This design comes from an exercise in tuning for small area and a short achievable clock period on the open sky130 flow, not from production work. Where RTL was checked, it was by simulation tests only, not by an equivalence proof against the original. Not every run is shown, and edits may drop behaviour that the tests do not exercise. The RTL of runs 2, 3, 5 to 8, 10 and 11 was laid out without a check of its function. Power and IR drop assume default switching activity.

<file path="flow/flow/run.sh">
#!/bin/bash
# The standard layout (standard.sh) with two changes:
#  - the smallest buffer (buf_1) on every port;
#  - synthesis maps with ABC script flow/abc.script (in a copy of ORFS's
#    scripts folder, where it replaces abc_speed.script).
# Extra ORFS settings: 
# Each ORFS step writes its full log under orfs/logs/; make's output goes to
# standard_flow.log.
set -euo pipefail
rm -rf scripts_abc
cp -r "$FLOW_HOME/scripts" scripts_abc
cp flow/abc.script scripts_abc/abc_speed.script
export BUFFER_PORTS_ARGS="-buffer_cell sky130_fd_sc_hd__buf_1"
bash standard.sh SCRIPTS_DIR="$PWD/scripts_abc"  finish > standard_flow.log 2>&1
</file>
<file path="flow/flow/abc.script">
&get -n
&st
&syn2
&dch -f
&nf -p -R 10
&put
buffer -c
topo
stime -c
dnsize -c
</file>
<file path="flow/standard.sh">
#!/bin/bash
# synth_recipe.tcl (not shown) runs the flow's synth.tcl, then flattens the netlist and writes it again
# the make line also repeats each setting of config.mk as NAME=value (left out here)
make -C /OpenROAD-flow-scripts/flow DESIGN_CONFIG=/design/flow/config.mk WORK_HOME=/design/flow/orfs CLKGATE_MAP_FILE= SYNTH_SCRIPT=/design/flow/synth_recipe.tcl "${@:-finish}"
</file>
<file path="flow/config.mk">
export PLATFORM = sky130hd
export DESIGN_NAME = sparc_exu_alu
export DESIGN_NICKNAME = sparc_exu_alu
export VERILOG_FILES = /design/flow/design.v
export SDC_FILE = /design/flow/constraint.sdc
export NUM_CORES = 4
export LEC_CHECK = 0
export CAP_MARGIN = 20
export CORE_MARGIN = 2
export CORE_UTILIZATION = 40
export SETUP_SLACK_MARGIN = 3.0
export SLEW_MARGIN = 20
export SYNTH_HIERARCHICAL = 1
</file>
<file path="flow/constraint.sdc">
create_clock -name core_clock -period 9.0 [get_ports {rclk}]
set_input_delay 1.8000 -clock core_clock [delete_from_list [all_inputs] [get_ports {rclk}]]
set_output_delay 1.8000 -clock core_clock [all_outputs]
set_load 0.01 [all_outputs]
</file>
<file path="flow/design.v">
module sparc_exu_alu
(
   alu_byp_rd_data_e, exu_ifu_brpc_e, exu_lsu_ldst_va_e,
   exu_lsu_early_va_e, exu_mmu_early_va_e, alu_ecl_add_n64_e,
   alu_ecl_add_n32_e, alu_ecl_log_n64_e, alu_ecl_log_n32_e,
   alu_ecl_zhigh_e, alu_ecl_zlow_e, exu_ifu_regz_e,
   alu_ecl_adderin2_63_e, alu_ecl_adderin2_31_e,
   alu_ecl_adder_out_63_e, alu_ecl_cout32_e, alu_ecl_cout64_e_l,
   alu_ecl_mem_addr_invalid_e_l,
   cen, rclk, byp_alu_rs1_data_e, byp_alu_rs2_data_e_l,
   byp_alu_rs3_data_e, byp_alu_rcc_data_e, ecl_alu_cin_e,
   ifu_exu_invert_d, ecl_alu_log_sel_and_e, ecl_alu_log_sel_or_e,
   ecl_alu_log_sel_xor_e, ecl_alu_log_sel_move_e,
   ecl_alu_out_sel_sum_e_l, ecl_alu_out_sel_rs3_e_l,
   ecl_alu_out_sel_shift_e_l, ecl_alu_out_sel_logic_e_l,
   shft_alu_shift_out_e, ecl_alu_sethi_inst_e, ifu_lsu_casa_e
   );
   input cen;
   input rclk;
   input [63:0] byp_alu_rs1_data_e;
   input [63:0] byp_alu_rs2_data_e_l;
   input [63:0] byp_alu_rs3_data_e;
   input [63:0] byp_alu_rcc_data_e;
   input        ecl_alu_cin_e;
   input        ifu_exu_invert_d;
   input        ecl_alu_log_sel_and_e;
   input        ecl_alu_log_sel_or_e;
   input        ecl_alu_log_sel_xor_e;
   input        ecl_alu_log_sel_move_e;
   input        ecl_alu_out_sel_sum_e_l;
   input        ecl_alu_out_sel_rs3_e_l;
   input        ecl_alu_out_sel_shift_e_l;
   input        ecl_alu_out_sel_logic_e_l;
   input [63:0] shft_alu_shift_out_e;
   input        ecl_alu_sethi_inst_e;
   input        ifu_lsu_casa_e;
   output [63:0] alu_byp_rd_data_e;
   output [47:0] exu_ifu_brpc_e;
   output [47:0] exu_lsu_ldst_va_e;
   output [10:3] exu_lsu_early_va_e;
   output [7:0]  exu_mmu_early_va_e;
   output        alu_ecl_add_n64_e;
   output        alu_ecl_add_n32_e;
   output        alu_ecl_log_n64_e;
   output        alu_ecl_log_n32_e;
   output        alu_ecl_zhigh_e;
   output        alu_ecl_zlow_e;
   output        exu_ifu_regz_e;
   output        alu_ecl_adderin2_63_e;
   output        alu_ecl_adderin2_31_e;
   output        alu_ecl_adder_out_63_e;
   output        alu_ecl_cout32_e;
   output        alu_ecl_cout64_e_l;
   output        alu_ecl_mem_addr_invalid_e_l;
   wire [63:0] a = byp_alu_rs1_data_e;
   wire [63:0] rs2 = ~byp_alu_rs2_data_e_l;
   wire        cin = ecl_alu_cin_e;
   reg invert_e;
   always @(posedge rclk) invert_e <= ifu_exu_invert_d;
   wire [63:0] b;
   alu_bx bx (.rs2_l(byp_alu_rs2_data_e_l), .inv(invert_e), .b(b));
   wire [63:0] p, gn, tn;
   alu_pgen pgen (.a(a), .b(b), .p(p));
   alu_gt gtgen (.a(a), .b(b), .gn(gn), .tn(tn));
   wire [63:0] g = ~gn, t = ~tn;
   wire [64:0] c;
   alu_carry carry (.gn(gn), .tn(tn), .cin(cin), .c(c));
   wire [63:0] sum;
   alu_sum sumx (.p(p), .c(c[63:0]), .s(sum));
   reg [63:0] sum_q;
   always @(posedge rclk) if (cen) sum_q <= sum;
   wire [63:0] lgn;
   alu_logic logic_blk (.gn(gn), .p(p), .rs2(rs2), .sel_and(ecl_alu_log_sel_and_e),
                        .sel_or(ecl_alu_log_sel_or_e), .sel_xor(ecl_alu_log_sel_xor_e),
                        .sel_mov(ecl_alu_log_sel_move_e), .sethi(ecl_alu_sethi_inst_e),
                        .lgn(lgn));
   wire [63:0] lg = ~lgn;
   alu_outmux outmux (.sum_q(sum_q), .rs3(byp_alu_rs3_data_e), .sh(shft_alu_shift_out_e),
                      .lgn(lgn), .sel_sum(~ecl_alu_out_sel_sum_e_l),
                      .sel_rs3(~ecl_alu_out_sel_rs3_e_l),
                      .sel_sh(~ecl_alu_out_sel_shift_e_l),
                      .sel_lg_l(ecl_alu_out_sel_logic_e_l), .rd(alu_byp_rd_data_e));
   wire spr_zlo, spr_zhi, lg_zlo, lg_zhi;
   alu_sprz sprz (.p(p), .tn(tn), .cin(cin), .zlo(spr_zlo), .zhi(spr_zhi));
   alu_o64 lgz (.x(lgn), .olo(lg_zlo), .ohi(lg_zhi));
   assign alu_ecl_zlow_e  = ecl_alu_out_sel_sum_e_l ? lg_zlo : spr_zlo;
   assign alu_ecl_zhigh_e = ecl_alu_out_sel_sum_e_l ? lg_zhi : spr_zhi;
   alu_va va (.a(a), .sum_q(sum_q), .casa(ifu_lsu_casa_e), .va(exu_lsu_ldst_va_e),
              .ok_l(alu_ecl_mem_addr_invalid_e_l));
   alu_z64 rccz (.x(byp_alu_rcc_data_e), .zlo(), .zhi(), .z(exu_ifu_regz_e));
   assign exu_ifu_brpc_e = sum_q[47:0];
   assign exu_lsu_early_va_e = sum_q[10:3];
   assign exu_mmu_early_va_e = sum_q[7:0];
   assign alu_ecl_add_n64_e = sum_q[63];
   assign alu_ecl_adder_out_63_e = sum_q[63];
   assign alu_ecl_add_n32_e = sum_q[31];
   assign alu_ecl_log_n64_e = lg[63];
   assign alu_ecl_log_n32_e = lg[31];
   assign alu_ecl_adderin2_63_e = b[63];
   assign alu_ecl_adderin2_31_e = b[31];
   assign alu_ecl_cout32_e = c[32];
   assign alu_ecl_cout64_e_l = ~c[64];
endmodule
module alu_bx (rs2_l, inv, b);
   input [63:0] rs2_l;
   input inv;
   output [63:0] b;
   assign b = ~rs2_l ^ {64{inv}};
endmodule
module alu_pgen (a, b, p);
   input [63:0] a, b;
   output [63:0] p;
   assign p = a ^ b;
endmodule
module alu_gt (a, b, gn, tn);
   input [63:0] a, b;
   output [63:0] gn, tn;
   assign gn = ~(a & b);
   assign tn = ~(a | b);
endmodule
module alu_sum (p, c, s);
   input [63:0] p, c;
   output [63:0] s;
   assign s = p ^ c;
endmodule
module alu_logic (gn, p, rs2, sel_and, sel_or, sel_xor, sel_mov, sethi, lgn);
   input [63:0] gn, p, rs2;
   wire [63:0] g = ~gn;
   input sel_and, sel_or, sel_xor, sel_mov, sethi;
   output [63:0] lgn;
   wire s_g = sel_and | sel_or;
   wire s_p = sel_or | sel_xor;
   wire s_mlo = sel_mov;
   wire s_mhi = sel_mov & ~sethi;
   assign lgn = ~((g & {64{s_g}}) | (p & {64{s_p}}) |
                  (rs2 & {{32{s_mhi}}, {32{s_mlo}}}));
endmodule
module alu_outmux (sum_q, rs3, sh, lgn, sel_sum, sel_rs3, sel_sh, sel_lg_l, rd);
   input [63:0] sum_q, rs3, sh, lgn;
   input sel_sum, sel_rs3, sel_sh, sel_lg_l;
   output [63:0] rd;
   wire [63:0] y0n = ~((sum_q & {64{sel_sum}}) | (rs3 & {64{sel_rs3}}));
   wire [63:0] y1n = ~((~lgn & ~{64{sel_lg_l}}) | (sh & {64{sel_sh}}));
   assign rd = ~(y0n & y1n);
endmodule
module alu_sprz (p, tn, cin, zlo, zhi);
   input [63:0] p, tn;
   input cin;
   output zlo, zhi;
   wire [63:0] spr = p ^ {~tn[62:0], cin};
   assign zlo = ~(|spr[31:0]);
   assign zhi = ~(|spr[63:32]);
endmodule
module alu_z64 (x, zlo, zhi, z);
   input [63:0] x;
   output zlo, zhi, z;
   assign zlo = ~(|x[31:0]);
   assign zhi = ~(|x[63:32]);
   assign z = ~(|x);
endmodule
module alu_o64 (x, olo, ohi);
   input [63:0] x;
   output olo, ohi;
   assign olo = &x[31:0];
   assign ohi = &x[63:32];
endmodule
module alu_va (a, sum_q, casa, va, ok_l);
   input [63:0] a, sum_q;
   input casa;
   output [47:0] va;
   output ok_l;
   assign va = casa ? a[47:0] : sum_q[47:0];
   wire a_ok = (&a[63:47]) | ~(|a[63:47]);
   wire s_ok = (&sum_q[63:47]) | ~(|sum_q[63:47]);
   assign ok_l = casa ? a_ok : s_ok;
endmodule
module alu_carry (gn, tn, cin, c);
   input [63:0] gn, tn;
   wire [63:0] g = ~gn, t = ~tn;
   input cin;
   output [64:0] c;    
   wire bg0_0 = g[0];
   wire bt0_0 = t[0];
   wire bg0_1 = g[1];
   wire bt0_1 = t[1];
   wire bg0_2 = g[2];
   wire bt0_2 = t[2];
   wire bg0_3 = g[3];
   wire bt0_3 = t[3];
   wire bg0_4 = g[4];
   wire bt0_4 = t[4];
   wire bg0_5 = g[5];
   wire bt0_5 = t[5];
   wire bg0_6 = g[6];
   wire bt0_6 = t[6];
   wire bg0_7 = g[7];
   wire bt0_7 = t[7];
   wire bg0_8 = g[8];
   wire bt0_8 = t[8];
   wire bg0_9 = g[9];
   wire bt0_9 = t[9];
   wire bg0_10 = g[10];
   wire bt0_10 = t[10];
   wire bg0_11 = g[11];
   wire bt0_11 = t[11];
   wire bg0_12 = g[12];
   wire bt0_12 = t[12];
   wire bg0_13 = g[13];
   wire bt0_13 = t[13];
   wire bg0_14 = g[14];
   wire bt0_14 = t[14];
   wire bg0_15 = g[15];
   wire bt0_15 = t[15];
   wire bg0_16 = g[16];
   wire bt0_16 = t[16];
   wire bg0_17 = g[17];
   wire bt0_17 = t[17];
   wire bg0_18 = g[18];
   wire bt0_18 = t[18];
   wire bg0_19 = g[19];
   wire bt0_19 = t[19];
   wire bg0_20 = g[20];
   wire bt0_20 = t[20];
   wire bg0_21 = g[21];
   wire bt0_21 = t[21];
   wire bg0_22 = g[22];
   wire bt0_22 = t[22];
   wire bg0_23 = g[23];
   wire bt0_23 = t[23];
   wire bg0_24 = g[24];
   wire bt0_24 = t[24];
   wire bg0_25 = g[25];
   wire bt0_25 = t[25];
   wire bg0_26 = g[26];
   wire bt0_26 = t[26];
   wire bg0_27 = g[27];
   wire bt0_27 = t[27];
   wire bg0_28 = g[28];
   wire bt0_28 = t[28];
   wire bg0_29 = g[29];
   wire bt0_29 = t[29];
   wire bg0_30 = g[30];
   wire bt0_30 = t[30];
   wire bg0_31 = g[31];
   wire bt0_31 = t[31];
   wire bg0_32 = g[32];
   wire bt0_32 = t[32];
   wire bg0_33 = g[33];
   wire bt0_33 = t[33];
   wire bg0_34 = g[34];
   wire bt0_34 = t[34];
   wire bg0_35 = g[35];
   wire bt0_35 = t[35];
   wire bg0_36 = g[36];
   wire bt0_36 = t[36];
   wire bg0_37 = g[37];
   wire bt0_37 = t[37];
   wire bg0_38 = g[38];
   wire bt0_38 = t[38];
   wire bg0_39 = g[39];
   wire bt0_39 = t[39];
   wire bg0_40 = g[40];
   wire bt0_40 = t[40];
   wire bg0_41 = g[41];
   wire bt0_41 = t[41];
   wire bg0_42 = g[42];
   wire bt0_42 = t[42];
   wire bg0_43 = g[43];
   wire bt0_43 = t[43];
   wire bg0_44 = g[44];
   wire bt0_44 = t[44];
   wire bg0_45 = g[45];
   wire bt0_45 = t[45];
   wire bg0_46 = g[46];
   wire bt0_46 = t[46];
   wire bg0_47 = g[47];
   wire bt0_47 = t[47];
   wire bg0_48 = g[48];
   wire bt0_48 = t[48];
   wire bg0_49 = g[49];
   wire bt0_49 = t[49];
   wire bg0_50 = g[50];
   wire bt0_50 = t[50];
   wire bg0_51 = g[51];
   wire bt0_51 = t[51];
   wire bg0_52 = g[52];
   wire bt0_52 = t[52];
   wire bg0_53 = g[53];
   wire bt0_53 = t[53];
   wire bg0_54 = g[54];
   wire bt0_54 = t[54];
   wire bg0_55 = g[55];
   wire bt0_55 = t[55];
   wire bg0_56 = g[56];
   wire bt0_56 = t[56];
   wire bg0_57 = g[57];
   wire bt0_57 = t[57];
   wire bg0_58 = g[58];
   wire bt0_58 = t[58];
   wire bg0_59 = g[59];
   wire bt0_59 = t[59];
   wire bg0_60 = g[60];
   wire bt0_60 = t[60];
   wire bg0_61 = g[61];
   wire bt0_61 = t[61];
   wire bg0_62 = g[62];
   wire bt0_62 = t[62];
   wire bg0_63 = g[63];
   wire bt0_63 = t[63];
   wire bg1_1 = bg0_1 | (bt0_1 & bg0_0);
   wire bt1_1 = bt0_1 & bt0_0;
   wire bg1_3 = bg0_3 | (bt0_3 & bg0_2);
   wire bt1_3 = bt0_3 & bt0_2;
   wire bg1_5 = bg0_5 | (bt0_5 & bg0_4);
   wire bt1_5 = bt0_5 & bt0_4;
   wire bg1_7 = bg0_7 | (bt0_7 & bg0_6);
   wire bt1_7 = bt0_7 & bt0_6;
   wire bg1_9 = bg0_9 | (bt0_9 & bg0_8);
   wire bt1_9 = bt0_9 & bt0_8;
   wire bg1_11 = bg0_11 | (bt0_11 & bg0_10);
   wire bt1_11 = bt0_11 & bt0_10;
   wire bg1_13 = bg0_13 | (bt0_13 & bg0_12);
   wire bt1_13 = bt0_13 & bt0_12;
   wire bg1_15 = bg0_15 | (bt0_15 & bg0_14);
   wire bt1_15 = bt0_15 & bt0_14;
   wire bg1_17 = bg0_17 | (bt0_17 & bg0_16);
   wire bt1_17 = bt0_17 & bt0_16;
   wire bg1_19 = bg0_19 | (bt0_19 & bg0_18);
   wire bt1_19 = bt0_19 & bt0_18;
   wire bg1_21 = bg0_21 | (bt0_21 & bg0_20);
   wire bt1_21 = bt0_21 & bt0_20;
   wire bg1_23 = bg0_23 | (bt0_23 & bg0_22);
   wire bt1_23 = bt0_23 & bt0_22;
   wire bg1_25 = bg0_25 | (bt0_25 & bg0_24);
   wire bt1_25 = bt0_25 & bt0_24;
   wire bg1_27 = bg0_27 | (bt0_27 & bg0_26);
   wire bt1_27 = bt0_27 & bt0_26;
   wire bg1_29 = bg0_29 | (bt0_29 & bg0_28);
   wire bt1_29 = bt0_29 & bt0_28;
   wire bg1_31 = bg0_31 | (bt0_31 & bg0_30);
   wire bt1_31 = bt0_31 & bt0_30;
   wire bg1_33 = bg0_33 | (bt0_33 & bg0_32);
   wire bt1_33 = bt0_33 & bt0_32;
   wire bg1_35 = bg0_35 | (bt0_35 & bg0_34);
   wire bt1_35 = bt0_35 & bt0_34;
   wire bg1_37 = bg0_37 | (bt0_37 & bg0_36);
   wire bt1_37 = bt0_37 & bt0_36;
   wire bg1_39 = bg0_39 | (bt0_39 & bg0_38);
   wire bt1_39 = bt0_39 & bt0_38;
   wire bg1_41 = bg0_41 | (bt0_41 & bg0_40);
   wire bt1_41 = bt0_41 & bt0_40;
   wire bg1_43 = bg0_43 | (bt0_43 & bg0_42);
   wire bt1_43 = bt0_43 & bt0_42;
   wire bg1_45 = bg0_45 | (bt0_45 & bg0_44);
   wire bt1_45 = bt0_45 & bt0_44;
   wire bg1_47 = bg0_47 | (bt0_47 & bg0_46);
   wire bt1_47 = bt0_47 & bt0_46;
   wire bg1_49 = bg0_49 | (bt0_49 & bg0_48);
   wire bt1_49 = bt0_49 & bt0_48;
   wire bg1_51 = bg0_51 | (bt0_51 & bg0_50);
   wire bt1_51 = bt0_51 & bt0_50;
   wire bg1_53 = bg0_53 | (bt0_53 & bg0_52);
   wire bt1_53 = bt0_53 & bt0_52;
   wire bg1_55 = bg0_55 | (bt0_55 & bg0_54);
   wire bt1_55 = bt0_55 & bt0_54;
   wire bg1_57 = bg0_57 | (bt0_57 & bg0_56);
   wire bt1_57 = bt0_57 & bt0_56;
   wire bg1_59 = bg0_59 | (bt0_59 & bg0_58);
   wire bt1_59 = bt0_59 & bt0_58;
   wire bg1_61 = bg0_61 | (bt0_61 & bg0_60);
   wire bt1_61 = bt0_61 & bt0_60;
   wire bg1_63 = bg0_63 | (bt0_63 & bg0_62);
   wire bt1_63 = bt0_63 & bt0_62;
   wire bg2_3 = bg1_3 | (bt1_3 & bg1_1);
   wire bt2_3 = bt1_3 & bt1_1;
   wire bg2_7 = bg1_7 | (bt1_7 & bg1_5);
   wire bt2_7 = bt1_7 & bt1_5;
   wire bg2_11 = bg1_11 | (bt1_11 & bg1_9);
   wire bt2_11 = bt1_11 & bt1_9;
   wire bg2_15 = bg1_15 | (bt1_15 & bg1_13);
   wire bt2_15 = bt1_15 & bt1_13;
   wire bg2_19 = bg1_19 | (bt1_19 & bg1_17);
   wire bt2_19 = bt1_19 & bt1_17;
   wire bg2_23 = bg1_23 | (bt1_23 & bg1_21);
   wire bt2_23 = bt1_23 & bt1_21;
   wire bg2_27 = bg1_27 | (bt1_27 & bg1_25);
   wire bt2_27 = bt1_27 & bt1_25;
   wire bg2_31 = bg1_31 | (bt1_31 & bg1_29);
   wire bt2_31 = bt1_31 & bt1_29;
   wire bg2_35 = bg1_35 | (bt1_35 & bg1_33);
   wire bt2_35 = bt1_35 & bt1_33;
   wire bg2_39 = bg1_39 | (bt1_39 & bg1_37);
   wire bt2_39 = bt1_39 & bt1_37;
   wire bg2_43 = bg1_43 | (bt1_43 & bg1_41);
   wire bt2_43 = bt1_43 & bt1_41;
   wire bg2_47 = bg1_47 | (bt1_47 & bg1_45);
   wire bt2_47 = bt1_47 & bt1_45;
   wire bg2_51 = bg1_51 | (bt1_51 & bg1_49);
   wire bt2_51 = bt1_51 & bt1_49;
   wire bg2_55 = bg1_55 | (bt1_55 & bg1_53);
   wire bt2_55 = bt1_55 & bt1_53;
   wire bg2_59 = bg1_59 | (bt1_59 & bg1_57);
   wire bt2_59 = bt1_59 & bt1_57;
   wire bg2_63 = bg1_63 | (bt1_63 & bg1_61);
   wire bt2_63 = bt1_63 & bt1_61;
   wire bg3_7 = bg2_7 | (bt2_7 & bg2_3);
   wire bt3_7 = bt2_7 & bt2_3;
   wire bg3_15 = bg2_15 | (bt2_15 & bg2_11);
   wire bt3_15 = bt2_15 & bt2_11;
   wire bg3_23 = bg2_23 | (bt2_23 & bg2_19);
   wire bt3_23 = bt2_23 & bt2_19;
   wire bg3_31 = bg2_31 | (bt2_31 & bg2_27);
   wire bt3_31 = bt2_31 & bt2_27;
   wire bg3_39 = bg2_39 | (bt2_39 & bg2_35);
   wire bt3_39 = bt2_39 & bt2_35;
   wire bg3_47 = bg2_47 | (bt2_47 & bg2_43);
   wire bt3_47 = bt2_47 & bt2_43;
   wire bg3_55 = bg2_55 | (bt2_55 & bg2_51);
   wire bt3_55 = bt2_55 & bt2_51;
   wire bg3_63 = bg2_63 | (bt2_63 & bg2_59);
   wire bt3_63 = bt2_63 & bt2_59;
   wire bg4_15 = bg3_15 | (bt3_15 & bg3_7);
   wire bt4_15 = bt3_15 & bt3_7;
   wire bg4_31 = bg3_31 | (bt3_31 & bg3_23);
   wire bt4_31 = bt3_31 & bt3_23;
   wire bg4_47 = bg3_47 | (bt3_47 & bg3_39);
   wire bt4_47 = bt3_47 & bt3_39;
   wire bg4_63 = bg3_63 | (bt3_63 & bg3_55);
   wire bt4_63 = bt3_63 & bt3_55;
   wire bg5_31 = bg4_31 | (bt4_31 & bg4_15);
   wire bt5_31 = bt4_31 & bt4_15;
   wire bg5_63 = bg4_63 | (bt4_63 & bg4_47);
   wire bt5_63 = bt4_63 & bt4_47;
   wire bg6_63 = bg5_63 | (bt5_63 & bg5_31);
   wire bt6_63 = bt5_63 & bt5_31;
   wire bg7_47 = bg4_47 | (bt4_47 & bg5_31);
   wire bt7_47 = bt4_47 & bt5_31;
   wire bg8_23 = bg3_23 | (bt3_23 & bg4_15);
   wire bt8_23 = bt3_23 & bt4_15;
   wire bg8_39 = bg3_39 | (bt3_39 & bg5_31);
   wire bt8_39 = bt3_39 & bt5_31;
   wire bg8_55 = bg3_55 | (bt3_55 & bg7_47);
   wire bt8_55 = bt3_55 & bt7_47;
   wire bg9_11 = bg2_11 | (bt2_11 & bg3_7);
   wire bt9_11 = bt2_11 & bt3_7;
   wire bg9_19 = bg2_19 | (bt2_19 & bg4_15);
   wire bt9_19 = bt2_19 & bt4_15;
   wire bg9_27 = bg2_27 | (bt2_27 & bg8_23);
   wire bt9_27 = bt2_27 & bt8_23;
   wire bg9_35 = bg2_35 | (bt2_35 & bg5_31);
   wire bt9_35 = bt2_35 & bt5_31;
   wire bg9_43 = bg2_43 | (bt2_43 & bg8_39);
   wire bt9_43 = bt2_43 & bt8_39;
   wire bg9_51 = bg2_51 | (bt2_51 & bg7_47);
   wire bt9_51 = bt2_51 & bt7_47;
   wire bg9_59 = bg2_59 | (bt2_59 & bg8_55);
   wire bt9_59 = bt2_59 & bt8_55;
   wire bg10_5 = bg1_5 | (bt1_5 & bg2_3);
   wire bt10_5 = bt1_5 & bt2_3;
   wire bg10_9 = bg1_9 | (bt1_9 & bg3_7);
   wire bt10_9 = bt1_9 & bt3_7;
   wire bg10_13 = bg1_13 | (bt1_13 & bg9_11);
   wire bt10_13 = bt1_13 & bt9_11;
   wire bg10_17 = bg1_17 | (bt1_17 & bg4_15);
   wire bt10_17 = bt1_17 & bt4_15;
   wire bg10_21 = bg1_21 | (bt1_21 & bg9_19);
   wire bt10_21 = bt1_21 & bt9_19;
   wire bg10_25 = bg1_25 | (bt1_25 & bg8_23);
   wire bt10_25 = bt1_25 & bt8_23;
   wire bg10_29 = bg1_29 | (bt1_29 & bg9_27);
   wire bt10_29 = bt1_29 & bt9_27;
   wire bg10_33 = bg1_33 | (bt1_33 & bg5_31);
   wire bt10_33 = bt1_33 & bt5_31;
   wire bg10_37 = bg1_37 | (bt1_37 & bg9_35);
   wire bt10_37 = bt1_37 & bt9_35;
   wire bg10_41 = bg1_41 | (bt1_41 & bg8_39);
   wire bt10_41 = bt1_41 & bt8_39;
   wire bg10_45 = bg1_45 | (bt1_45 & bg9_43);
   wire bt10_45 = bt1_45 & bt9_43;
   wire bg10_49 = bg1_49 | (bt1_49 & bg7_47);
   wire bt10_49 = bt1_49 & bt7_47;
   wire bg10_53 = bg1_53 | (bt1_53 & bg9_51);
   wire bt10_53 = bt1_53 & bt9_51;
   wire bg10_57 = bg1_57 | (bt1_57 & bg8_55);
   wire bt10_57 = bt1_57 & bt8_55;
   wire bg10_61 = bg1_61 | (bt1_61 & bg9_59);
   wire bt10_61 = bt1_61 & bt9_59;
   wire bg11_2 = bg0_2 | (bt0_2 & bg1_1);
   wire bt11_2 = bt0_2 & bt1_1;
   wire bg11_4 = bg0_4 | (bt0_4 & bg2_3);
   wire bt11_4 = bt0_4 & bt2_3;
   wire bg11_6 = bg0_6 | (bt0_6 & bg10_5);
   wire bt11_6 = bt0_6 & bt10_5;
   wire bg11_8 = bg0_8 | (bt0_8 & bg3_7);
   wire bt11_8 = bt0_8 & bt3_7;
   wire bg11_10 = bg0_10 | (bt0_10 & bg10_9);
   wire bt11_10 = bt0_10 & bt10_9;
   wire bg11_12 = bg0_12 | (bt0_12 & bg9_11);
   wire bt11_12 = bt0_12 & bt9_11;
   wire bg11_14 = bg0_14 | (bt0_14 & bg10_13);
   wire bt11_14 = bt0_14 & bt10_13;
   wire bg11_16 = bg0_16 | (bt0_16 & bg4_15);
   wire bt11_16 = bt0_16 & bt4_15;
   wire bg11_18 = bg0_18 | (bt0_18 & bg10_17);
   wire bt11_18 = bt0_18 & bt10_17;
   wire bg11_20 = bg0_20 | (bt0_20 & bg9_19);
   wire bt11_20 = bt0_20 & bt9_19;
   wire bg11_22 = bg0_22 | (bt0_22 & bg10_21);
   wire bt11_22 = bt0_22 & bt10_21;
   wire bg11_24 = bg0_24 | (bt0_24 & bg8_23);
   wire bt11_24 = bt0_24 & bt8_23;
   wire bg11_26 = bg0_26 | (bt0_26 & bg10_25);
   wire bt11_26 = bt0_26 & bt10_25;
   wire bg11_28 = bg0_28 | (bt0_28 & bg9_27);
   wire bt11_28 = bt0_28 & bt9_27;
   wire bg11_30 = bg0_30 | (bt0_30 & bg10_29);
   wire bt11_30 = bt0_30 & bt10_29;
   wire bg11_32 = bg0_32 | (bt0_32 & bg5_31);
   wire bt11_32 = bt0_32 & bt5_31;
   wire bg11_34 = bg0_34 | (bt0_34 & bg10_33);
   wire bt11_34 = bt0_34 & bt10_33;
   wire bg11_36 = bg0_36 | (bt0_36 & bg9_35);
   wire bt11_36 = bt0_36 & bt9_35;
   wire bg11_38 = bg0_38 | (bt0_38 & bg10_37);
   wire bt11_38 = bt0_38 & bt10_37;
   wire bg11_40 = bg0_40 | (bt0_40 & bg8_39);
   wire bt11_40 = bt0_40 & bt8_39;
   wire bg11_42 = bg0_42 | (bt0_42 & bg10_41);
   wire bt11_42 = bt0_42 & bt10_41;
   wire bg11_44 = bg0_44 | (bt0_44 & bg9_43);
   wire bt11_44 = bt0_44 & bt9_43;
   wire bg11_46 = bg0_46 | (bt0_46 & bg10_45);
   wire bt11_46 = bt0_46 & bt10_45;
   wire bg11_48 = bg0_48 | (bt0_48 & bg7_47);
   wire bt11_48 = bt0_48 & bt7_47;
   wire bg11_50 = bg0_50 | (bt0_50 & bg10_49);
   wire bt11_50 = bt0_50 & bt10_49;
   wire bg11_52 = bg0_52 | (bt0_52 & bg9_51);
   wire bt11_52 = bt0_52 & bt9_51;
   wire bg11_54 = bg0_54 | (bt0_54 & bg10_53);
   wire bt11_54 = bt0_54 & bt10_53;
   wire bg11_56 = bg0_56 | (bt0_56 & bg8_55);
   wire bt11_56 = bt0_56 & bt8_55;
   wire bg11_58 = bg0_58 | (bt0_58 & bg10_57);
   wire bt11_58 = bt0_58 & bt10_57;
   wire bg11_60 = bg0_60 | (bt0_60 & bg9_59);
   wire bt11_60 = bt0_60 & bt9_59;
   wire bg11_62 = bg0_62 | (bt0_62 & bg10_61);
   wire bt11_62 = bt0_62 & bt10_61;
   assign c[0] = cin;
   assign c[1] = bg0_0 | (bt0_0 & cin);
   assign c[2] = bg1_1 | (bt1_1 & cin);
   assign c[3] = bg11_2 | (bt11_2 & cin);
   assign c[4] = bg2_3 | (bt2_3 & cin);
   assign c[5] = bg11_4 | (bt11_4 & cin);
   assign c[6] = bg10_5 | (bt10_5 & cin);
   assign c[7] = bg11_6 | (bt11_6 & cin);
   assign c[8] = bg3_7 | (bt3_7 & cin);
   assign c[9] = bg11_8 | (bt11_8 & cin);
   assign c[10] = bg10_9 | (bt10_9 & cin);
   assign c[11] = bg11_10 | (bt11_10 & cin);
   assign c[12] = bg9_11 | (bt9_11 & cin);
   assign c[13] = bg11_12 | (bt11_12 & cin);
   assign c[14] = bg10_13 | (bt10_13 & cin);
   assign c[15] = bg11_14 | (bt11_14 & cin);
   assign c[16] = bg4_15 | (bt4_15 & cin);
   assign c[17] = bg11_16 | (bt11_16 & cin);
   assign c[18] = bg10_17 | (bt10_17 & cin);
   assign c[19] = bg11_18 | (bt11_18 & cin);
   assign c[20] = bg9_19 | (bt9_19 & cin);
   assign c[21] = bg11_20 | (bt11_20 & cin);
   assign c[22] = bg10_21 | (bt10_21 & cin);
   assign c[23] = bg11_22 | (bt11_22 & cin);
   assign c[24] = bg8_23 | (bt8_23 & cin);
   assign c[25] = bg11_24 | (bt11_24 & cin);
   assign c[26] = bg10_25 | (bt10_25 & cin);
   assign c[27] = bg11_26 | (bt11_26 & cin);
   assign c[28] = bg9_27 | (bt9_27 & cin);
   assign c[29] = bg11_28 | (bt11_28 & cin);
   assign c[30] = bg10_29 | (bt10_29 & cin);
   assign c[31] = bg11_30 | (bt11_30 & cin);
   assign c[32] = bg5_31 | (bt5_31 & cin);
   assign c[33] = bg11_32 | (bt11_32 & cin);
   assign c[34] = bg10_33 | (bt10_33 & cin);
   assign c[35] = bg11_34 | (bt11_34 & cin);
   assign c[36] = bg9_35 | (bt9_35 & cin);
   assign c[37] = bg11_36 | (bt11_36 & cin);
   assign c[38] = bg10_37 | (bt10_37 & cin);
   assign c[39] = bg11_38 | (bt11_38 & cin);
   assign c[40] = bg8_39 | (bt8_39 & cin);
   assign c[41] = bg11_40 | (bt11_40 & cin);
   assign c[42] = bg10_41 | (bt10_41 & cin);
   assign c[43] = bg11_42 | (bt11_42 & cin);
   assign c[44] = bg9_43 | (bt9_43 & cin);
   assign c[45] = bg11_44 | (bt11_44 & cin);
   assign c[46] = bg10_45 | (bt10_45 & cin);
   assign c[47] = bg11_46 | (bt11_46 & cin);
   assign c[48] = bg7_47 | (bt7_47 & cin);
   assign c[49] = bg11_48 | (bt11_48 & cin);
   assign c[50] = bg10_49 | (bt10_49 & cin);
   assign c[51] = bg11_50 | (bt11_50 & cin);
   assign c[52] = bg9_51 | (bt9_51 & cin);
   assign c[53] = bg11_52 | (bt11_52 & cin);
   assign c[54] = bg10_53 | (bt10_53 & cin);
   assign c[55] = bg11_54 | (bt11_54 & cin);
   assign c[56] = bg8_55 | (bt8_55 & cin);
   assign c[57] = bg11_56 | (bt11_56 & cin);
   assign c[58] = bg10_57 | (bt10_57 & cin);
   assign c[59] = bg11_58 | (bt11_58 & cin);
   assign c[60] = bg9_59 | (bt9_59 & cin);
   assign c[61] = bg11_60 | (bt11_60 & cin);
   assign c[62] = bg10_61 | (bt10_61 & cin);
   assign c[63] = bg11_62 | (bt11_62 & cin);
   assign c[64] = bg6_63 | (bt6_63 & cin);
endmodule
</file>
Run 1, signal wires on met3:
Drawn at 2 px/micron.
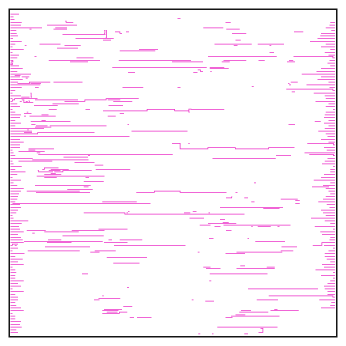
share of all routed wire: 7.9%
nets with wire on the layer: 355
longest straight run: 68.8 microns
wire length on this layer: 3490 microns
main direction: horizontal

Run 1, metal layers overlaid:
Drawn at 4 px/micron. Two of the layers only.
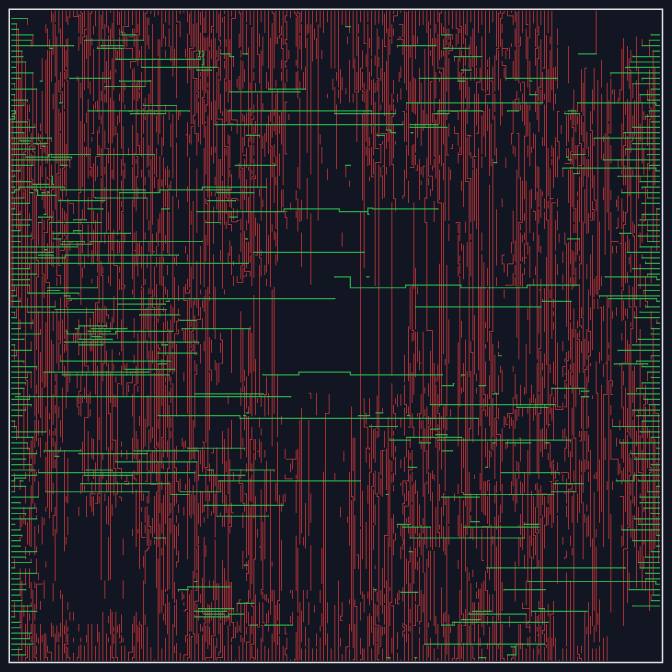
[green] metal 3 | wire length: 3490 microns
[red] metal 2 | wire length: 22.3 mm

Run 1, routing congestion map:
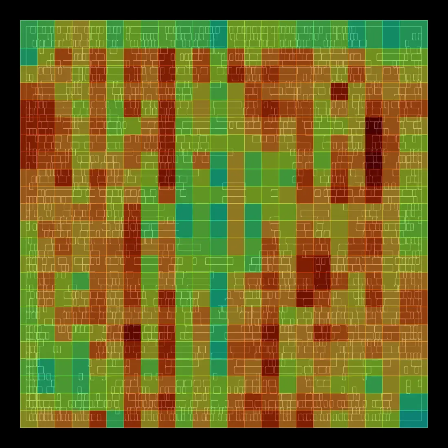
M2 GR Usage: 0.5553
GRT Overall Usage: 0.3071
wire per inst: 20.86 microns
met3 Use GR: 0.04380

Run 1, placed cells, one colour a class:
Drawn at 2 px/micron.
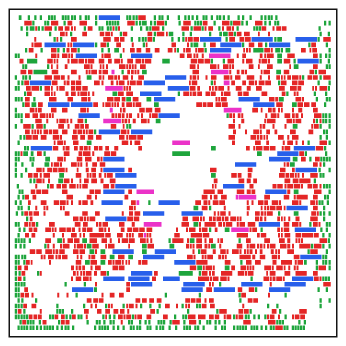
[blue] flops | cells: 65
[magenta] clock drivers and dummy loads | cells: 16
[green] other buffers and delay cells | cells: 584
[red] combinational and other logic | cells: 1127

==> results.toml, run 1 <==
[sta]
maxSlewHeadroom = 0.3431

[floorplan]
core_area_sq_mm = 0.02496

[global_routing]
grt.busiest_layer = "met2"
grt-ovfl-total = 0
use_met1 = 0.3712
grt_pass1_vias = 10740
grt_pass1_wl_microns = 62130

[outcome]
status = "no timing/DRC/antenna violations"

[place]
dp_hpwl_microns = 33940
gp_congestion = 0.9132

[yosys]
yosys-top-cells-area = "edfxtp_1 (19%), xor2_1 (11%), xnor2_1 (11%), a222oi_1 (6.3%), inv_1 (6.0%)"
synth-main-ff-cell = "edfxtp_1"
syn_nets = 1654
synth.avg_cell_area_sq_um = 7.655
ys_seq_area_frac = 0.1922

[detailed_routing]
num_vias = 11920
route.final.wire_length_microns = 44350

[clocking]
cts.clk_slew.worst_paths_ns = 0.07
ctsResizeCount = 16
cts_made_buffers = 9

[worst_setup_path]
cp.arrival_ns = 4.12
required_ns = 7.20
endpoint = "alu_ecl_zlow_e"

[layout]
final-nonclk-buf-share = 0.1981
drive_gt1_frac = 0.09933

[min_path]
whs_path_depth = 3

[pwr]
internal_power_mw = 1.034
==> run 1: cell usage in the layout, fill, tap and decap left out, types with 52 or more instances in the layout <==
master    synthesis  final
buf_4            69     56
o211ai_1         69     69
o21ai_0          56     52
a22oi_1          64     64
edfxtp_1         64     64
nor2_1           99     89
inv_1           162    158
buf_1             3    516
xor2_1          129    129
xnor2_1         127    112
a222oi_1         64     64
nand2_1         153    152
==> run 1: synthesized netlist by cell type, types with 3 or more instances <==
master and number:
o211ai_1 69, o21a_1 8, nand2b_1 7, or4_1 4, a21oi_1 26, clkbuf_1 10, xnor2_1 127, buf_1 3
xor2_1 129, buf_8 6, inv_1 162, nand3_1 5, edfxtp_1 64, nor2_1 99, a22oi_1 64, nand4_1 34
buf_2 30, buf_4 69, buf_6 10, o21ai_0 56, mux2_2 50, nand2_1 153, a222oi_1 64, nor4_1 50
==> run 1: sequential cells by signal, summed over array words and instances, names as in the netlist <==
| name | flops |
|---|---|
| sum_q | 64 |
| invert_e | 1 |
==> run 1: power groups by stage <==
stage	combinational [mW]	clock [mW]	sequential, mW
floorplan	0.682	0	0.467
global placement	0.921	0	0.503
detailed placement	0.921	0	0.505
CTS	0.955	0.369	0.499
global route	1.08	0.381	0.505
finish	1.00	0.364	0.499
==> run 1: per-module statistics from Yosys (local to each module, per instance), a selection <==
module,copies in the design,cells inside,cell area (sq um),flops+latches
alu_bx,1,71,661.9,0
alu_carry,1,209,1041,0
alu_gt,1,128,480.5,0
alu_logic,1,152,1011,0
alu_o64,1,22,137.6,0
alu_outmux,1,220,1384,0
alu_pgen,1,64,560.5,0
alu_sum,1,64,560.5,0
alu_va,1,79,719.4,0
alu_z64,1,23,140.1,0
sparc_exu_alu,1,202,2715,65
==> run 1: critical path, stage by stage <==
cell      delay [ns]
buf_1           0.08
or2_2           0.31
buf_8           0.25
a222oi_1        0.40
nand4_1         0.18
or4_4           0.60
nor2_1          0.12
mux2_2          0.19
buf_1           0.16
==> run 1: logic make-up (layout without fill, tap and decap cells) <==
logic type / after synthesis / in the layout / share of synthesized area
other cells: 0 / 4 / 0
flops: 65 / 65 / 0.1922
buf+inv: 290 / 762 / 0.1512
mux: 50 / 50 / 0.05572
compound gates: 300 / 300 / 0.2185
xor+xnor: 256 / 256 / 0.2219
simple gates: 359 / 359 / 0.1605
==> inputs of run 2 (changes only) <==
--- a/flow/design.v
+++ b/flow/design.v
@@ -87,3 +87,4 @@
    assign alu_ecl_zhigh_e = ecl_alu_out_sel_sum_e_l ? lg_zhi : spr_zhi;
-   alu_va va (.a(a), .sum_q(sum_q), .casa(ifu_lsu_casa_e), .va(exu_lsu_ldst_va_e),
+   alu_va va (.a(a), .sum_q(sum_q), .casa(ifu_lsu_casa_e), .ncasa(~ifu_lsu_casa_e),
+              .va(exu_lsu_ldst_va_e),
               .ok_l(alu_ecl_mem_addr_invalid_e_l));
@@ -166,11 +167,11 @@
 endmodule
-module alu_va (a, sum_q, casa, va, ok_l);
+module alu_va (a, sum_q, casa, ncasa, va, ok_l);
    input [63:0] a, sum_q;
-   input casa;
+   input casa, ncasa;    
    output [47:0] va;
    output ok_l;
-   assign va = casa ? a[47:0] : sum_q[47:0];
+   assign va = (a[47:0] & {48{casa}}) | (sum_q[47:0] & {48{ncasa}});
    wire a_ok = (&a[63:47]) | ~(|a[63:47]);
    wire s_ok = (&sum_q[63:47]) | ~(|sum_q[63:47]);
-   assign ok_l = casa ? a_ok : s_ok;
+   assign ok_l = (casa & a_ok) | (ncasa & s_ok);
 endmodule
--- a/flow/config.mk
+++ b/flow/config.mk
@@ -10,2 +10,5 @@
 export CORE_UTILIZATION = 40
+export CTS_BUF_LIST = sky130_fd_sc_hd__clkbuf_8
+export CTS_CLUSTER_DIAMETER = 100
+export CTS_CLUSTER_SIZE = 30
 export SETUP_SLACK_MARGIN = 3.0
Run 2, placed cells, one colour a class:
Drawn at 2 px/micron.
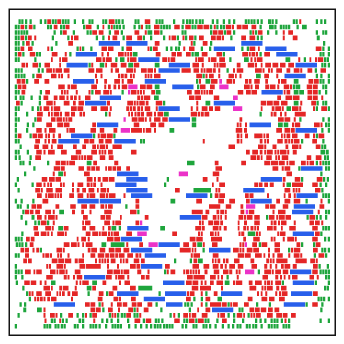
[green] other buffers and delay cells | cells: 574
[magenta] clock drivers and dummy loads | cells: 16
[blue] flops | cells: 65
[red] combinational and other logic | cells: 1133

Run 2, signal wires on met3:
Drawn at 2 px/micron.
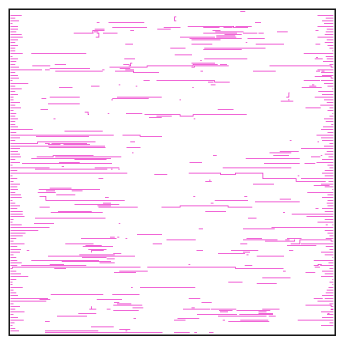
main direction: horizontal
share of all routed wire: 8.8%
wire length on this layer: 4240 microns
nets with wire on the layer: 402
longest straight run: 63.9 microns

Run 2, metal layers overlaid:
Drawn at 4 px/micron. Two of the layers only.
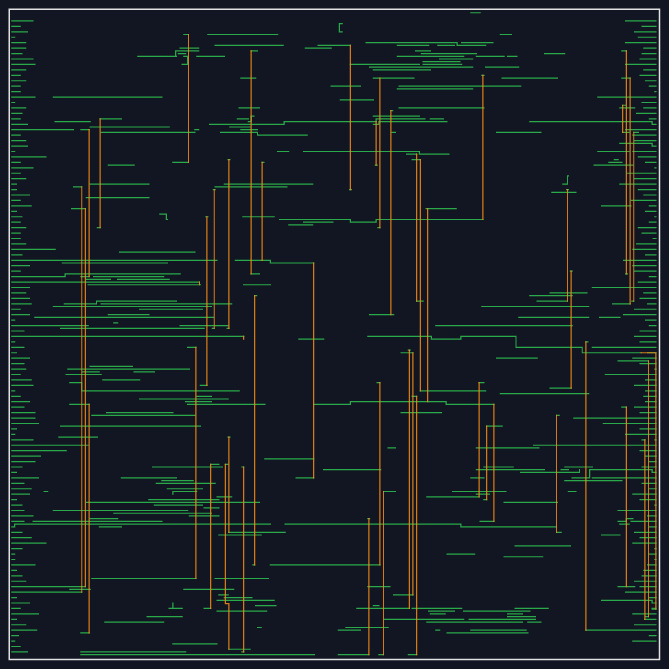
[orange] metal 4 | wire length: 2120 microns
[green] metal 3 | wire length: 4240 microns

==> run 2 against run 1 <==
Against the previous run:
- final cell count down 0.38%
- flip-flop and latch count did not move
- global-route usage rose by 3.0 points
- critical path type unchanged
- largest cell class unchanged
- largest power group unchanged
==> results.toml, run 2 <==
[worst_setup_path]
path_depth = 9
cp.arrival_ns = 4.17
crit_chain = "buf_1 -> or2_4 -> buf_6 -> a222oi_1 -> nand4_1 -> or4_4 -> nor2_1 -> mux2_2 -> buf_1"
critPathSlowestCell = "or4_4"

[layout]
regMostFlops = "sum_q"
top_regs = "sum_q x64, invert_e x1"
final_cell_mix = "buf_1 (516), inv_1 (162), nand2_1 (152)"
mostFrequentLayoutCell = "buf_1"
largest_reg_flops = 64

[yosys]
yosys-top-cells-area = "edfxtp_1 (19%), xor2_1 (11%), xnor2_1 (11%), a222oi_1 (6.4%), inv_1 (6.2%)"
synth-main-ff-cell = "edfxtp_1"
synth.avg_cell_area_sq_um = 7.543
netlist_top_cells_count = "inv_1 (165), nand2_1 (153), xor2_1 (129)"
ys_seq_area_frac = 0.1940
syn_nets = 1661

[detailed_routing]
wl_per_cell_microns = 22.70
route.final.wire_length_microns = 48070
num_vias = 12210

[global_routing]
grt_pass1_wl_microns = 66780
grt_pass1_vias = 11250
grt_usage = 0.3368
grt-ovfl-total = 0

[place]
dp_hpwl_microns = 36650

[pwr]
internal_power_mw = 0.9008

[sta]
maxSlewHeadroom = 0.2470

[outcome]
status = "no timing/DRC/antenna violations"

[clocking]
cts_made_buffers = 9

[min_path]
whs_path_depth = 3
==> run 2: cell families after synthesis <==
group / count (synthesis) / share of synthesized area
AND/OR/NAND/NOR: 359 / 0.1620
AO/OA/AOI/OAI: 348 / 0.2626
buffers and inverters: 297 / 0.1551
XOR/XNOR: 256 / 0.2240
flip-flops: 65 / 0.1940
multiplexers: 2 / 0.002250
==> run 2: per-stage QoR <==
stage / hold WS [ns] / util
6_report: 1.280 / 0.5015
2_1_floorplan: 0.9901 / -
3_5_place_dp: 1.223 / 0.4714
5_1_grt: 1.360 / 0.5013
3_3_place_gp: 1.236 / 0.4714
4_1_cts: 1.273 / 0.4901
==> run 2: worst max path at each step <==
stage | slack, ns | from | end
floorplan | 3.30 | byp_alu_rs2_data_e_l[17] | alu_ecl_cout64_e_l
global placement | 2.55 | byp_alu_rs2_data_e_l[17] | alu_ecl_cout64_e_l
detailed placement | 2.53 | byp_alu_rs2_data_e_l[17] | alu_ecl_cout64_e_l
CTS | 3.00 | ecl_alu_log_sel_or_e | alu_ecl_zhigh_e
global route | 2.99 | ecl_alu_log_sel_or_e | alu_ecl_zhigh_e
finish | 3.03 | ecl_alu_log_sel_and_e | alu_ecl_zlow_e
==> run 2: cell type report <==
type                    instances  area, sq um
well taps                     324        405.4
flip-flops and latches         65         1946
clock buffers                   9        123.9
inverters                     165        619.3
clock inverters                 7        31.28
fillers                      2576        12190
multi-input cells             968         6720
repair buffers                574         2407
diodes                          6        15.01
==> run 2: power groups by stage <==
stage	Combinational (mW)	Clock, mW	Sequential, mW
after CTS	0.961	0.239	0.504
after floorplan	0.674	0	0.469
after detailed placement	0.922	0	0.511
after global placement	0.920	0	0.510
final	0.999	0.233	0.509
after global routing	1.08	0.245	0.513
==> run 2: routing by layer <==
layer	vias to the layer above	share of wire	GRT usage
li1	5628	-	-
met5	-	0.00050	0
met2	712	0.49	0.5903
met1	5765	0.38	0.3964
met4	4	0.044	0.1561
met3	102	0.088	0.06588
==> run 2: tightest hold or removal path: cells and delay by family, from the launching register on <==
kind	cells	cell delay, ns
XOR/XNOR	3	0.57
flip-flops	1	0.58
==> run 2: what timing repair did <==
item                                    CTS  global route
resized for setup                        14            40
pin swaps                                25            28
buffers inserted                         29            12
endpoints found under the setup margin    3             3
gates cloned                              2             2
==> inputs of run 3 (changes only) <==
--- a/flow/config.mk
+++ b/flow/config.mk
@@ -10,6 +10,3 @@
 export CORE_UTILIZATION = 40
-export CTS_BUF_LIST = sky130_fd_sc_hd__clkbuf_8
-export CTS_CLUSTER_DIAMETER = 100
-export CTS_CLUSTER_SIZE = 30
-export SETUP_SLACK_MARGIN = 3.0
+export SETUP_SLACK_MARGIN = 3.2
 export SLEW_MARGIN = 20
Run 3, routing congestion map:
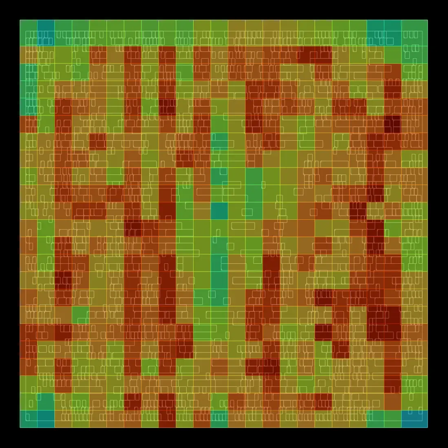
Final Util: 0.5253
wire per inst: 22.98 microns
M2 GR Usage: 0.6203
met3 Use GR: 0.05516

Run 3, signal wires on met3:
Drawn at 2 px/micron.
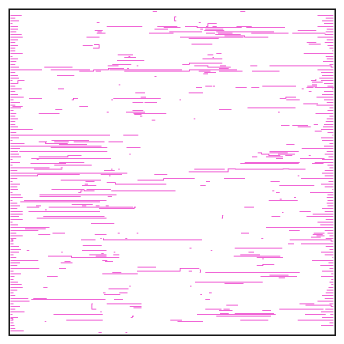
wire length on this layer: 4110 microns
share of all routed wire: 8.3%
longest straight run: 58.0 microns
main direction: horizontal
nets with wire on the layer: 423

Run 3, metal layers overlaid:
Drawn at 4 px/micron. Two of the layers only.
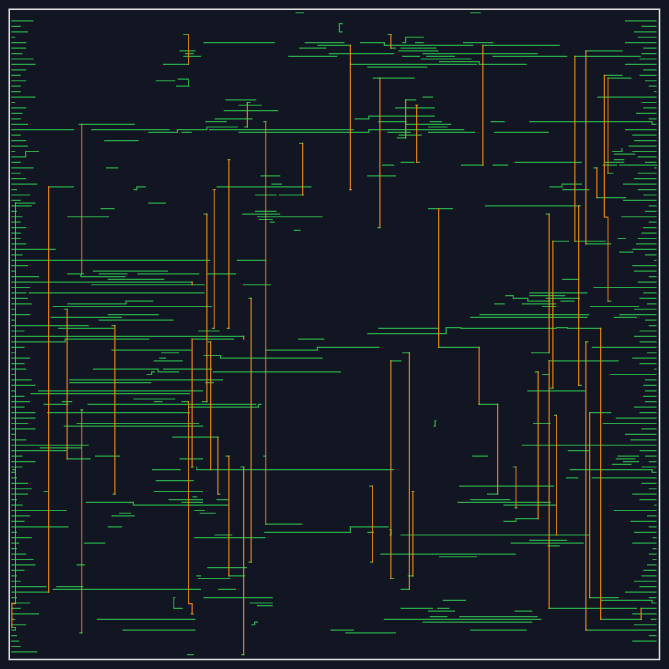
GRT Overall Usage: 0.3515
total number of vias: 12.48k

==> run 3 against run 2 <==
Against the previous run:
- still clean
- via count is 2.2% higher
- sequential share of layout area is 0.72 points lower
- cell area is 4.8% higher
- count of clock-buffer cells in the layout is 2 higher
- critical endpoint is now alu_ecl_zhigh_e
==> results.toml, run 3 <==
[worst_setup_path]
cp.arrival_ns = 4.08
path_max_fanout = 8

[detailed_routing]
route.final.wire_length_microns = 49360
first_pass_iters = 10
via_per_inst = 5.811
drc_errors = 0
antenna_left = 0

[sta]
whs_ns = 1.281
maxSlewHeadroom = 0.2304
worst_pin_slew_ns = 1.154

[layout]
largest_reg_flops = 64
final_cell_mix = "buf_1 (511), inv_1 (160), nand2_1 (152)"
multi_input_area_sq_mm = 0.006843
seq_area_sq_mm = 0.001946
fill_cells = 2509
top_regs = "sum_q x64, invert_e x1"
mostFrequentLayoutCell = "buf_1"
regMostFlops = "sum_q"
final_cell_area_sq_mm = 0.01285

[global_routing]
grt_pass1_vias = 11610
grt_pass1_wl_microns = 69630
grt-ovfl-total = 0

[min_path]
whs_path_depth = 3
min_path_type = "register to register"

[yosys]
synth-main-ff-cell = "edfxtp_1"
synth.avg_cell_area_sq_um = 7.543
netlist_top_cells_count = "inv_1 (165), nand2_1 (153), xor2_1 (129)"
synthCells = 1327
ys_warn_count = 7
yosys.cell_count.top_type = "inv_1"
synth_area_sq_mm = 0.01001
syn_nets = 1661
yosys-top-cells-area = "edfxtp_1 (19%), xor2_1 (11%), xnor2_1 (11%), a222oi_1 (6.4%), inv_1 (6.2%)"
ys_seq_area_frac = 0.1940

[clocking]
tritoncts = "built"
cts_made_buffers = 9
cts.clk_slew.worst_paths_ns = 0.06
cts_buffer_depth = 2

[place]
dp_hpwl_microns = 36650

[floorplan]
rows = 57
io_pins = 523

[pwr]
pwr_density_cell_mw_per_mm2 = 146.8

[outcome]
status = "no timing/DRC/antenna violations"
-- run 3: how the worst max path moves through the flow --
| stage | from | slack (ns) | depth (start not counted) | endpoint |
|---|---|---|---|---|
| 6_report | ecl_alu_log_sel_or_e | 3.12 | 10 | alu_ecl_zhigh_e |
| 5_1_grt | byp_alu_rs2_data_e_l[29] | 3.07 | 14 | alu_ecl_cout64_e_l |
| 4_1_cts | ecl_alu_log_sel_and_e | 3.20 | 9 | alu_ecl_zlow_e |
| 2_1_floorplan | byp_alu_rs2_data_e_l[17] | 3.30 | 14 | alu_ecl_cout64_e_l |
| 3_3_place_gp | byp_alu_rs2_data_e_l[17] | 2.55 | 16 | alu_ecl_cout64_e_l |
| 3_5_place_dp | byp_alu_rs2_data_e_l[17] | 2.53 | 16 | alu_ecl_cout64_e_l |
-- run 3: area by class of cell --
class / count / area share
clock buffers: 11 / 0.01811
flip-flops and latches: 65 / 0.1514
multi-input cells: 969 / 0.5325
repair buffers: 604 / 0.2155
inverters: 165 / 0.04819
well taps: 324 / 0.03155
diodes: 5 / 0.0009736
clock inverters: 5 / 0.001850
-- run 3: logic make-up after synthesis --
kind of cell | share of synthesized area
AOI/OAI and AO/OA | 0.2626
and+or+nand+nor | 0.1620
buffers and inverters | 0.1551
xor gates and xnor gates | 0.2240
muxes | 0.002250
DFF | 0.1940
-- run 3: critical path, cell delays in order --
cell,delay [ns]
buf_8,0.11
or2_4,0.29
buf_6,0.15
buf_16,0.14
a222oi_1,0.42
nand4_1,0.21
or4_4,0.56
nor2_4,0.11
mux2_4,0.17
buf_6,0.10
-- run 3: where the power goes --
part           switching (mW)  internal (mW)  leakage (nW)
clock                   0.154          0.184         0.122
combinational           0.630          0.408          4.47
sequential             0.0829          0.427         0.635
-- run 3: repair_timing --
| item | in CTS | in global routing |
|---|---|---|
| hold buffers | 0 | 0 |
| buffers inserted | 58 | 9 |
| gates resized for setup | 55 | 42 |
| hold endpoints to repair | 0 | 0 |
| pin swaps | 68 | 33 |
| cloned | 8 | 1 |
| setup endpoints to repair | 3 | 4 |
-- run 3: routing by layer --
metal	part of all wire	GRT usage	wire length, microns
met4	0.038	0.1525	1895
met1	0.38	0.4229	18860
met3	0.083	0.05516	4105
met2	0.50	0.6203	24480
met5	0.00053	0	26
==> inputs of run 4 (changes only) <==
--- a/flow/design.v
+++ b/flow/design.v
@@ -87,4 +87,3 @@
    assign alu_ecl_zhigh_e = ecl_alu_out_sel_sum_e_l ? lg_zhi : spr_zhi;
-   alu_va va (.a(a), .sum_q(sum_q), .casa(ifu_lsu_casa_e), .ncasa(~ifu_lsu_casa_e),
-              .va(exu_lsu_ldst_va_e),
+   alu_va va (.a(a), .sum_q(sum_q), .casa(ifu_lsu_casa_e), .va(exu_lsu_ldst_va_e),
               .ok_l(alu_ecl_mem_addr_invalid_e_l));
@@ -167,11 +166,11 @@
 endmodule
-module alu_va (a, sum_q, casa, ncasa, va, ok_l);
+module alu_va (a, sum_q, casa, va, ok_l);
    input [63:0] a, sum_q;
-   input casa, ncasa;    
+   input casa;
    output [47:0] va;
    output ok_l;
-   assign va = (a[47:0] & {48{casa}}) | (sum_q[47:0] & {48{ncasa}});
+   assign va = casa ? a[47:0] : sum_q[47:0];
    wire a_ok = (&a[63:47]) | ~(|a[63:47]);
    wire s_ok = (&sum_q[63:47]) | ~(|sum_q[63:47]);
-   assign ok_l = (casa & a_ok) | (ncasa & s_ok);
+   assign ok_l = casa ? a_ok : s_ok;
 endmodule
==> flow/flow/run.sh (replaced) <==
#!/bin/bash
# The standard layout (standard.sh) with these changes:
#  - the smallest buffer (buf_1) on every port;
#  - in a copy of ORFS's scripts folder, synthesis maps the adder's carry
#    network (module alu_carry) with ABC script flow/abc_fast.script and the
#    rest with flow/abc.script (patch_synth.py edits synth.tcl to do so).
# Extra ORFS settings: 
# Each ORFS step writes its full log under orfs/logs/; make's output goes to
# standard_flow.log.
set -euo pipefail
rm -rf scripts_abc
cp -r "$FLOW_HOME/scripts" scripts_abc
cp flow/abc.script scripts_abc/abc_speed.script
cp flow/abc_fast.script scripts_abc/abc_fast.script
python3 flow/patch_synth.py scripts_abc/synth.tcl
export BUFFER_PORTS_ARGS="-buffer_cell sky130_fd_sc_hd__buf_1"
bash standard.sh SCRIPTS_DIR="$PWD/scripts_abc"  finish > standard_flow.log 2>&1
==> flow/flow/abc_fast.script (new file) <==
strash
dch
map -B 0.9
topo
stime -c
buffer -c
upsize -c
dnsize -c
==> flow/flow/patch_synth.py (new file) <==
"""Patch a copy of ORFS's synth.tcl: map module alu_carry with
abc_fast.script, and the rest of the design with the usual ABC script."""
import sys
p = sys.argv[1]
s = open(p).read()
old = '  log_cmd abc {*}$abc_args\n'
assert s.count(old) == 1, "synth.tcl: abc call not found"
new = '''  set fast_args [lreplace $abc_args 1 1 $::env(SCRIPTS_DIR)/abc_fast.script]
  if {[llength [tee -q -s result.string select -list-mod alu_carry]]} {
    log_cmd abc {*}$fast_args alu_carry
    log_cmd abc {*}$abc_args * alu_carry %d
  } else {
    log_cmd abc {*}$abc_args
  }
'''
open(p, 'w').write(s.replace(old, new))
--- a/flow/config.mk
+++ b/flow/config.mk
@@ -10,3 +10,3 @@
 export CORE_UTILIZATION = 40
-export SETUP_SLACK_MARGIN = 3.2
+export SETUP_SLACK_MARGIN = 3.0
 export SLEW_MARGIN = 20
Run 4, signal wires on met3:
Drawn at 2 px/micron.
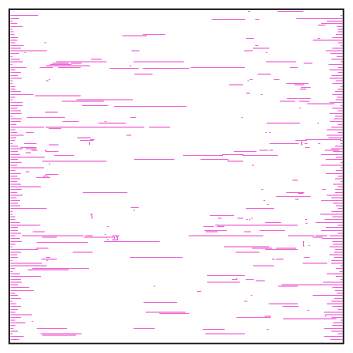
longest straight run: 49.0 microns
main direction: horizontal
wire length on this layer: 2940 microns
share of all routed wire: 6.7%

Run 4, routing congestion map:
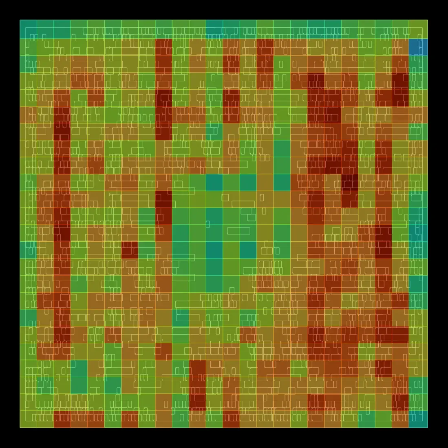
met3 Use GR: 0.03813
GRT Overall Usage: 0.2982
M2 GR Usage: 0.5176
most used routing layer: met2

Run 4, cell sizes after repair:
Drawn at 2 px/micron.
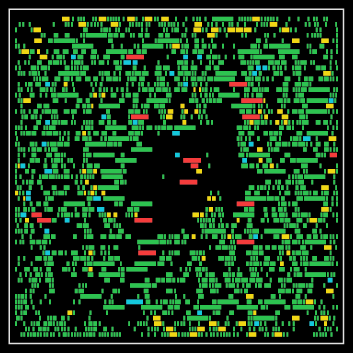
[red] _6 and larger | cells: 15 | share: 0.80%
[green] _0 and _1 cells | cells: 1710 | share: 92%
[yellow] _2 cells | cells: 106 | share: 5.7%
[cyan] _3 and _4 cells | cells: 37 | share: 2.0%

==> run 4 against run 3 <==
Against the previous run:
- maximum frequency shrank 1.1%
- critical path depth is the same
- largest cell class unchanged
- area after synthesis grew 5.3%
- clock skew is essentially flat
- die area grew 5.2%
- flip-flop and latch count is the same
- still clean
- critical path type unchanged
- power shrank 1.4%
- count of clock-buffer cells in the layout grew 1
==> results.toml, run 4 <==
[pwr]
p_comb_mw = 0.997
pwr_density_cell_mw_per_mm2 = 147.5
clock_power_share = 0.194
power_sequential_mw = 0.501
switchingPower_mw = 0.8415
top_power_group = "combinational logic"
seqPwrFrac = 0.270

[yosys]
netlist_top_cells_count = "nand2_1 (210), inv_1 (198), xor2_1 (129)"
syn_nets = 1758
ys_seq_area_frac = 0.1842
synth_area_sq_mm = 0.01054
yosys-top-cells-area = "edfxtp_1 (18%), xor2_1 (11%), xnor2_1 (11%), nand2_1 (7.5%), inv_1 (7.1%)"
ys_warn_count = 7

[min_path]
whs_path_depth = 4
min_path_type = "register to register"

[clocking]
cts.clk_slew.worst_paths_ns = 0.06
cts_made_buffers = 9

[layout]
final_cell_mix = "buf_1 (518), nand2_1 (210), inv_1 (195)"
largest_reg_flops = 64

[worst_setup_path]
crit_chain = "buf_1 -> buf_6 -> nor2b_2 -> buf_6 -> a222oi_1 -> nand4_1 -> or4_4 -> nor2_1 -> mux2_2 -> clkbuf_2"
path_max_fanout = 33
critPathSlowestCell = "or4_4"
cp-startpoint = "ecl_alu_log_sel_move_e"
crit_family = "simple AND/OR/NAND/NOR gates"
cpPeakStageDelay_ns = 0.55

[global_routing]
use_met1 = 0.3763

[floorplan]
io_pins = 523
rows = 59

[detailed_routing]
first_pass_iters = 9
wl_per_cell_microns = 19.99
antenna_left = 0

[sta]
worst_pin_slew_ns = 1.012

[outcome]
status = "no timing/DRC/antenna violations"
## run 4: cell count changes in the layout (fill, tap and decap cells not counted), moves of 12 or more
cell / before / now
buf_4: 71 / 29
inv_1: 160 / 195
o21ai_0: 48 / 36
nand2_2: 1 / 21
mux2_2: 0 / 50
xnor2_1: 110 / 127
a22o_1: 47 / 0
nor2_1: 80 / 101
nand2_1: 152 / 210
xnor2_2: 17 / 0
## run 4: how the worst max path moves through the flow
stage                           end  slack, ns  cells after the start
floorplan           alu_ecl_zhigh_e       3.56                      8
global placement     alu_ecl_zlow_e       2.86                      9
detailed placement   alu_ecl_zlow_e       2.82                      9
CTS                  alu_ecl_zlow_e       3.01                      9
global route        alu_ecl_zhigh_e       2.96                     10
finish              alu_ecl_zhigh_e       3.05                     10
## run 4: modules after synthesis (local to each module, per instance), a selection
module,flip-flops and latches,cell area (sq um)
alu_bx,0,661.9
alu_gt,0,480.5
alu_o64,0,137.6
alu_pgen,0,560.5
alu_sum,0,560.5
alu_va,0,719.4
## run 4: cells by family (layout without fill, tap and decap cells)
kind of cell | Yosys count | after routing | share of synthesized area
other | 0 | 1 | 0
AND/OR/NAND/NOR | 455 | 455 | 0.1972
flip-flops | 65 | 65 | 0.1842
multiplexers | 50 | 50 | 0.05342
XOR/XNOR | 256 | 256 | 0.2127
buffers and inverters | 330 | 774 | 0.1592
AO/OA/AOI/OAI | 268 | 268 | 0.1933
## run 4: repair_timing
action | CTS | global route
pin swaps | 17 | 10
endpoints found under the setup margin | 2 | 2
hold buffers | 0 | 0
resized for setup | 2 | 12
buffers inserted | 11 | 9
gates cloned | 0 | 1
## run 4: metrics by stage
stage | util | total power, mW | area (sq um) | instances | hold slack [ns]
after global routing | 0.4851 | 1.966 | 12600 | 2203 | 1.314
after detailed placement | 0.4659 | 1.471 | 12110 | 2166 | 1.229
after floorplan | - | 1.183 | 10540 | 1424 | 1.007
after global placement | 0.4659 | 1.471 | 12110 | 2166 | 1.220
final | 0.4852 | 1.859 | 12610 | 2204 | 1.255
after CTS | 0.4802 | 1.846 | 12480 | 2193 | 1.245
## run 4: layout make-up
type                    instances  area [sq um]
well taps                     335         419.2
fillers                      2734         13380
repair buffers                556          2265
multi-input cells            1029          6937
inverters                     202         758.2
flip-flops and latches         65          1946
clock inverters                 4         43.79
clock buffers                  12         236.5
diodes                          1         2.502
==> inputs of run 5 (changes only) <==
--- a/flow/design.v
+++ b/flow/design.v
@@ -84,6 +84,16 @@
    alu_sprz sprz (.p(p), .tn(tn), .cin(cin), .zlo(spr_zlo), .zhi(spr_zhi));
-   alu_o64 lgz (.x(lgn), .olo(lg_zlo), .ohi(lg_zhi));
+   wire zg_lo, zg_hi, zt_lo, zt_hi, zp_lo, zp_hi, zm_lo, zm_hi;
+   alu_o64 gz (.x(gn), .olo(zg_lo), .ohi(zg_hi));
+   alu_o64 tz (.x(tn), .olo(zt_lo), .ohi(zt_hi));
+   alu_z64 pz (.x(p), .zlo(zp_lo), .zhi(zp_hi), .z());
+   alu_o64 mz (.x(byp_alu_rs2_data_e_l), .olo(zm_lo), .ohi(zm_hi));
+   assign lg_zlo = (ecl_alu_log_sel_and_e & zg_lo) | (ecl_alu_log_sel_or_e & zt_lo) |
+                   (ecl_alu_log_sel_xor_e & zp_lo) | (ecl_alu_log_sel_move_e & zm_lo);
+   assign lg_zhi = (ecl_alu_log_sel_and_e & zg_hi) | (ecl_alu_log_sel_or_e & zt_hi) |
+                   (ecl_alu_log_sel_xor_e & zp_hi) |
+                   (ecl_alu_log_sel_move_e & (zm_hi | ecl_alu_sethi_inst_e));
    assign alu_ecl_zlow_e  = ecl_alu_out_sel_sum_e_l ? lg_zlo : spr_zlo;
    assign alu_ecl_zhigh_e = ecl_alu_out_sel_sum_e_l ? lg_zhi : spr_zhi;
-   alu_va va (.a(a), .sum_q(sum_q), .casa(ifu_lsu_casa_e), .va(exu_lsu_ldst_va_e),
+   alu_va va (.a(a), .sum_q(sum_q), .casa(ifu_lsu_casa_e), .ncasa(~ifu_lsu_casa_e),
+              .va(exu_lsu_ldst_va_e),
               .ok_l(alu_ecl_mem_addr_invalid_e_l));
@@ -166,11 +176,11 @@
 endmodule
-module alu_va (a, sum_q, casa, va, ok_l);
+module alu_va (a, sum_q, casa, ncasa, va, ok_l);
    input [63:0] a, sum_q;
-   input casa;
+   input casa, ncasa;    
    output [47:0] va;
    output ok_l;
-   assign va = casa ? a[47:0] : sum_q[47:0];
+   assign va = (a[47:0] & {48{casa}}) | (sum_q[47:0] & {48{ncasa}});
    wire a_ok = (&a[63:47]) | ~(|a[63:47]);
    wire s_ok = (&sum_q[63:47]) | ~(|sum_q[63:47]);
-   assign ok_l = casa ? a_ok : s_ok;
+   assign ok_l = (casa & a_ok) | (ncasa & s_ok);
 endmodule
--- a/flow/config.mk
+++ b/flow/config.mk
@@ -10,3 +10,3 @@
 export CORE_UTILIZATION = 40
-export SETUP_SLACK_MARGIN = 3.0
+export SETUP_SLACK_MARGIN = 3.3
 export SLEW_MARGIN = 20
Run 5, cell sizes after repair:
Drawn at 2 px/micron.
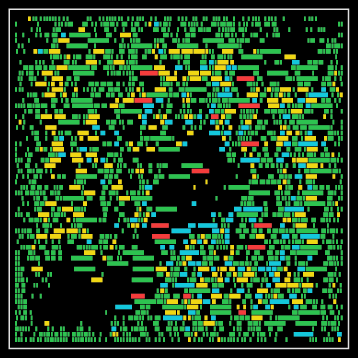
[yellow] _2 cells | cells: 247 | share: 12%
[cyan] _3 and _4 cells | cells: 136 | share: 6.9%
[red] _6 and larger | cells: 14 | share: 0.71%
[green] _0 and _1 cells | cells: 1587 | share: 80%

Run 5, metal layers overlaid:
Drawn at 3 px/micron. Two of the layers only.
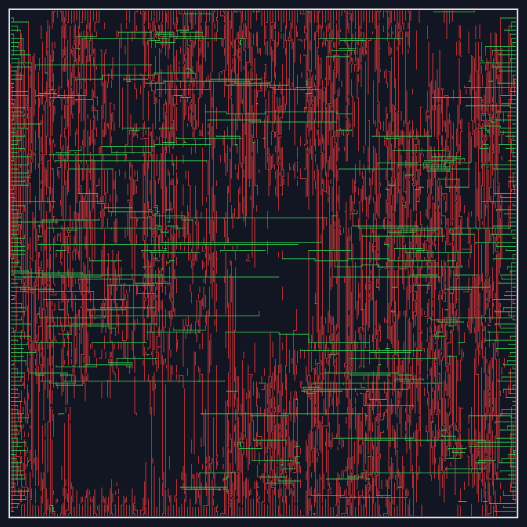
[green] metal 3 | wire length: 4060 microns
[red] metal 2 | wire length: 24.4 mm

Run 5, placed cells, one colour a class:
Drawn at 2 px/micron.
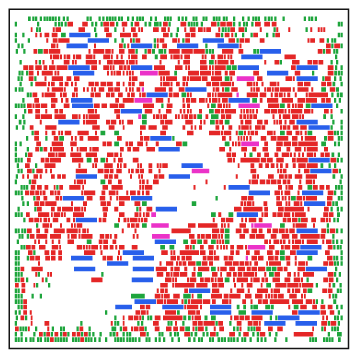
core area: 0.02680 sq mm
post-route cell area: 0.01478 sq mm

==> run 5 against run 4 <==
Against the previous run:
- still clean
- power is 9.3% higher
- clock power barely moved
- critical path depth down 4
- worst setup slack improved by 0.26 ns
- die area grew 3.2%
- critical path type unchanged
- critical endpoint is now alu_byp_rd_data_e[55]
- largest power group unchanged
- highest routed layer unchanged
==> results.toml, run 5 <==
[clocking]
clock-root-buffer = "clkbuf_16"
cts_made_buffers = 9
tritoncts = "built"
cts.clk_slew.worst_paths_ns = 0.07
cts_sinks = 65

[layout]
drive_gt1_frac = 0.2001
largest_reg_flops = 64
final_cell_mix = "buf_1 (484), inv_1 (194), nand2_1 (193)"
final-instance-count-excl-fill = 2327

[yosys]
syn_nets = 1837
synthCells = 1503
synth_area_sq_mm = 0.01088
synth.avg_cell_area_sq_um = 7.239
ys_warn_count = 7

[sta]
tns_ns = 0
rsz0062_at_grt = "yes"
finalHoldViolCount = 0
whs_ns = 1.226
max_freq_ghz = 0.1757
worst_pin_slew_ns = 1.113

[worst_setup_path]
critPathSlowestCell = "clkbuf_2"
reg2reg_depth = 21
required_ns = 7.20
crit_chain = "clkbuf_2 -> nor2b_2 -> buf_4 -> a222oi_1 -> o211ai_1 -> buf_1"
startpoint_type = "primary input"
cp.arrival_ns = 3.89
cpPeakStageDelay_ns = 0.67
crit_path_end_kind = "output port"
path_max_fanout = 35

[detailed_routing]
drc_errors = 0
first_pass_iters = 10
route.final.wire_length_microns = 49880
via_per_inst = 5.823
antenna_left = 0
num_vias = 13550
wl_per_cell_microns = 21.43

[place]
dp_hpwl_microns = 37460
port-buffer-count = 522
gp_congestion = 0.9293
pre_cts_ws_ns = 3.135
dpl.cell_count = 2244

[pwr]
seqPwrFrac = 0.247
leakage_nw = 6.006
switchingPower_mw = 0.9415
internal_power_mw = 1.090
pwr_density_cell_mw_per_mm2 = 137.5
p_total_mw = 2.031
clock_power_share = 0.179

[floorplan]
io_pins = 523
die_area_sq_mm = 0.02854
rows = 60

[min_path]
min_path_type = "register to register"
whs_path_depth = 4

[global_routing]
antenna_found_initial = 2
grt-ovfl-total = 0
grt_pass1_wl_microns = 70320
grt_usage = 0.3170
grt_max_degree = 65

[outcome]
status = "no timing/DRC/antenna violations"

[run]
maxCapViolCount = 0
## run 5: changes by cell type in the layout (fill, tap and decap cells not counted), moves of 28 or more
cell     delta
a22o_1     +47
xnor2_2    +53
xnor2_1    -62
xor2_2     +45
buf_4      +42
nor2_4     +39
buf_1      -34
nand4_1    +36
nor2_2     +28
xor2_1     -49
mux2_2     -50
nor2_1     -59
## run 5: cell type report
class                           count  area (sq um)
Fill cell                        2648         12020
Tap cell                          341         426.7
Multi-Input combinational cell   1102          8756
Clock buffer                       12         236.5
Clock inverter                      4         46.29
Timing Repair Buffer              596          2591
Inverter                          205         769.5
Sequential cell                    65          1946
Antenna cell                        2         5.005
## run 5: per-layer routing
layer	wire length [microns]	vias up	GRT usage	share of wire
met5	0	-	0	0
met2	24370	780	0.5479	0.49
met4	1468	0	0.1038	0.029
met3	4063	103	0.04840	0.081
li1	-	6210	-	-
met1	19970	6458	0.4043	0.40
## run 5: worst max-delay path: cells and delay by family
| kind | cells | cell delay (ns) |
|---|---|---|
| and+or+nand+nor | 1 | 0.28 |
| buffers and inverters | 3 | 1.24 |
| AOI/OAI and AO/OA | 2 | 0.53 |
## run 5: timing repair
item / 4_1_cts / 5_1_grt
setup endpoints to repair: 35 / 12
buffers inserted: 1 / 63
hold buffers: 0 / 0
pin swaps: 2 / 81
gates cloned: 0 / 1
gates resized for setup: 53 / 272
## run 5: power by group through the flow
stage	Combinational [mW]	Clock [mW]	Sequential (mW)
floorplan	0.725	0	0.469
CTS	0.999	0.369	0.502
global route	1.25	0.380	0.508
detailed placement	0.980	0	0.504
finish	1.17	0.363	0.502
global placement	0.975	0	0.506
## run 5: worst paths after layout
| kind | startpoint | end | slack, ns |
|---|---|---|---|
| hold reg to reg | invert_e | sum_q[9] | 1.23 |
| hold / removal | invert_e | sum_q[9] | 1.23 |
| setup reg to reg | invert_e | sum_q[63] | 5.32 |
| setup / recovery | ecl_alu_log_sel_move_e | alu_byp_rd_data_e[55] | 3.31 |
## run 5: per-stage QoR
stage | instance area [sq um] | util
2_1_floorplan | 10880 | -
3_3_place_gp | 12420 | 0.4634
3_5_place_dp | 12420 | 0.4634
4_1_cts | 12960 | 0.4835
5_1_grt | 14780 | 0.5514
6_report | 14780 | 0.5514
==> inputs of run 6 (changes only) <==
--- a/flow/design.v
+++ b/flow/design.v
@@ -71,15 +71,13 @@
    always @(posedge rclk) if (cen) sum_q <= sum;
-   wire [63:0] lgn;
-   alu_logic logic_blk (.gn(gn), .p(p), .rs2(rs2), .sel_and(ecl_alu_log_sel_and_e),
-                        .sel_or(ecl_alu_log_sel_or_e), .sel_xor(ecl_alu_log_sel_xor_e),
-                        .sel_mov(ecl_alu_log_sel_move_e), .sethi(ecl_alu_sethi_inst_e),
-                        .lgn(lgn));
-   wire [63:0] lg = ~lgn;
-   alu_outmux outmux (.sum_q(sum_q), .rs3(byp_alu_rs3_data_e), .sh(shft_alu_shift_out_e),
-                      .lgn(lgn), .sel_sum(~ecl_alu_out_sel_sum_e_l),
-                      .sel_rs3(~ecl_alu_out_sel_rs3_e_l),
-                      .sel_sh(~ecl_alu_out_sel_shift_e_l),
-                      .sel_lg_l(ecl_alu_out_sel_logic_e_l), .rd(alu_byp_rd_data_e));
-   wire spr_zlo, spr_zhi, lg_zlo, lg_zhi;
-   alu_sprz sprz (.p(p), .tn(tn), .cin(cin), .zlo(spr_zlo), .zhi(spr_zhi));
+   wire [63:0] lg;
+   alu_lgout lgout (.gn(gn), .p(p), .rs2_l(byp_alu_rs2_data_e_l),
+                    .sel_and(ecl_alu_log_sel_and_e),
+                    .sel_or(ecl_alu_log_sel_or_e), .sel_xor(ecl_alu_log_sel_xor_e),
+                    .sel_mov(ecl_alu_log_sel_move_e), .sethi(ecl_alu_sethi_inst_e),
+                    .sum_q(sum_q), .rs3(byp_alu_rs3_data_e), .sh(shft_alu_shift_out_e),
+                    .sel_sum(~ecl_alu_out_sel_sum_e_l),
+                    .sel_rs3(~ecl_alu_out_sel_rs3_e_l),
+                    .sel_sh(~ecl_alu_out_sel_shift_e_l),
+                    .sel_lg(~ecl_alu_out_sel_logic_e_l), .rd(alu_byp_rd_data_e),
+                    .lg63(alu_ecl_log_n64_e), .lg31(alu_ecl_log_n32_e));
    wire zg_lo, zg_hi, zt_lo, zt_hi, zp_lo, zp_hi, zm_lo, zm_hi;
@@ -94,2 +92,4 @@
                    (ecl_alu_log_sel_move_e & (zm_hi | ecl_alu_sethi_inst_e));
+   wire spr_zlo, spr_zhi, lg_zlo, lg_zhi;
+   alu_sprz sprz (.p(p), .tn(tn), .cin(cin), .zlo(spr_zlo), .zhi(spr_zhi));
    assign alu_ecl_zlow_e  = ecl_alu_out_sel_sum_e_l ? lg_zlo : spr_zlo;
@@ -106,4 +106,2 @@
    assign alu_ecl_add_n32_e = sum_q[31];
-   assign alu_ecl_log_n64_e = lg[63];
-   assign alu_ecl_log_n32_e = lg[31];
    assign alu_ecl_adderin2_63_e = b[63];
@@ -147,2 +145,19 @@
 endmodule
+module alu_lgout (gn, p, rs2_l, sel_and, sel_or, sel_xor, sel_mov, sethi,
+                  sum_q, rs3, sh, sel_sum, sel_rs3, sel_sh, sel_lg, rd, lg63, lg31);
+   input [63:0] gn, p, rs2_l, sum_q, rs3, sh;
+   input sel_and, sel_or, sel_xor, sel_mov, sethi, sel_sum, sel_rs3, sel_sh, sel_lg;
+   output [63:0] rd;
+   output lg63, lg31;
+   wire s_g = sel_and | sel_or;
+   wire s_p = sel_or | sel_xor;
+   wire s_mlo = sel_mov;
+   wire s_mhi = sel_mov & ~sethi;
+   wire [63:0] lg = (~gn & {64{s_g}}) | (p & {64{s_p}}) |
+                    (~rs2_l & {{32{s_mhi}}, {32{s_mlo}}});
+   assign rd = (sum_q & {64{sel_sum}}) | (rs3 & {64{sel_rs3}}) |
+               (sh & {64{sel_sh}}) | (lg & {64{sel_lg}});
+   assign lg63 = lg[63];
+   assign lg31 = lg[31];
+endmodule
 module alu_outmux (sum_q, rs3, sh, lgn, sel_sum, sel_rs3, sel_sh, sel_lg_l, rd);
--- a/flow/config.mk
+++ b/flow/config.mk
@@ -10,2 +10,5 @@
 export CORE_UTILIZATION = 40
+export CTS_BUF_LIST = sky130_fd_sc_hd__clkbuf_8
+export CTS_CLUSTER_DIAMETER = 100
+export CTS_CLUSTER_SIZE = 30
 export SETUP_SLACK_MARGIN = 3.3
Run 6, routing congestion map:
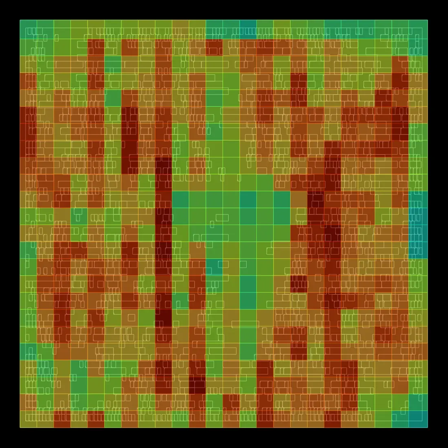
M2 GR Usage: 0.5929
GRT Overall Usage: 0.3333

Run 6, placed cells, one colour a class:
Drawn at 2 px/micron.
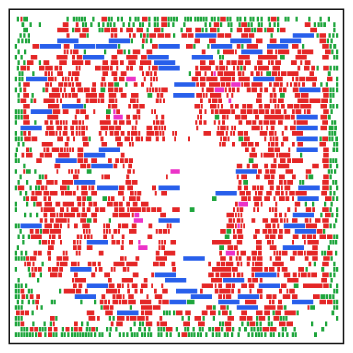
[magenta] clock drivers and dummy loads | cells: 15
[red] combinational and other logic | cells: 1183
[green] other buffers and delay cells | cells: 551
[blue] flops | cells: 65

Run 6, signal wires on met3:
Drawn at 2 px/micron.
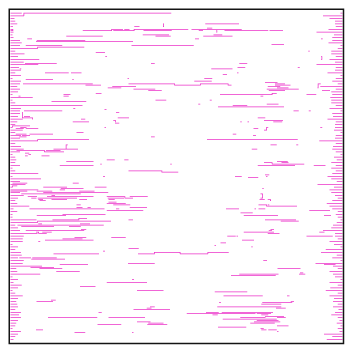
wire length on this layer: 3730 microns
nets with wire on the layer: 421
longest straight run: 73.6 microns

==> run 6 against run 5 <==
Against the previous run:
- worst setup slack got worse by 0.080 ns
- sequential share of layout area increased by 1.3 points
- area after synthesis decreased by 3.0%
- flip-flop and latch count stayed put
- count of clock-buffer cells in the layout is 3 lower
- global-route usage increased by 1.6 points
- clock skew hardly changed
- non-clock buffer count is 45 lower
- largest power group unchanged
- first-iteration DRC count fell by 20%
- cell area down 9.2%
- critical path depth rose by 3
- synthesized cell count decreased by 8.0%
==> results.toml, run 6 <==
[worst_setup_path]
startpoint_type = "primary input"
crit_path_end_kind = "output port"
r2r_slack_ns = 5.25
cp-startpoint = "byp_alu_rs2_data_e_l[19]"
reg2reg_depth = 14
timing.rr.end = "sum_q[23]"
path_max_fanout = 4
cp.arrival_ns = 3.97

[run]
maxCapViolCount = 0

[detailed_routing]
m1WireLength_microns = 19610
first_pass_iters = 9
via_per_inst = 6.086
num_vias = 13090
top_layer = "met4"

[place]
dpl.cell_count = 2116
gp_congestion = 0.9234
port-buffer-count = 522
dp_hpwl_microns = 37220

[outcome]
status = "no timing/DRC/antenna violations"

[sta]
worst_pin_slew_ns = 1.318
rsz0062_at_grt = "yes"
finalHoldViolCount = 0
max_freq_ghz = 0.1733

[min_path]
whs_path_depth = 1
hp-start = "ifu_exu_invert_d"

[clocking]
tritoncts = "built"
ctsHoldBuffers = 0
clock-root-buffer = "clkbuf_8"

[floorplan]
io_pins = 523
rows = 59
die_area_sq_mm = 0.02770

[global_routing]
antenna_found_initial = 1
grt_pass1_wl_microns = 73040
grt_max_degree = 69

[layout]
final_cell_mix = "buf_1 (504), nand2_1 (143), o21ai_0 (126)"
fill_cells = 2623

[yosys]
synthCells = 1383

[pwr]
pwr_density_cell_mw_per_mm2 = 136.1
## run 6: critical path: cells and delay by family
kind,cells,cell delay [ns]
AO/OA/AOI/OAI,2,0.45
XOR/XNOR,1,0.14
buffers and inverters,2,0.44
AND/OR/NAND/NOR,4,1.16
## run 6: cell type report
type	count	share of cell area
clock inverters	6	0.002051
multi-input cells	1105	0.6263
well taps	335	0.03124
diodes	1	0.0001865
inverters	78	0.02182
clock buffers	9	0.009232
flip-flops and latches	65	0.1450
repair buffers	551	0.1642
## run 6: worst max path at each step
stage / endpoint
final: alu_ecl_zlow_e
after global routing: alu_ecl_cout64_e_l
after detailed placement: alu_byp_rd_data_e[1]
after global placement: alu_byp_rd_data_e[7]
after CTS: alu_ecl_cout64_e_l
after floorplan: alu_ecl_cout64_e_l
## run 6: timing repair
| item | in CTS | in global routing |
|---|---|---|
| pin swaps | 6 | 18 |
| hold endpoints to repair | 0 | 0 |
| gates cloned | 1 | 1 |
| buffers inserted | 4 | 12 |
| setup endpoints to repair | 48 | 10 |
| resized for setup | 59 | 129 |
## run 6: where the power goes
part	total (mW)	switching (mW)	internal, mW
Clock	0.239	0.144	0.0946
Combinational	1.09	0.676	0.414
Sequential	0.497	0.0705	0.426
## run 6: routing by layer
| metal | vias up | global-route usage |
|---|---|---|
| li1 | 5952 | - |
| met1 | 6286 | 0.4168 |
| met2 | 762 | 0.5929 |
| met3 | 85 | 0.04658 |
| met4 | 0 | 0.1038 |
| met5 | - | 0 |
## run 6: per-stage QoR
stage / instance area (sq um) / hold WS, ns / utilization / setup slack (ns)
floorplan: 10550 / 1.018 / - / 3.795
global placement: 12200 / 1.589 / 0.4695 / 2.859
detailed placement: 12200 / 1.608 / 0.4695 / 2.847
CTS: 12650 / 1.482 / 0.4869 / 3.246
global route: 13420 / 1.492 / 0.5164 / 3.168
finish: 13420 / 1.507 / 0.5164 / 3.228
==> inputs of run 7 (changes only) <==
==> flow/flow/run.sh (replaced) <==
#!/bin/bash
# The standard layout (standard.sh) with two changes:
#  - the smallest buffer (buf_1) on every port;
#  - synthesis maps with ABC script flow/abc.script (in a copy of ORFS's
#    scripts folder, where it replaces abc_speed.script).
# Extra ORFS settings: 
# Each ORFS step writes its full log under orfs/logs/; make's output goes to
# standard_flow.log.
set -euo pipefail
rm -rf scripts_abc
cp -r "$FLOW_HOME/scripts" scripts_abc
cp flow/abc.script scripts_abc/abc_speed.script
export BUFFER_PORTS_ARGS="-buffer_cell sky130_fd_sc_hd__buf_1"
bash standard.sh SCRIPTS_DIR="$PWD/scripts_abc"  finish > standard_flow.log 2>&1
--- a/flow/config.mk
+++ b/flow/config.mk
@@ -10,6 +10,3 @@
 export CORE_UTILIZATION = 40
-export CTS_BUF_LIST = sky130_fd_sc_hd__clkbuf_8
-export CTS_CLUSTER_DIAMETER = 100
-export CTS_CLUSTER_SIZE = 30
-export SETUP_SLACK_MARGIN = 3.3
+export SETUP_SLACK_MARGIN = 3.2
 export SLEW_MARGIN = 20
removed: flow/flow/abc_fast.script
removed: flow/flow/patch_synth.py
Run 7, routing congestion map:
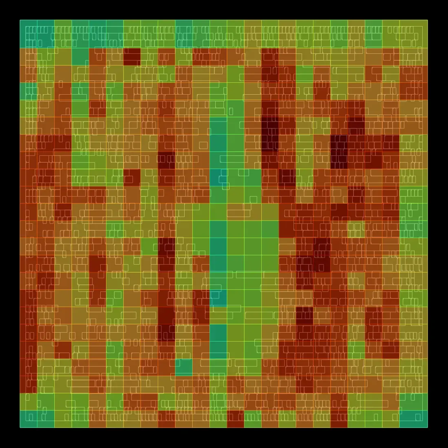
met3 Use GR: 0.04495
Final Util: 0.5193
M2 GR Usage: 0.6302
GRT Overall Usage: 0.3492
met1 GRT Util: 0.4039

Run 7, metal layers overlaid:
Drawn at 3 px/micron. Two of the layers only.
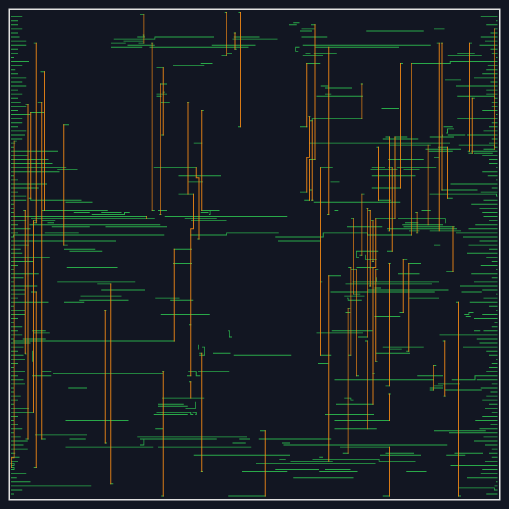
[green] metal 3 | wire length: 3810 microns
[orange] metal 4 | wire length: 2630 microns

Run 7, placed cells, one colour a class:
Drawn at 2 px/micron.
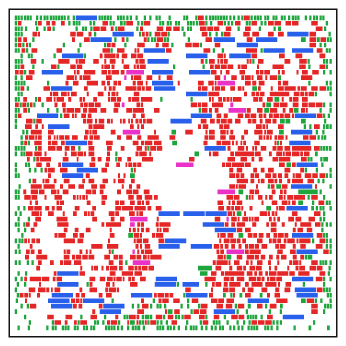
[green] other buffers and delay cells | cells: 554
[red] combinational and other logic | cells: 1078
[magenta] clock drivers and dummy loads | cells: 16
[blue] flops | cells: 65

==> run 7 against run 6 <==
Against the previous run:
- first-iteration DRC count fell by 9.5%
- via count fell by 1.6%
- count of clock-buffer cells in the layout rose by 3
- worst setup slack improved by 0.020 ns
- area after synthesis fell by 4.1%
- clock skew barely moved
- core utilization rose by 0.29 points
- sequential power barely moved
- cell area fell by 3.1%
- maximum frequency rose by 0.35%
- critical path type unchanged
- critical endpoint is now alu_ecl_cout64_e_l
- largest power group unchanged
- highest routed layer is now met5
==> results.toml, run 7 <==
[outcome]
status = "no timing/DRC/antenna violations"

[clocking]
cts_buffer_depth = 2
h-tree-depth = 3
cts_sinks = 65
clock-root-buffer = "clkbuf_16"
tritoncts = "built"

[floorplan]
rows = 58
io_pins = 523
die_area_sq_mm = 0.02658

[sta]
max_freq_ghz = 0.1739
fin_crit_ns = 5.752
worst_pin_slew_ns = 1.083
finalHoldViolCount = 0
rsz0062_at_grt = "yes"

[detailed_routing]
via_per_inst = 6.283
drc_errors = 0
num_vias = 12880
first_pass_iters = 6

[pwr]
internal_power_mw = 1.015
seqPwrFrac = 0.262
switching_share = 0.4644
clock_power_share = 0.182
power_frac_comb = 0.557
pwr_density_cell_mw_per_mm2 = 145.8
switchingPower_mw = 0.8803

[global_routing]
grt_pass1_wl_microns = 70440
grt_pass1_vias = 11880
grt_max_degree = 67
antenna_found_initial = 7
grt-ovfl-total = 0

[layout]
largest_reg_flops = 64
fill_cells = 2537
final_cell_area_sq_mm = 0.01300
final_cell_mix = "buf_1 (505), o21ai_0 (136), xor2_1 (114)"
seq_area_sq_mm = 0.001946
multi_input_area_sq_mm = 0.007965

[worst_setup_path]
crit_family = "buffers and inverters"
startpoint_type = "primary input"
crit_path_end_kind = "output port"
timing.rr.end = "sum_q[39]"
reg2reg_depth = 18
r2r_slack_ns = 4.90
critPathBufInv = 6
cp.arrival_ns = 3.95
path_max_fanout = 5

[yosys]
synth.avg_cell_area_sq_um = 7.910
synthCells = 1279

[run]
maxCapViolCount = 0

[place]
port-buffer-count = 522
gp_congestion = 0.9276
dp_hpwl_microns = 37580
place_area_sq_mm = 0.01177

[min_path]
whs_path_depth = 3
hp-start = "invert_e"
==> run 7: what timing repair did <==
item                                    4_1_cts  5_1_grt
hold buffers                                  0        0
pin swaps                                    10       38
endpoints found under the hold margin         0        0
cloned                                        1        0
endpoints found under the setup margin       10        4
setup buffers                                 8       12
resized for setup                            32      151
==> run 7: final cells by class <==
class / instances / area share
clock inverters: 4 / 0.001636
multi-input cells: 1040 / 0.6126
flip-flops and latches: 65 / 0.1496
repair buffers: 554 / 0.1736
diodes: 7 / 0.001347
well taps: 330 / 0.03176
clock buffers: 12 / 0.01819
inverters: 38 / 0.01116
==> run 7: worst max-delay path by stage <==
stage / start / to / slack [ns] / depth (start not counted)
after CTS: byp_alu_rs2_data_e_l[17] / alu_ecl_cout64_e_l / 3.06 / 16
after floorplan: byp_alu_rs2_data_e_l[17] / alu_ecl_cout64_e_l / 3.26 / 14
after global placement: byp_alu_rs2_data_e_l[17] / alu_ecl_cout64_e_l / 2.48 / 16
final: byp_alu_rs2_data_e_l[5] / alu_ecl_cout64_e_l / 3.25 / 18
after detailed placement: byp_alu_rs2_data_e_l[17] / alu_ecl_cout64_e_l / 2.36 / 16
after global routing: byp_alu_rs2_data_e_l[1] / alu_ecl_zlow_e / 3.16 / 10
==> run 7: power groups by stage <==
stage	clock [mW]	sequential [mW]	combinational (mW)
finish	0.344	0.496	1.06
global route	0.354	0.501	1.14
CTS	0.342	0.496	0.982
detailed placement	0	0.501	0.959
global placement	0	0.501	0.958
floorplan	0	0.469	0.695
==> run 7: worst min-delay path: cells and delay by family (launching register included) <==
family | cells | cell delay [ns]
xor gates and xnor gates | 3 | 0.58
DFF | 1 | 0.51
==> run 7: stage by stage <==
stage	hold WS, ns	util	worst slack, ns	power [mW]	cells
after global placement	1.249	0.4691	2.476	1.459	2005
after floorplan	1.012	-	3.257	1.164	1279
final	1.217	0.5193	3.248	1.895	2050
after CTS	1.266	0.4880	3.064	1.820	2031
after detailed placement	1.236	0.4702	2.356	1.460	2006
after global routing	1.257	0.5191	3.161	1.990	2048
==> run 7: per-layer routing <==
metal,global-route usage,up-vias,share of wire
li1,-,5754,-
met1,0.4039,6201,0.36
met2,0.6302,768,0.51
met3,0.04495,155,0.077
met4,0.1786,2,0.053
met5,0,-,0.00024
==> inputs of run 8 (changes only) <==
==> flow/flow/abc.script (replaced) <==
&get -n
&st
&syn2
&dch -f
&nf -p -R 10
&put
topo
stime -c
dnsize -c
--- a/flow/config.mk
+++ b/flow/config.mk
@@ -10,3 +10,6 @@
 export CORE_UTILIZATION = 40
-export SETUP_SLACK_MARGIN = 3.2
+export CTS_BUF_LIST = sky130_fd_sc_hd__clkbuf_8
+export CTS_CLUSTER_DIAMETER = 100
+export CTS_CLUSTER_SIZE = 30
+export SETUP_SLACK_MARGIN = 3.0
 export SLEW_MARGIN = 20
Run 8, routing congestion map:
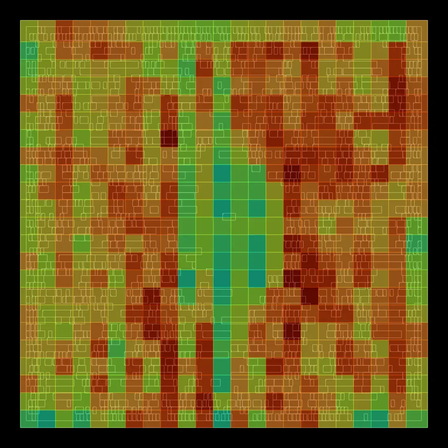
M2 GR Usage: 0.6004
met1 GRT Util: 0.4414
GRT Overall Usage: 0.3448
Final Util: 0.5062

Run 8, placed cells, one colour a class:
Drawn at 2 px/micron.
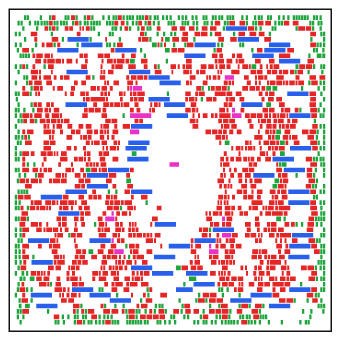
post-route cell area: 0.01220 sq mm
core area: 0.02411 sq mm
Seq/total area: 0.1594
FP Rows: 57

Run 8, signal wires on met3:
Drawn at 2 px/micron.
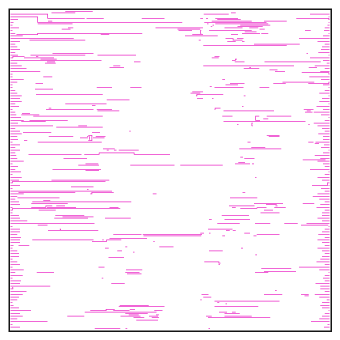
met3 Use GR: 0.04831
total wire length: 46570 microns
total number of vias: 12.58k

==> run 8 against run 7 <==
Against the previous run:
- register-to-register slack lost 0.06 ns
- critical path depth shrank 12
- cell area shrank 6.1%
- largest cell class unchanged
- power shrank 7.8%
==> results.toml, run 8 <==
[pwr]
p_total_mw = 1.748

[detailed_routing]
via_per_inst = 6.193

[clocking]
cts_buffer_depth = 2
tritoncts = "built"
h-tree-depth = 3
cts_sinks = 65

[floorplan]
die_area_sq_mm = 0.02567

[min_path]
whs_path_depth = 3

[sta]
whs_ns = 1.248
timing.final.ws_setup_ns = 3.057
finalHoldViolCount = 0
worst_pin_slew_ns = 1.060
max_freq_ghz = 0.1683
rsz0062_at_grt = "yes"
fin_crit_ns = 5.943

[worst_setup_path]
path_max_fanout = 48
r2r_slack_ns = 4.84
cp.arrival_ns = 4.14
crit_path_end_kind = "output port"
reg2reg_depth = 17
timing.rr.end = "sum_q[55]"

[layout]
fill_cells = 2456
final_cell_mix = "buf_1 (516), o21ai_0 (145), xor2_1 (129)"
largest_reg_flops = 64

[global_routing]
grt_pass1_vias = 11560
grt_max_degree = 67
antenna_found_initial = 5
grt.busiest_layer = "met2"
grt_pass1_wl_microns = 69110

[place]
gp_congestion = 0.9796
dp_hpwl_microns = 35820

[yosys]
synth.avg_cell_area_sq_um = 8.081

[run]
maxCapViolCount = 0

[outcome]
status = "no timing/DRC/antenna violations"
[run 8: layer usage]
metal | up-vias | wire, microns
met3 | 87 | 3871
met1 | 6024 | 18860
met2 | 732 | 22480
li1 | 5735 | -
met5 | - | 41
met4 | 6 | 1323
[run 8: how the worst max path moves through the flow]
stage | slack, ns | startpoint | endpoint | cells after the start
floorplan | 3.10 | byp_alu_rs2_data_e_l[17] | alu_ecl_cout64_e_l | 14
global placement | 2.30 | byp_alu_rs2_data_e_l[17] | alu_ecl_cout64_e_l | 16
detailed placement | 2.14 | byp_alu_rs2_data_e_l[17] | alu_ecl_cout64_e_l | 16
CTS | 3.01 | byp_alu_rs2_data_e_l[16] | alu_ecl_cout64_e_l | 16
global route | 2.95 | byp_alu_rs2_data_e_l[16] | alu_ecl_cout64_e_l | 15
finish | 3.06 | ecl_alu_log_sel_and_e | alu_byp_rd_data_e[2] | 6
[run 8: area by class of cell]
cell class                 count  area [sq um]  share of cell area
antenna                        2         5.005           0.0004101
timing repair buffer         548          2166              0.1775
multi-input combinational   1039          7355              0.6027
clock inverter                 7         55.05            0.004511
inverter                      38         147.6             0.01210
tap                          324         405.4             0.03322
clock buffer                   9         123.9             0.01015
sequential                    65          1946              0.1594
[run 8: critical path, delay by kind of cell]
family	cells	cell delay, ns
and+or+nand+nor	1	0.49
AOI/OAI and AO/OA	2	0.75
buffers and inverters	3	1.01
[run 8: what timing repair did]
item,in CTS,in global routing
pin swaps,10,14
gates resized for setup,13,34
buffers inserted,8,6
hold buffers,0,0
endpoints found under the setup margin,1,4
[run 8: report_power, final]
group	internal, mW	switching [mW]	total (mW)
logic	0.371	0.615	0.986
registers	0.426	0.0712	0.497
clock network	0.124	0.142	0.265
[run 8: stage by stage]
stage | area [sq um] | utilization | instances
CTS | 12020 | 0.4984 | 2024
global placement | 11740 | 0.4869 | 2000
finish | 12200 | 0.5062 | 2032
detailed placement | 11740 | 0.4869 | 2000
global route | 12200 | 0.5060 | 2030
floorplan | 9766 | - | 1208
==> inputs of run 9 (changes only) <==
--- a/flow/design.v
+++ b/flow/design.v
@@ -71,13 +71,16 @@
    always @(posedge rclk) if (cen) sum_q <= sum;
-   wire [63:0] lg;
-   alu_lgout lgout (.gn(gn), .p(p), .rs2_l(byp_alu_rs2_data_e_l),
-                    .sel_and(ecl_alu_log_sel_and_e),
-                    .sel_or(ecl_alu_log_sel_or_e), .sel_xor(ecl_alu_log_sel_xor_e),
-                    .sel_mov(ecl_alu_log_sel_move_e), .sethi(ecl_alu_sethi_inst_e),
-                    .sum_q(sum_q), .rs3(byp_alu_rs3_data_e), .sh(shft_alu_shift_out_e),
-                    .sel_sum(~ecl_alu_out_sel_sum_e_l),
-                    .sel_rs3(~ecl_alu_out_sel_rs3_e_l),
-                    .sel_sh(~ecl_alu_out_sel_shift_e_l),
-                    .sel_lg(~ecl_alu_out_sel_logic_e_l), .rd(alu_byp_rd_data_e),
-                    .lg63(alu_ecl_log_n64_e), .lg31(alu_ecl_log_n32_e));
+   wire s_g = ecl_alu_log_sel_and_e | ecl_alu_log_sel_or_e;
+   wire s_p = ecl_alu_log_sel_or_e | ecl_alu_log_sel_xor_e;
+   wire s_mlo = ecl_alu_log_sel_move_e;
+   wire s_mhi = ecl_alu_log_sel_move_e & ~ecl_alu_sethi_inst_e;
+   wire o_lg = ~ecl_alu_out_sel_logic_e_l;
+   wire [63:0] gk, mk;
+   alu_lterm lterm (.gn(gn), .rs2_l(byp_alu_rs2_data_e_l), .kgn(~(s_g & o_lg)),
+                    .kmn_lo(~(s_mlo & o_lg)), .kmn_hi(~(s_mhi & o_lg)), .gk(gk), .mk(mk));
+   alu_rdmux rdmux (.sum_q(sum_q), .rs3(byp_alu_rs3_data_e), .sh(shft_alu_shift_out_e),
+                    .p(p), .gk(gk), .mk(mk), .sel_sum(~ecl_alu_out_sel_sum_e_l),
+                    .sel_rs3(~ecl_alu_out_sel_rs3_e_l), .sel_sh(~ecl_alu_out_sel_shift_e_l),
+                    .kp(s_p & o_lg), .rd(alu_byp_rd_data_e));
+   assign alu_ecl_log_n64_e = (~gn[63] & s_g) | (p[63] & s_p) | (rs2[63] & s_mhi);
+   assign alu_ecl_log_n32_e = (~gn[31] & s_g) | (p[31] & s_p) | (rs2[31] & s_mlo);
    wire zg_lo, zg_hi, zt_lo, zt_hi, zp_lo, zp_hi, zm_lo, zm_hi;
@@ -145,18 +148,16 @@
 endmodule
-module alu_lgout (gn, p, rs2_l, sel_and, sel_or, sel_xor, sel_mov, sethi,
-                  sum_q, rs3, sh, sel_sum, sel_rs3, sel_sh, sel_lg, rd, lg63, lg31);
-   input [63:0] gn, p, rs2_l, sum_q, rs3, sh;
-   input sel_and, sel_or, sel_xor, sel_mov, sethi, sel_sum, sel_rs3, sel_sh, sel_lg;
+module alu_lterm (gn, rs2_l, kgn, kmn_lo, kmn_hi, gk, mk);
+   input [63:0] gn, rs2_l;
+   input kgn, kmn_lo, kmn_hi;
+   output [63:0] gk, mk;
+   assign gk = ~(gn | {64{kgn}});
+   assign mk = ~(rs2_l | {{32{kmn_hi}}, {32{kmn_lo}}});
+endmodule
+module alu_rdmux (sum_q, rs3, sh, p, gk, mk, sel_sum, sel_rs3, sel_sh, kp, rd);
+   input [63:0] sum_q, rs3, sh, p, gk, mk;
+   input sel_sum, sel_rs3, sel_sh, kp;
    output [63:0] rd;
-   output lg63, lg31;
-   wire s_g = sel_and | sel_or;
-   wire s_p = sel_or | sel_xor;
-   wire s_mlo = sel_mov;
-   wire s_mhi = sel_mov & ~sethi;
-   wire [63:0] lg = (~gn & {64{s_g}}) | (p & {64{s_p}}) |
-                    (~rs2_l & {{32{s_mhi}}, {32{s_mlo}}});
-   assign rd = (sum_q & {64{sel_sum}}) | (rs3 & {64{sel_rs3}}) |
-               (sh & {64{sel_sh}}) | (lg & {64{sel_lg}});
-   assign lg63 = lg[63];
-   assign lg31 = lg[31];
+   wire [63:0] y0n = ~((sum_q & {64{sel_sum}}) | (rs3 & {64{sel_rs3}}) | (sh & {64{sel_sh}}));
+   wire [63:0] y1n = ~((p & {64{kp}}) | gk | mk);
+   assign rd = ~(y0n & y1n);
 endmodule
==> flow/flow/abc.script (replaced) <==
&get -n
&st
&syn2
&dch -f
&nf -p -R 10
&put
buffer -c
topo
stime -c
dnsize -c
Run 9, placed cells, one colour a class:
Drawn at 2 px/micron.
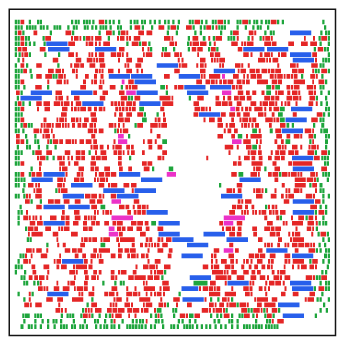
[red] combinational and other logic | cells: 1147
[green] other buffers and delay cells | cells: 546
[blue] flops | cells: 65
[magenta] clock drivers and dummy loads | cells: 16

Run 9, signal wires on met3:
Drawn at 2 px/micron.
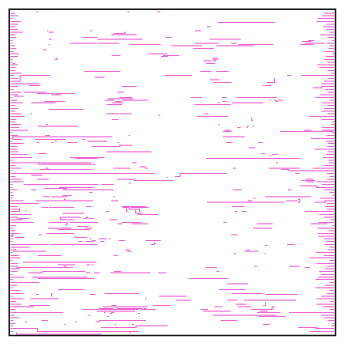
total number of vias: 12.62k
total wire length: 49780 microns
met3 Use GR: 0.04482

Run 9, routing congestion map:
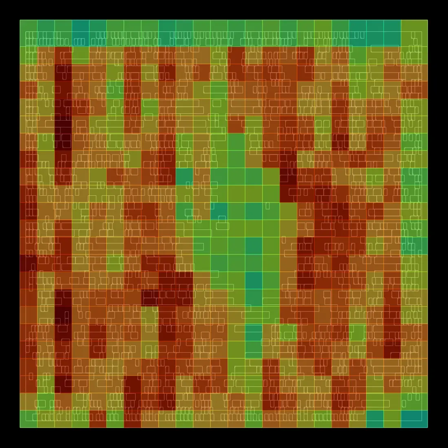
M2 GR Usage: 0.6476
Final Util: 0.5003
wire per inst: 23.60 microns

==> run 9 against run 8 <==
Against the previous run:
- routed wire length grew 6.9%
- global-route usage increased by 0.93 points
- flip-flop and latch count is the same
- synthesized cell count up 11%
- non-clock buffer count is 2 lower
- via count is 0.31% higher
- maximum frequency is 0.44% lower
==> results.toml, run 9 <==
[outcome]
status = "no timing/DRC/antenna violations"

[clocking]
cts_buffer_depth = 2
cts_sinks = 65
clkLatencyLatePin_ns = 0.37
tritoncts = "built"
h-tree-depth = 3
ctsHoldBuffers = 0

[layout]
final_cell_area_sq_mm = 0.01224
top_regs = "sum_q x64, invert_e x1"
largest_reg_flops = 64
final-instance-count-excl-fill = 2109
final_cell_mix = "buf_1 (512), nor2_1 (217), nand2_1 (152)"
synthToLayoutAreaGrowth_pct = 21.93
regMostFlops = "sum_q"

[sta]
finalHoldViolCount = 0
worst_pin_slew_ns = 1.154
whs_ns = 1.190
post-route-period-util = 0.6633
tns_ns = 0
rsz0062_at_grt = "no"
fin_crit_ns = 5.970
timing.final.ws_setup_ns = 3.030
max_freq_ghz = 0.1675

[global_routing]
grt_usage = 0.3541
grt_max_degree = 65
grt_pass1_wl_microns = 70860
grt_pass1_vias = 12050
grt-ovfl-total = 0
antenna_found_initial = 11

[place]
port-buffer-count = 522
dp_hpwl_microns = 38710
place_area_sq_mm = 0.01153
gp_congestion = 0.9858
dpl.cell_count = 2067

[yosys]
synth.avg_cell_area_sq_um = 7.513

[worst_setup_path]
critPathBufInv = 2
reg2reg_depth = 17
cp.arrival_ns = 4.17
crit_path_end_kind = "output port"
crit_chain = "buf_1 -> xnor2_1 -> nor2_1 -> nand4_1 -> or4_1 -> nor2_1 -> a222oi_1 -> a31oi_1 -> buf_1"
endpoint = "alu_ecl_zhigh_e"
r2r_start = "invert_e"
path_max_fanout = 4
r2r_slack_ns = 4.94
path_depth = 9
crit_family = "simple AND/OR/NAND/NOR gates"
critPathSlowestCell = "or4_1"
timing.rr.end = "sum_q[55]"
cpPeakStageDelay_ns = 0.58
cp-startpoint = "byp_alu_rs2_data_e_l[55]"

[floorplan]
rows = 57
die_w_microns = 162.4
io_pins = 523
die_area_sq_mm = 0.02638
core_area_sq_mm = 0.02446
floorplan.initialDensity = 0.4103

[pwr]
pwr_density_cell_mw_per_mm2 = 146.2
leakage_nw = 4.101

[detailed_routing]
via_per_inst = 5.985

[run]
maxCapViolCount = 0
-- run 9: cell count changes in the layout (fill, tap and decap cells not counted), moves of 32 or more --
cell and change:
a211oi_1 +64, clkinv_1 -33, nand2_1 +63, nor2_1 +125, o21ai_0 -93, o221ai_1 -32
-- run 9: worst min path at each step --
stage	from	depth (start not counted)	slack (ns)	end
2_1_floorplan	invert_e	5	1.01	sum_q[1]
3_3_place_gp	invert_e	4	1.26	sum_q[31]
3_5_place_dp	invert_e	4	1.27	sum_q[27]
4_1_cts	invert_e	4	1.32	sum_q[5]
5_1_grt	invert_e	3	1.22	sum_q[17]
6_report	invert_e	4	1.19	sum_q[3]
-- run 9: power by group --
part	switching [mW]	internal [mW]	total [mW]
combinational	0.628	0.355	0.983
clock	0.152	0.156	0.308
sequential	0.0727	0.426	0.499
total	0.853	0.937	1.79
-- run 9: area by class of cell --
class / instances / area, sq um
repair buffers: 546 / 2165
clock buffers: 9 / 123.9
clock inverters: 7 / 95.09
multi-input cells: 1111 / 7341
flip-flops and latches: 65 / 1946
inverters: 36 / 135.1
diodes: 11 / 27.53
fillers: 2574 / 12220
well taps: 324 / 405.4
-- run 9: per-stage QoR --
step	util	total power, mW
finish	0.5003	1.790
global route	0.5002	1.886
CTS	0.4854	1.750
detailed placement	0.4713	1.429
global placement	0.4713	1.426
floorplan	-	1.143
-- run 9: repair_timing --
action	CTS	global route
resized for setup	23	56
buffers inserted	4	11
setup endpoints to repair	2	3
pin swaps	8	14
gates cloned	0	0
endpoints found under the hold margin	0	0
-- run 9: worst min-delay path: cells and delay by family (launching register included) --
kind / cells / cell delay (ns)
simple gates: 2 / 0.22
xor+xnor: 2 / 0.28
flops: 1 / 0.50
-- run 9: metal layers --
metal	up-vias	global-route usage	wire [microns]
met3	136	0.04482	3677
met2	742	0.6476	25490
met1	5973	0.3898	17740
met4	0	0.2168	2875
met5	-	0	0
li1	5772	-	-
==> inputs of run 10 (changes only) <==
--- a/flow/design.v
+++ b/flow/design.v
@@ -87,4 +87,5 @@
    alu_o64 gz (.x(gn), .olo(zg_lo), .ohi(zg_hi));
-   alu_o64 tz (.x(tn), .olo(zt_lo), .ohi(zt_hi));
    alu_z64 pz (.x(p), .zlo(zp_lo), .zhi(zp_hi), .z());
+   assign zt_lo = zg_lo & zp_lo;
+   assign zt_hi = zg_hi & zp_hi;
    alu_o64 mz (.x(byp_alu_rs2_data_e_l), .olo(zm_lo), .ohi(zm_hi));
--- a/flow/flow/run.sh
+++ b/flow/flow/run.sh
@@ -5,3 +5,3 @@
 #    scripts folder, where it replaces abc_speed.script).
-# Extra ORFS settings: 
+# Extra ORFS settings: 'CTS_ARGS=-sink_clustering_enable -repair_clock_nets -sink_clustering_size 30 -sink_clustering_max_diameter 100 -buf_list sky130_fd_sc_hd__clkbuf_8 -dont_use_dummy_load'
 # Each ORFS step writes its full log under orfs/logs/; make's output goes to
@@ -13,2 +13,2 @@
 export BUFFER_PORTS_ARGS="-buffer_cell sky130_fd_sc_hd__buf_1"
-bash standard.sh SCRIPTS_DIR="$PWD/scripts_abc"  finish > standard_flow.log 2>&1
+bash standard.sh SCRIPTS_DIR="$PWD/scripts_abc" 'CTS_ARGS=-sink_clustering_enable -repair_clock_nets -sink_clustering_size 30 -sink_clustering_max_diameter 100 -buf_list sky130_fd_sc_hd__clkbuf_8 -dont_use_dummy_load' finish > standard_flow.log 2>&1
==> flow/flow/abc.script (replaced) <==
&get -n
&st
&syn2
&dch -f
&nf -p -R 10
&put
topo
stime -c
dnsize -c
Run 10, routing congestion map:
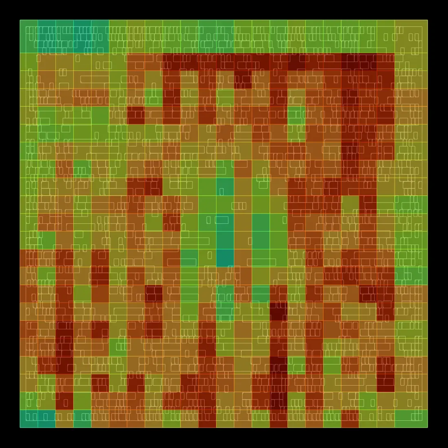
met1 GRT Util: 0.4551
GRT Overall Usage: 0.3742
met3 Use GR: 0.1136
M2 GR Usage: 0.6286
Final Util: 0.5035

Run 10, cell sizes after repair:
Drawn at 2 px/micron.
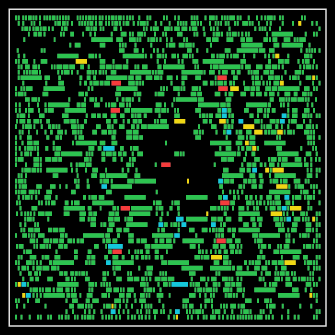
[green] _0 and _1 cells | cells: 1680 | share: 96%
[cyan] _3 and _4 cells | cells: 26 | share: 1.5%
[red] _6 and larger | cells: 9 | share: 0.52%
[yellow] _2 cells | cells: 28 | share: 1.6%

Run 10, metal layers overlaid:
Drawn at 4 px/micron. Two of the layers only.
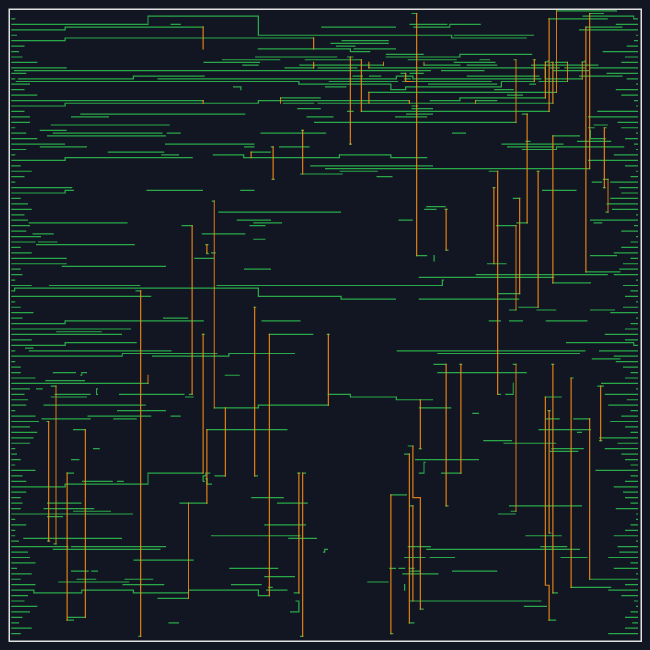
[green] metal 3 | wire length: 5100 microns
[orange] metal 4 | wire length: 1710 microns

==> run 10 against run 9 <==
Against the previous run:
- count of clock-buffer cells in the layout stayed put
- clock power is 29% lower
- sequential share of layout area is 0.66 points higher
- worst hold slack better by 0.22 ns
- global-route usage is 2.0 points higher
- core utilization is 0.33 points higher
- area after synthesis is 6.0% lower
- combinational power is 3.0% lower
- register-to-register slack worse by 0.17 ns
- critical path depth is 5 higher
- routed wire length is 1.8% lower
- synthesized cell count is 5.8% lower
- highest routed layer is now met5
==> results.toml, run 10 <==
[clocking]
cts_sinks = 65
clkLatencyLatePin_ns = 0.39
ctsHoldBuffers = 0
cts_buffer_depth = 2

[run]
maxCapViolCount = 0

[sta]
post-route-period-util = 0.6693
tns_ns = 0
fin_crit_ns = 6.024
max_freq_ghz = 0.1660
worst_pin_slew_ns = 1.080
rsz0062_at_grt = "yes"

[layout]
top_regs = "sum_q x64, invert_e x1"
final_cell_area_sq_mm = 0.01175
final_cell_mix = "buf_1 (516), nor2_1 (230), nand2_1 (156)"
largest_reg_flops = 64
synthToLayoutAreaGrowth_pct = 24.47

[worst_setup_path]
reg2reg_depth = 17
cpPeakStageDelay_ns = 0.44
endpoint = "alu_ecl_cout64_e_l"
r2r_start = "invert_e"
critPathSlowestCell = "xnor2_1"
timing.rr.end = "sum_q[39]"
crit_family = "simple AND/OR/NAND/NOR gates"
cp-startpoint = "byp_alu_rs2_data_e_l[31]"
cp.arrival_ns = 4.22
crit_chain = "buf_1 -> xnor2_1 -> nor2_1 -> nor4_1 -> nand2_1 -> clkinv_1 -> nand3_1 -> nand3_2 -> a21oi_4 -> clkinv_4 -> a31oi_4 -> o21ai_0 -> clkinv_1 -> buf_1"

[floorplan]
die_area_sq_mm = 0.02484
rows = 56
floorplan.initialDensity = 0.4045
die_w_microns = 157.6
io_pins = 523

[global_routing]
grt_pass1_wl_microns = 69410
grt-ovfl-total = 0
antenna_found_initial = 15

[detailed_routing]
drtIter0Drc = 1466
num_vias = 12380
wl_per_cell_microns = 23.61
wl_met2_microns = 22990
top_layer = "met5"
wl_met3_microns = 5096
via_per_inst = 5.981
route.final.wire_length_microns = 48880
m1WireLength_microns = 18930

[place]
port-buffer-count = 522
gp_congestion = 0.9556
dp_hpwl_microns = 38170
place_area_sq_mm = 0.01139

[yosys]
synth.avg_cell_area_sq_um = 7.503

[pwr]
pwr_density_cell_mw_per_mm2 = 142.7
p_total_mw = 1.676

[outcome]
status = "no timing/DRC/antenna violations"
run 10: cell types whose count changed in the layout (fill, tap and decap cells not counted), moves of 7 or more:
cell | previous run | this run
nor2_2 | 16 | 5
clkinv_1 | 0 | 31
xnor2_1 | 109 | 120
nand4_1 | 70 | 54
clkbuf_2 | 9 | 2
nor2_1 | 217 | 230
xnor2_2 | 17 | 7
inv_1 | 31 | 0
run 10: metal layers:
layer / global-route usage / up-vias
li1: - / 5663
met2: 0.6286 / 756
met4: 0.1281 / 20
met1: 0.4551 / 5806
met3: 0.1136 / 136
met5: 0 / -
run 10: layout make-up:
cell class | count | area [sq um]
diodes | 8 | 20.02
multi-input cells | 1091 | 7003
fillers | 2460 | 11580
well taps | 319 | 399.1
inverters | 36 | 140.1
repair buffers | 542 | 2117
clock buffers | 9 | 123.9
flip-flops and latches | 65 | 1946
run 10: worst reg2reg max path, cell delays in order, from the launching register on:
cell and delay, ns:
dfxtp_4 0.98, xnor2_2 0.28, nor2_1 0.10, buf_4 0.15, nor2_1 0.18, nand2_1 0.11, nor2_1 0.22, and4b_1 0.26
nand3_1 0.10, nand3_2 0.16, buf_4 0.13, buf_4 0.09, buf_4 0.16, clkinv_1 0.10, o21ai_0 0.44, a21oi_1 0.17
o21ai_0 0.23, xor2_1 0.09
run 10: repair_timing:
item	in CTS	in global routing
setup buffers	6	4
pin swaps	7	9
gates resized for setup	20	13
setup endpoints to repair	1	7
run 10: how the worst min path moves through the flow:
stage	from	endpoint	slack (ns)	cells after the start
3_3_place_gp	invert_e	sum_q[62]	1.36	3
4_1_cts	invert_e	sum_q[0]	1.41	3
6_report	invert_e	sum_q[63]	1.41	4
2_1_floorplan	invert_e	sum_q[3]	1.53	4
3_5_place_dp	invert_e	sum_q[62]	1.37	3
5_1_grt	invert_e	sum_q[7]	1.48	3
run 10: report_power, final:
group	internal [mW]	total, mW	leakage (nW)	switching (mW)
combinational	0.345	0.954	3.14	0.609
sequential	0.426	0.504	0.635	0.0773
clock	0.0896	0.218	0.0648	0.128
run 10: through the flow:
step           worst slack [ns]  cells  hold WS [ns]
2_1_floorplan             3.052   1258         1.533
3_3_place_gp              2.228   2043         1.360
3_5_place_dp              2.121   2043         1.366
4_1_cts                   3.006   2058         1.414
5_1_grt                   2.791   2063         1.483
6_report                  2.976   2070         1.411
==> inputs of run 11 (changes only) <==
--- a/flow/config.mk
+++ b/flow/config.mk
@@ -13,3 +13,3 @@
 export CTS_CLUSTER_SIZE = 30
-export SETUP_SLACK_MARGIN = 3.0
+export SETUP_SLACK_MARGIN = 2.85
 export SLEW_MARGIN = 20
Run 11, cell sizes after repair:
Drawn at 2 px/micron.
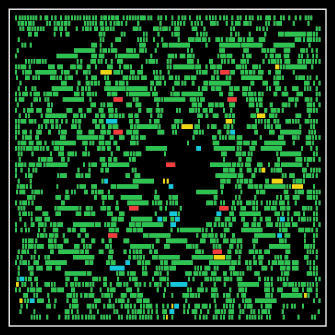
[cyan] _3 and _4 cells | cells: 19 | share: 1.1%
[red] _6 and larger | cells: 9 | share: 0.52%
[green] _0 and _1 cells | cells: 1692 | share: 97%
[yellow] _2 cells | cells: 16 | share: 0.92%

Run 11, routing congestion map:
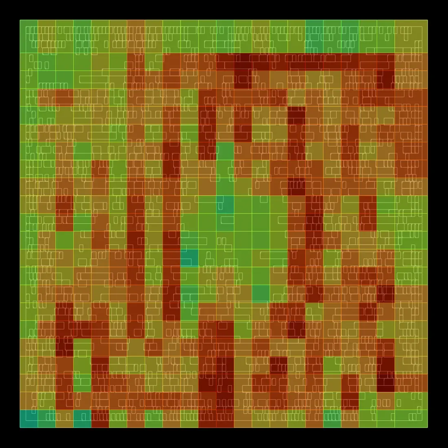
wire per inst: 23.49 microns
met3 Use GR: 0.1188
Final Util: 0.4996
M2 GR Usage: 0.6253
GRT Overall Usage: 0.3740

Run 11, metal layers overlaid:
Drawn at 4 px/micron. Two of the layers only.
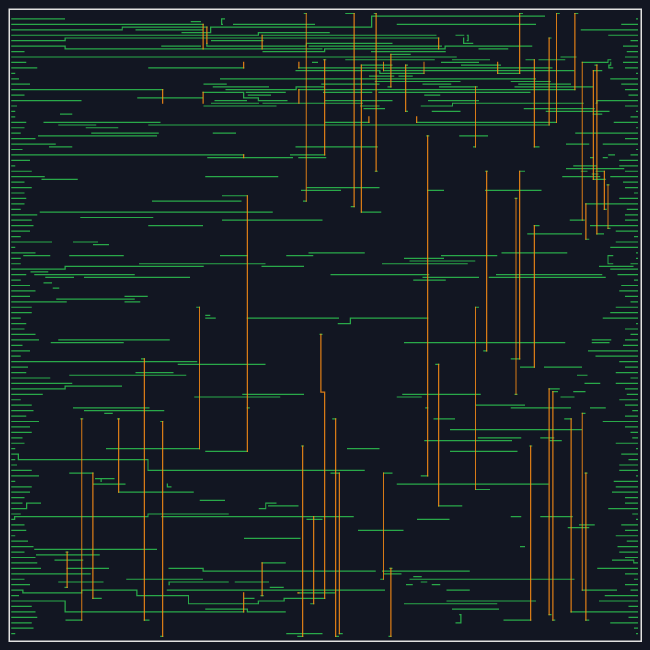
[orange] metal 4 | wire length: 1750 microns
[green] metal 3 | wire length: 5330 microns

==> run 11 against run 10 <==
Against the previous run:
- still clean
- cell area is 0.78% lower
- clock power hardly changed
- area after synthesis stayed put
- global-route usage hardly changed
- largest cell class unchanged
- largest power group unchanged
==> results.toml, run 11 <==
[yosys]
synth.avg_cell_area_sq_um = 7.503

[layout]
top_regs = "sum_q x64, invert_e x1"
fill_cells = 2514
final_cell_area_sq_mm = 0.01166
final_cell_mix = "buf_1 (519), nor2_1 (233), nand2_1 (156)"
synthToLayoutAreaGrowth_pct = 23.50

[worst_setup_path]
crit_family = "simple AND/OR/NAND/NOR gates"
crit_chain = "buf_1 -> xnor2_1 -> nor2_1 -> nor2_1 -> nand2_1 -> o21ai_0 -> nand2_1 -> o211ai_1 -> nand3_1 -> nand3_2 -> a21oi_4 -> inv_4 -> a31oi_4 -> o21ai_0 -> clkinv_1 -> buf_1"
cpPeakStageDelay_ns = 0.27
cp.arrival_ns = 4.24
critPathSlowestCell = "xnor2_1"

[clocking]
cts_buffer_depth = 2
cts_sinks = 65
ctsHoldBuffers = 0

[floorplan]
io_pins = 523
rows = 56
die_w_microns = 157.6
die_area_sq_mm = 0.02484
floorplan.initialDensity = 0.4045

[global_routing]
antenna_found_initial = 23
grt-ovfl-total = 0
grt_pass1_wl_microns = 68880

[pwr]
p_total_mw = 1.662
pwr_density_cell_mw_per_mm2 = 142.6

[detailed_routing]
route.final.wire_length_microns = 48600
num_vias = 12310
via_per_inst = 5.948
drtIter0Drc = 1531

[sta]
tns_ns = 0
worst_pin_slew_ns = 1.115
rsz0062_at_grt = "yes"
timing.final.ws_setup_ns = 2.956
fin_crit_ns = 6.044
max_freq_ghz = 0.1655

[place]
pre_cts_ws_ns = 2.173
gp_congestion = 0.9208
dp_hpwl_microns = 38380
port-buffer-count = 522

[outcome]
status = "no timing/DRC/antenna violations"
## run 11: cell count changes in the layout (fill, tap and decap cells not counted), moves of 3 or more
cell	change
diode_2	+6
buf_1	+3
nor2_2	-3
buf_2	-3
xnor2_2	-3
nor2_1	+3
xnor2_1	+3
buf_4	-7
## run 11: metrics by stage
step | hold WS (ns) | instances
6_report | 1.418 | 2069
5_1_grt | 1.468 | 2061
4_1_cts | 1.403 | 2054
3_5_place_dp | 1.387 | 2043
3_3_place_gp | 1.372 | 2043
2_1_floorplan | 1.533 | 1258
## run 11: path summary, 6_finish.rpt
| kind | startpoint | endpoint | slack, ns | cells past startpoint |
|---|---|---|---|---|
| setup / recovery | byp_alu_rs2_data_e_l[6] | alu_ecl_cout64_e_l | 2.96 | 16 |
| hold / removal | invert_e | sum_q[11] | 1.42 | 3 |
| setup reg to reg | invert_e | sum_q[63] | 4.92 | 17 |
| hold reg to reg | invert_e | sum_q[11] | 1.42 | 3 |
## run 11: tightest hold or removal path, stage by stage, from the launching register on
cell and delay (ns):
dfxtp_4 0.59, xnor2_1 0.30, xor2_1 0.23, xor2_1 0.15
## run 11: layout make-up
cell class,instances,area (sq um),share of cell area
diodes,14,35.03,0.003005
clock buffers,9,123.9,0.01063
inverters,36,137.6,0.01181
multi-input cells,1091,6955,0.5967
flip-flops and latches,65,1946,0.1669
well taps,319,399.1,0.03424
repair buffers,535,2061,0.1768
## run 11: where the power goes
group          total, mW  switching (mW)  internal, mW
sequential         0.506          0.0793         0.426
combinational      0.940           0.602         0.338
clock              0.216           0.127        0.0896
## run 11: metal layers
layer	GRT usage	vias to the layer above	routed length (microns)
met2	0.6253	726	22860
met1	0.4478	5783	18510
met3	0.1188	129	5328
met5	0	-	147
li1	-	5646	-
met4	0.1437	22	1754
## run 11: what timing repair did
item	4_1_cts	5_1_grt
setup endpoints to repair	1	3
setup buffers	2	1
pin swaps	2	3
gates resized for setup	7	12
endpoints found under the hold margin	0	0

==> layout pictures side by side <==
Metal layers overlaid.
shot_01.png
Drawn at 3 px/micron. Two of the layers only.
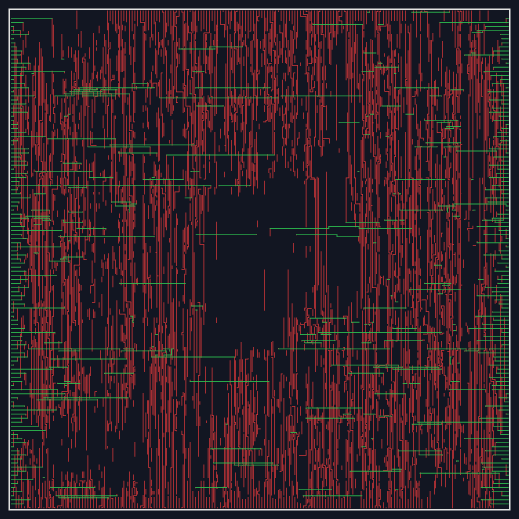
shot_02.png
Drawn at 3 px/micron. Two of the layers only.
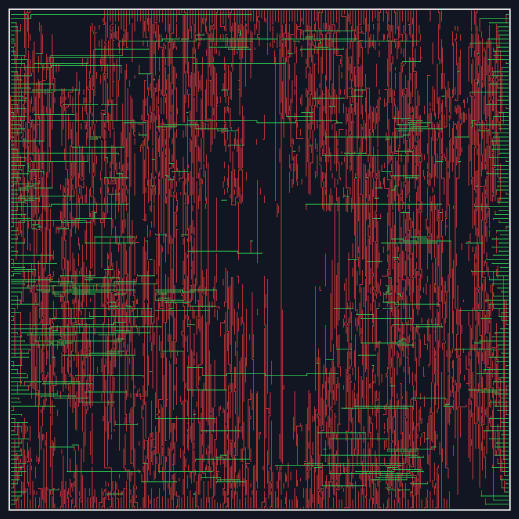
shot_03.png
Drawn at 4 px/micron. Two of the layers only.
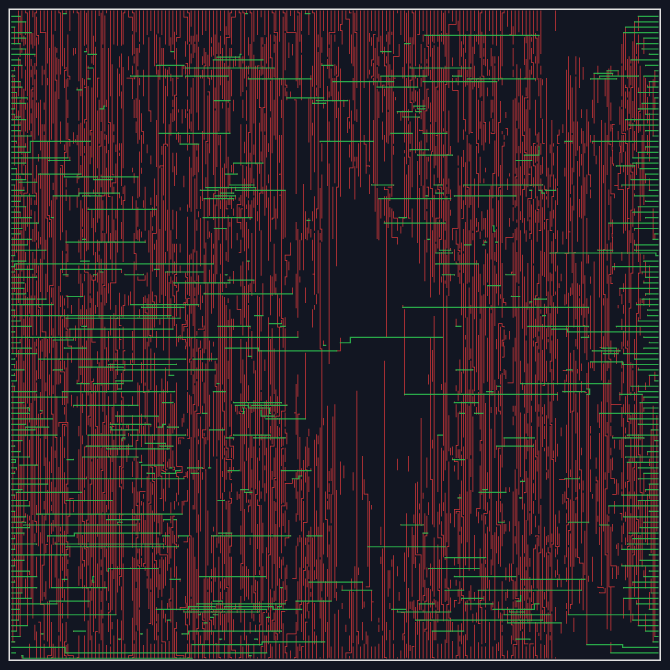
shot_04.png
Drawn at 4 px/micron. Two of the layers only.
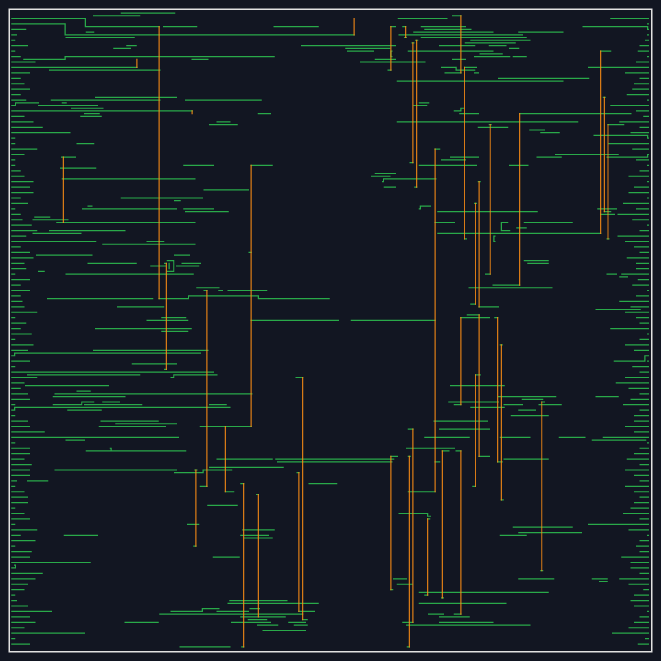
run 9 -> shot_03.png
run 6 -> shot_02.png
run 8 -> shot_04.png
run 4 -> shot_01.png

Key to shot_03.png:
[green] metal 3 | wire length: 3680 microns
[red] metal 2 | wire length: 25.5 mm


==> notes/layouts.md <==
Pictures saved along the way, in no particular order.

Placed cells, one colour a class.
Drawn at 2 px/micron.
picture 1
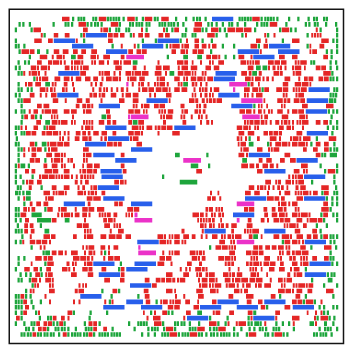
picture 2
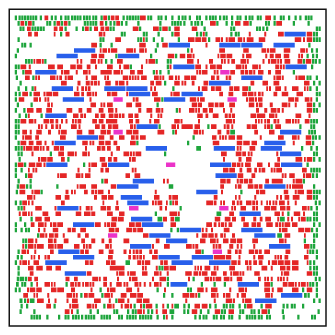
picture 3
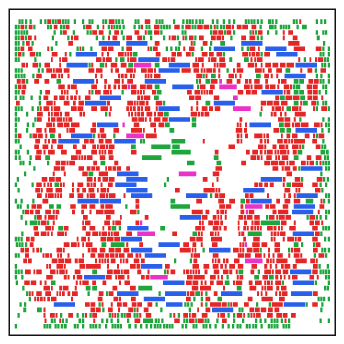
Picture 2 is run 11.
Picture 3 is run 3.
Picture 1 is run 4.

[afterwards: timing with drivers on the ports]
The flow's constraints put no driver on any port. The routed layouts listed below were extracted and timed again, unchanged, in two steps. Step 1: set_driving_cell puts a clkbuf_16 on rclk and a buf_2 on each other input, an assumption about the parent block. Step 2 times the ports against the registers' clock, not the clock port: input delays grow and output delays shrink by t, the midpoint of the rising clock arrivals with the driver on. Three values: no drivers, after step 1, after step 2; two values: the first two.
| run | t, ns | slack for setup (ns) | clock arrival spread, ns | worst register clock-pin slew, ns |
|---|---|---|---|---|
| run 1 | 0.388 | 3.083 / 3.062 / 3.062 | 0.010 / 0.011 | 0.07 / 0.07 |
| run 2 | 0.418 | 3.026 / 2.984 / 2.984 | 0.011 / 0.011 | 0.09 / 0.09 |
| run 3 | 0.401 | 3.118 / 3.078 / 3.078 | 0.012 / 0.012 | 0.07 / 0.07 |
| run 4 | 0.389 | 3.051 / 3.029 / 3.029 | 0.011 / 0.011 | 0.06 / 0.06 |
| run 5 | 0.391 | 3.308 / 3.251 / 3.251 | 0.011 / 0.011 | 0.07 / 0.07 |
| run 6 | 0.419 | 3.228 / 3.205 / 3.205 | 0.016 / 0.016 | 0.09 / 0.09 |
| run 7 | 0.401 | 3.248 / 3.207 / 3.207 | 0.011 / 0.011 | 0.07 / 0.07 |
| run 8 | 0.423 | 3.057 / 3.034 / 3.034 | 0.016 / 0.017 | 0.09 / 0.09 |
| run 9 | 0.412 | 3.030 / 3.006 / 3.006 | 0.009 / 0.009 | 0.09 / 0.09 |
| run 10 | 0.418 | 2.976 / 2.949 / 2.949 | 0.031 / 0.031 | 0.10 / 0.10 |
| run 11 | 0.414 | 2.956 / 2.931 / 2.931 | 0.022 / 0.022 | 0.09 / 0.09 |
After both steps every run listed still meets setup and hold. For run 5, which loses most, drivers alone change the setup slack by -0.057 ns; drivers and shift together by -0.057 ns.
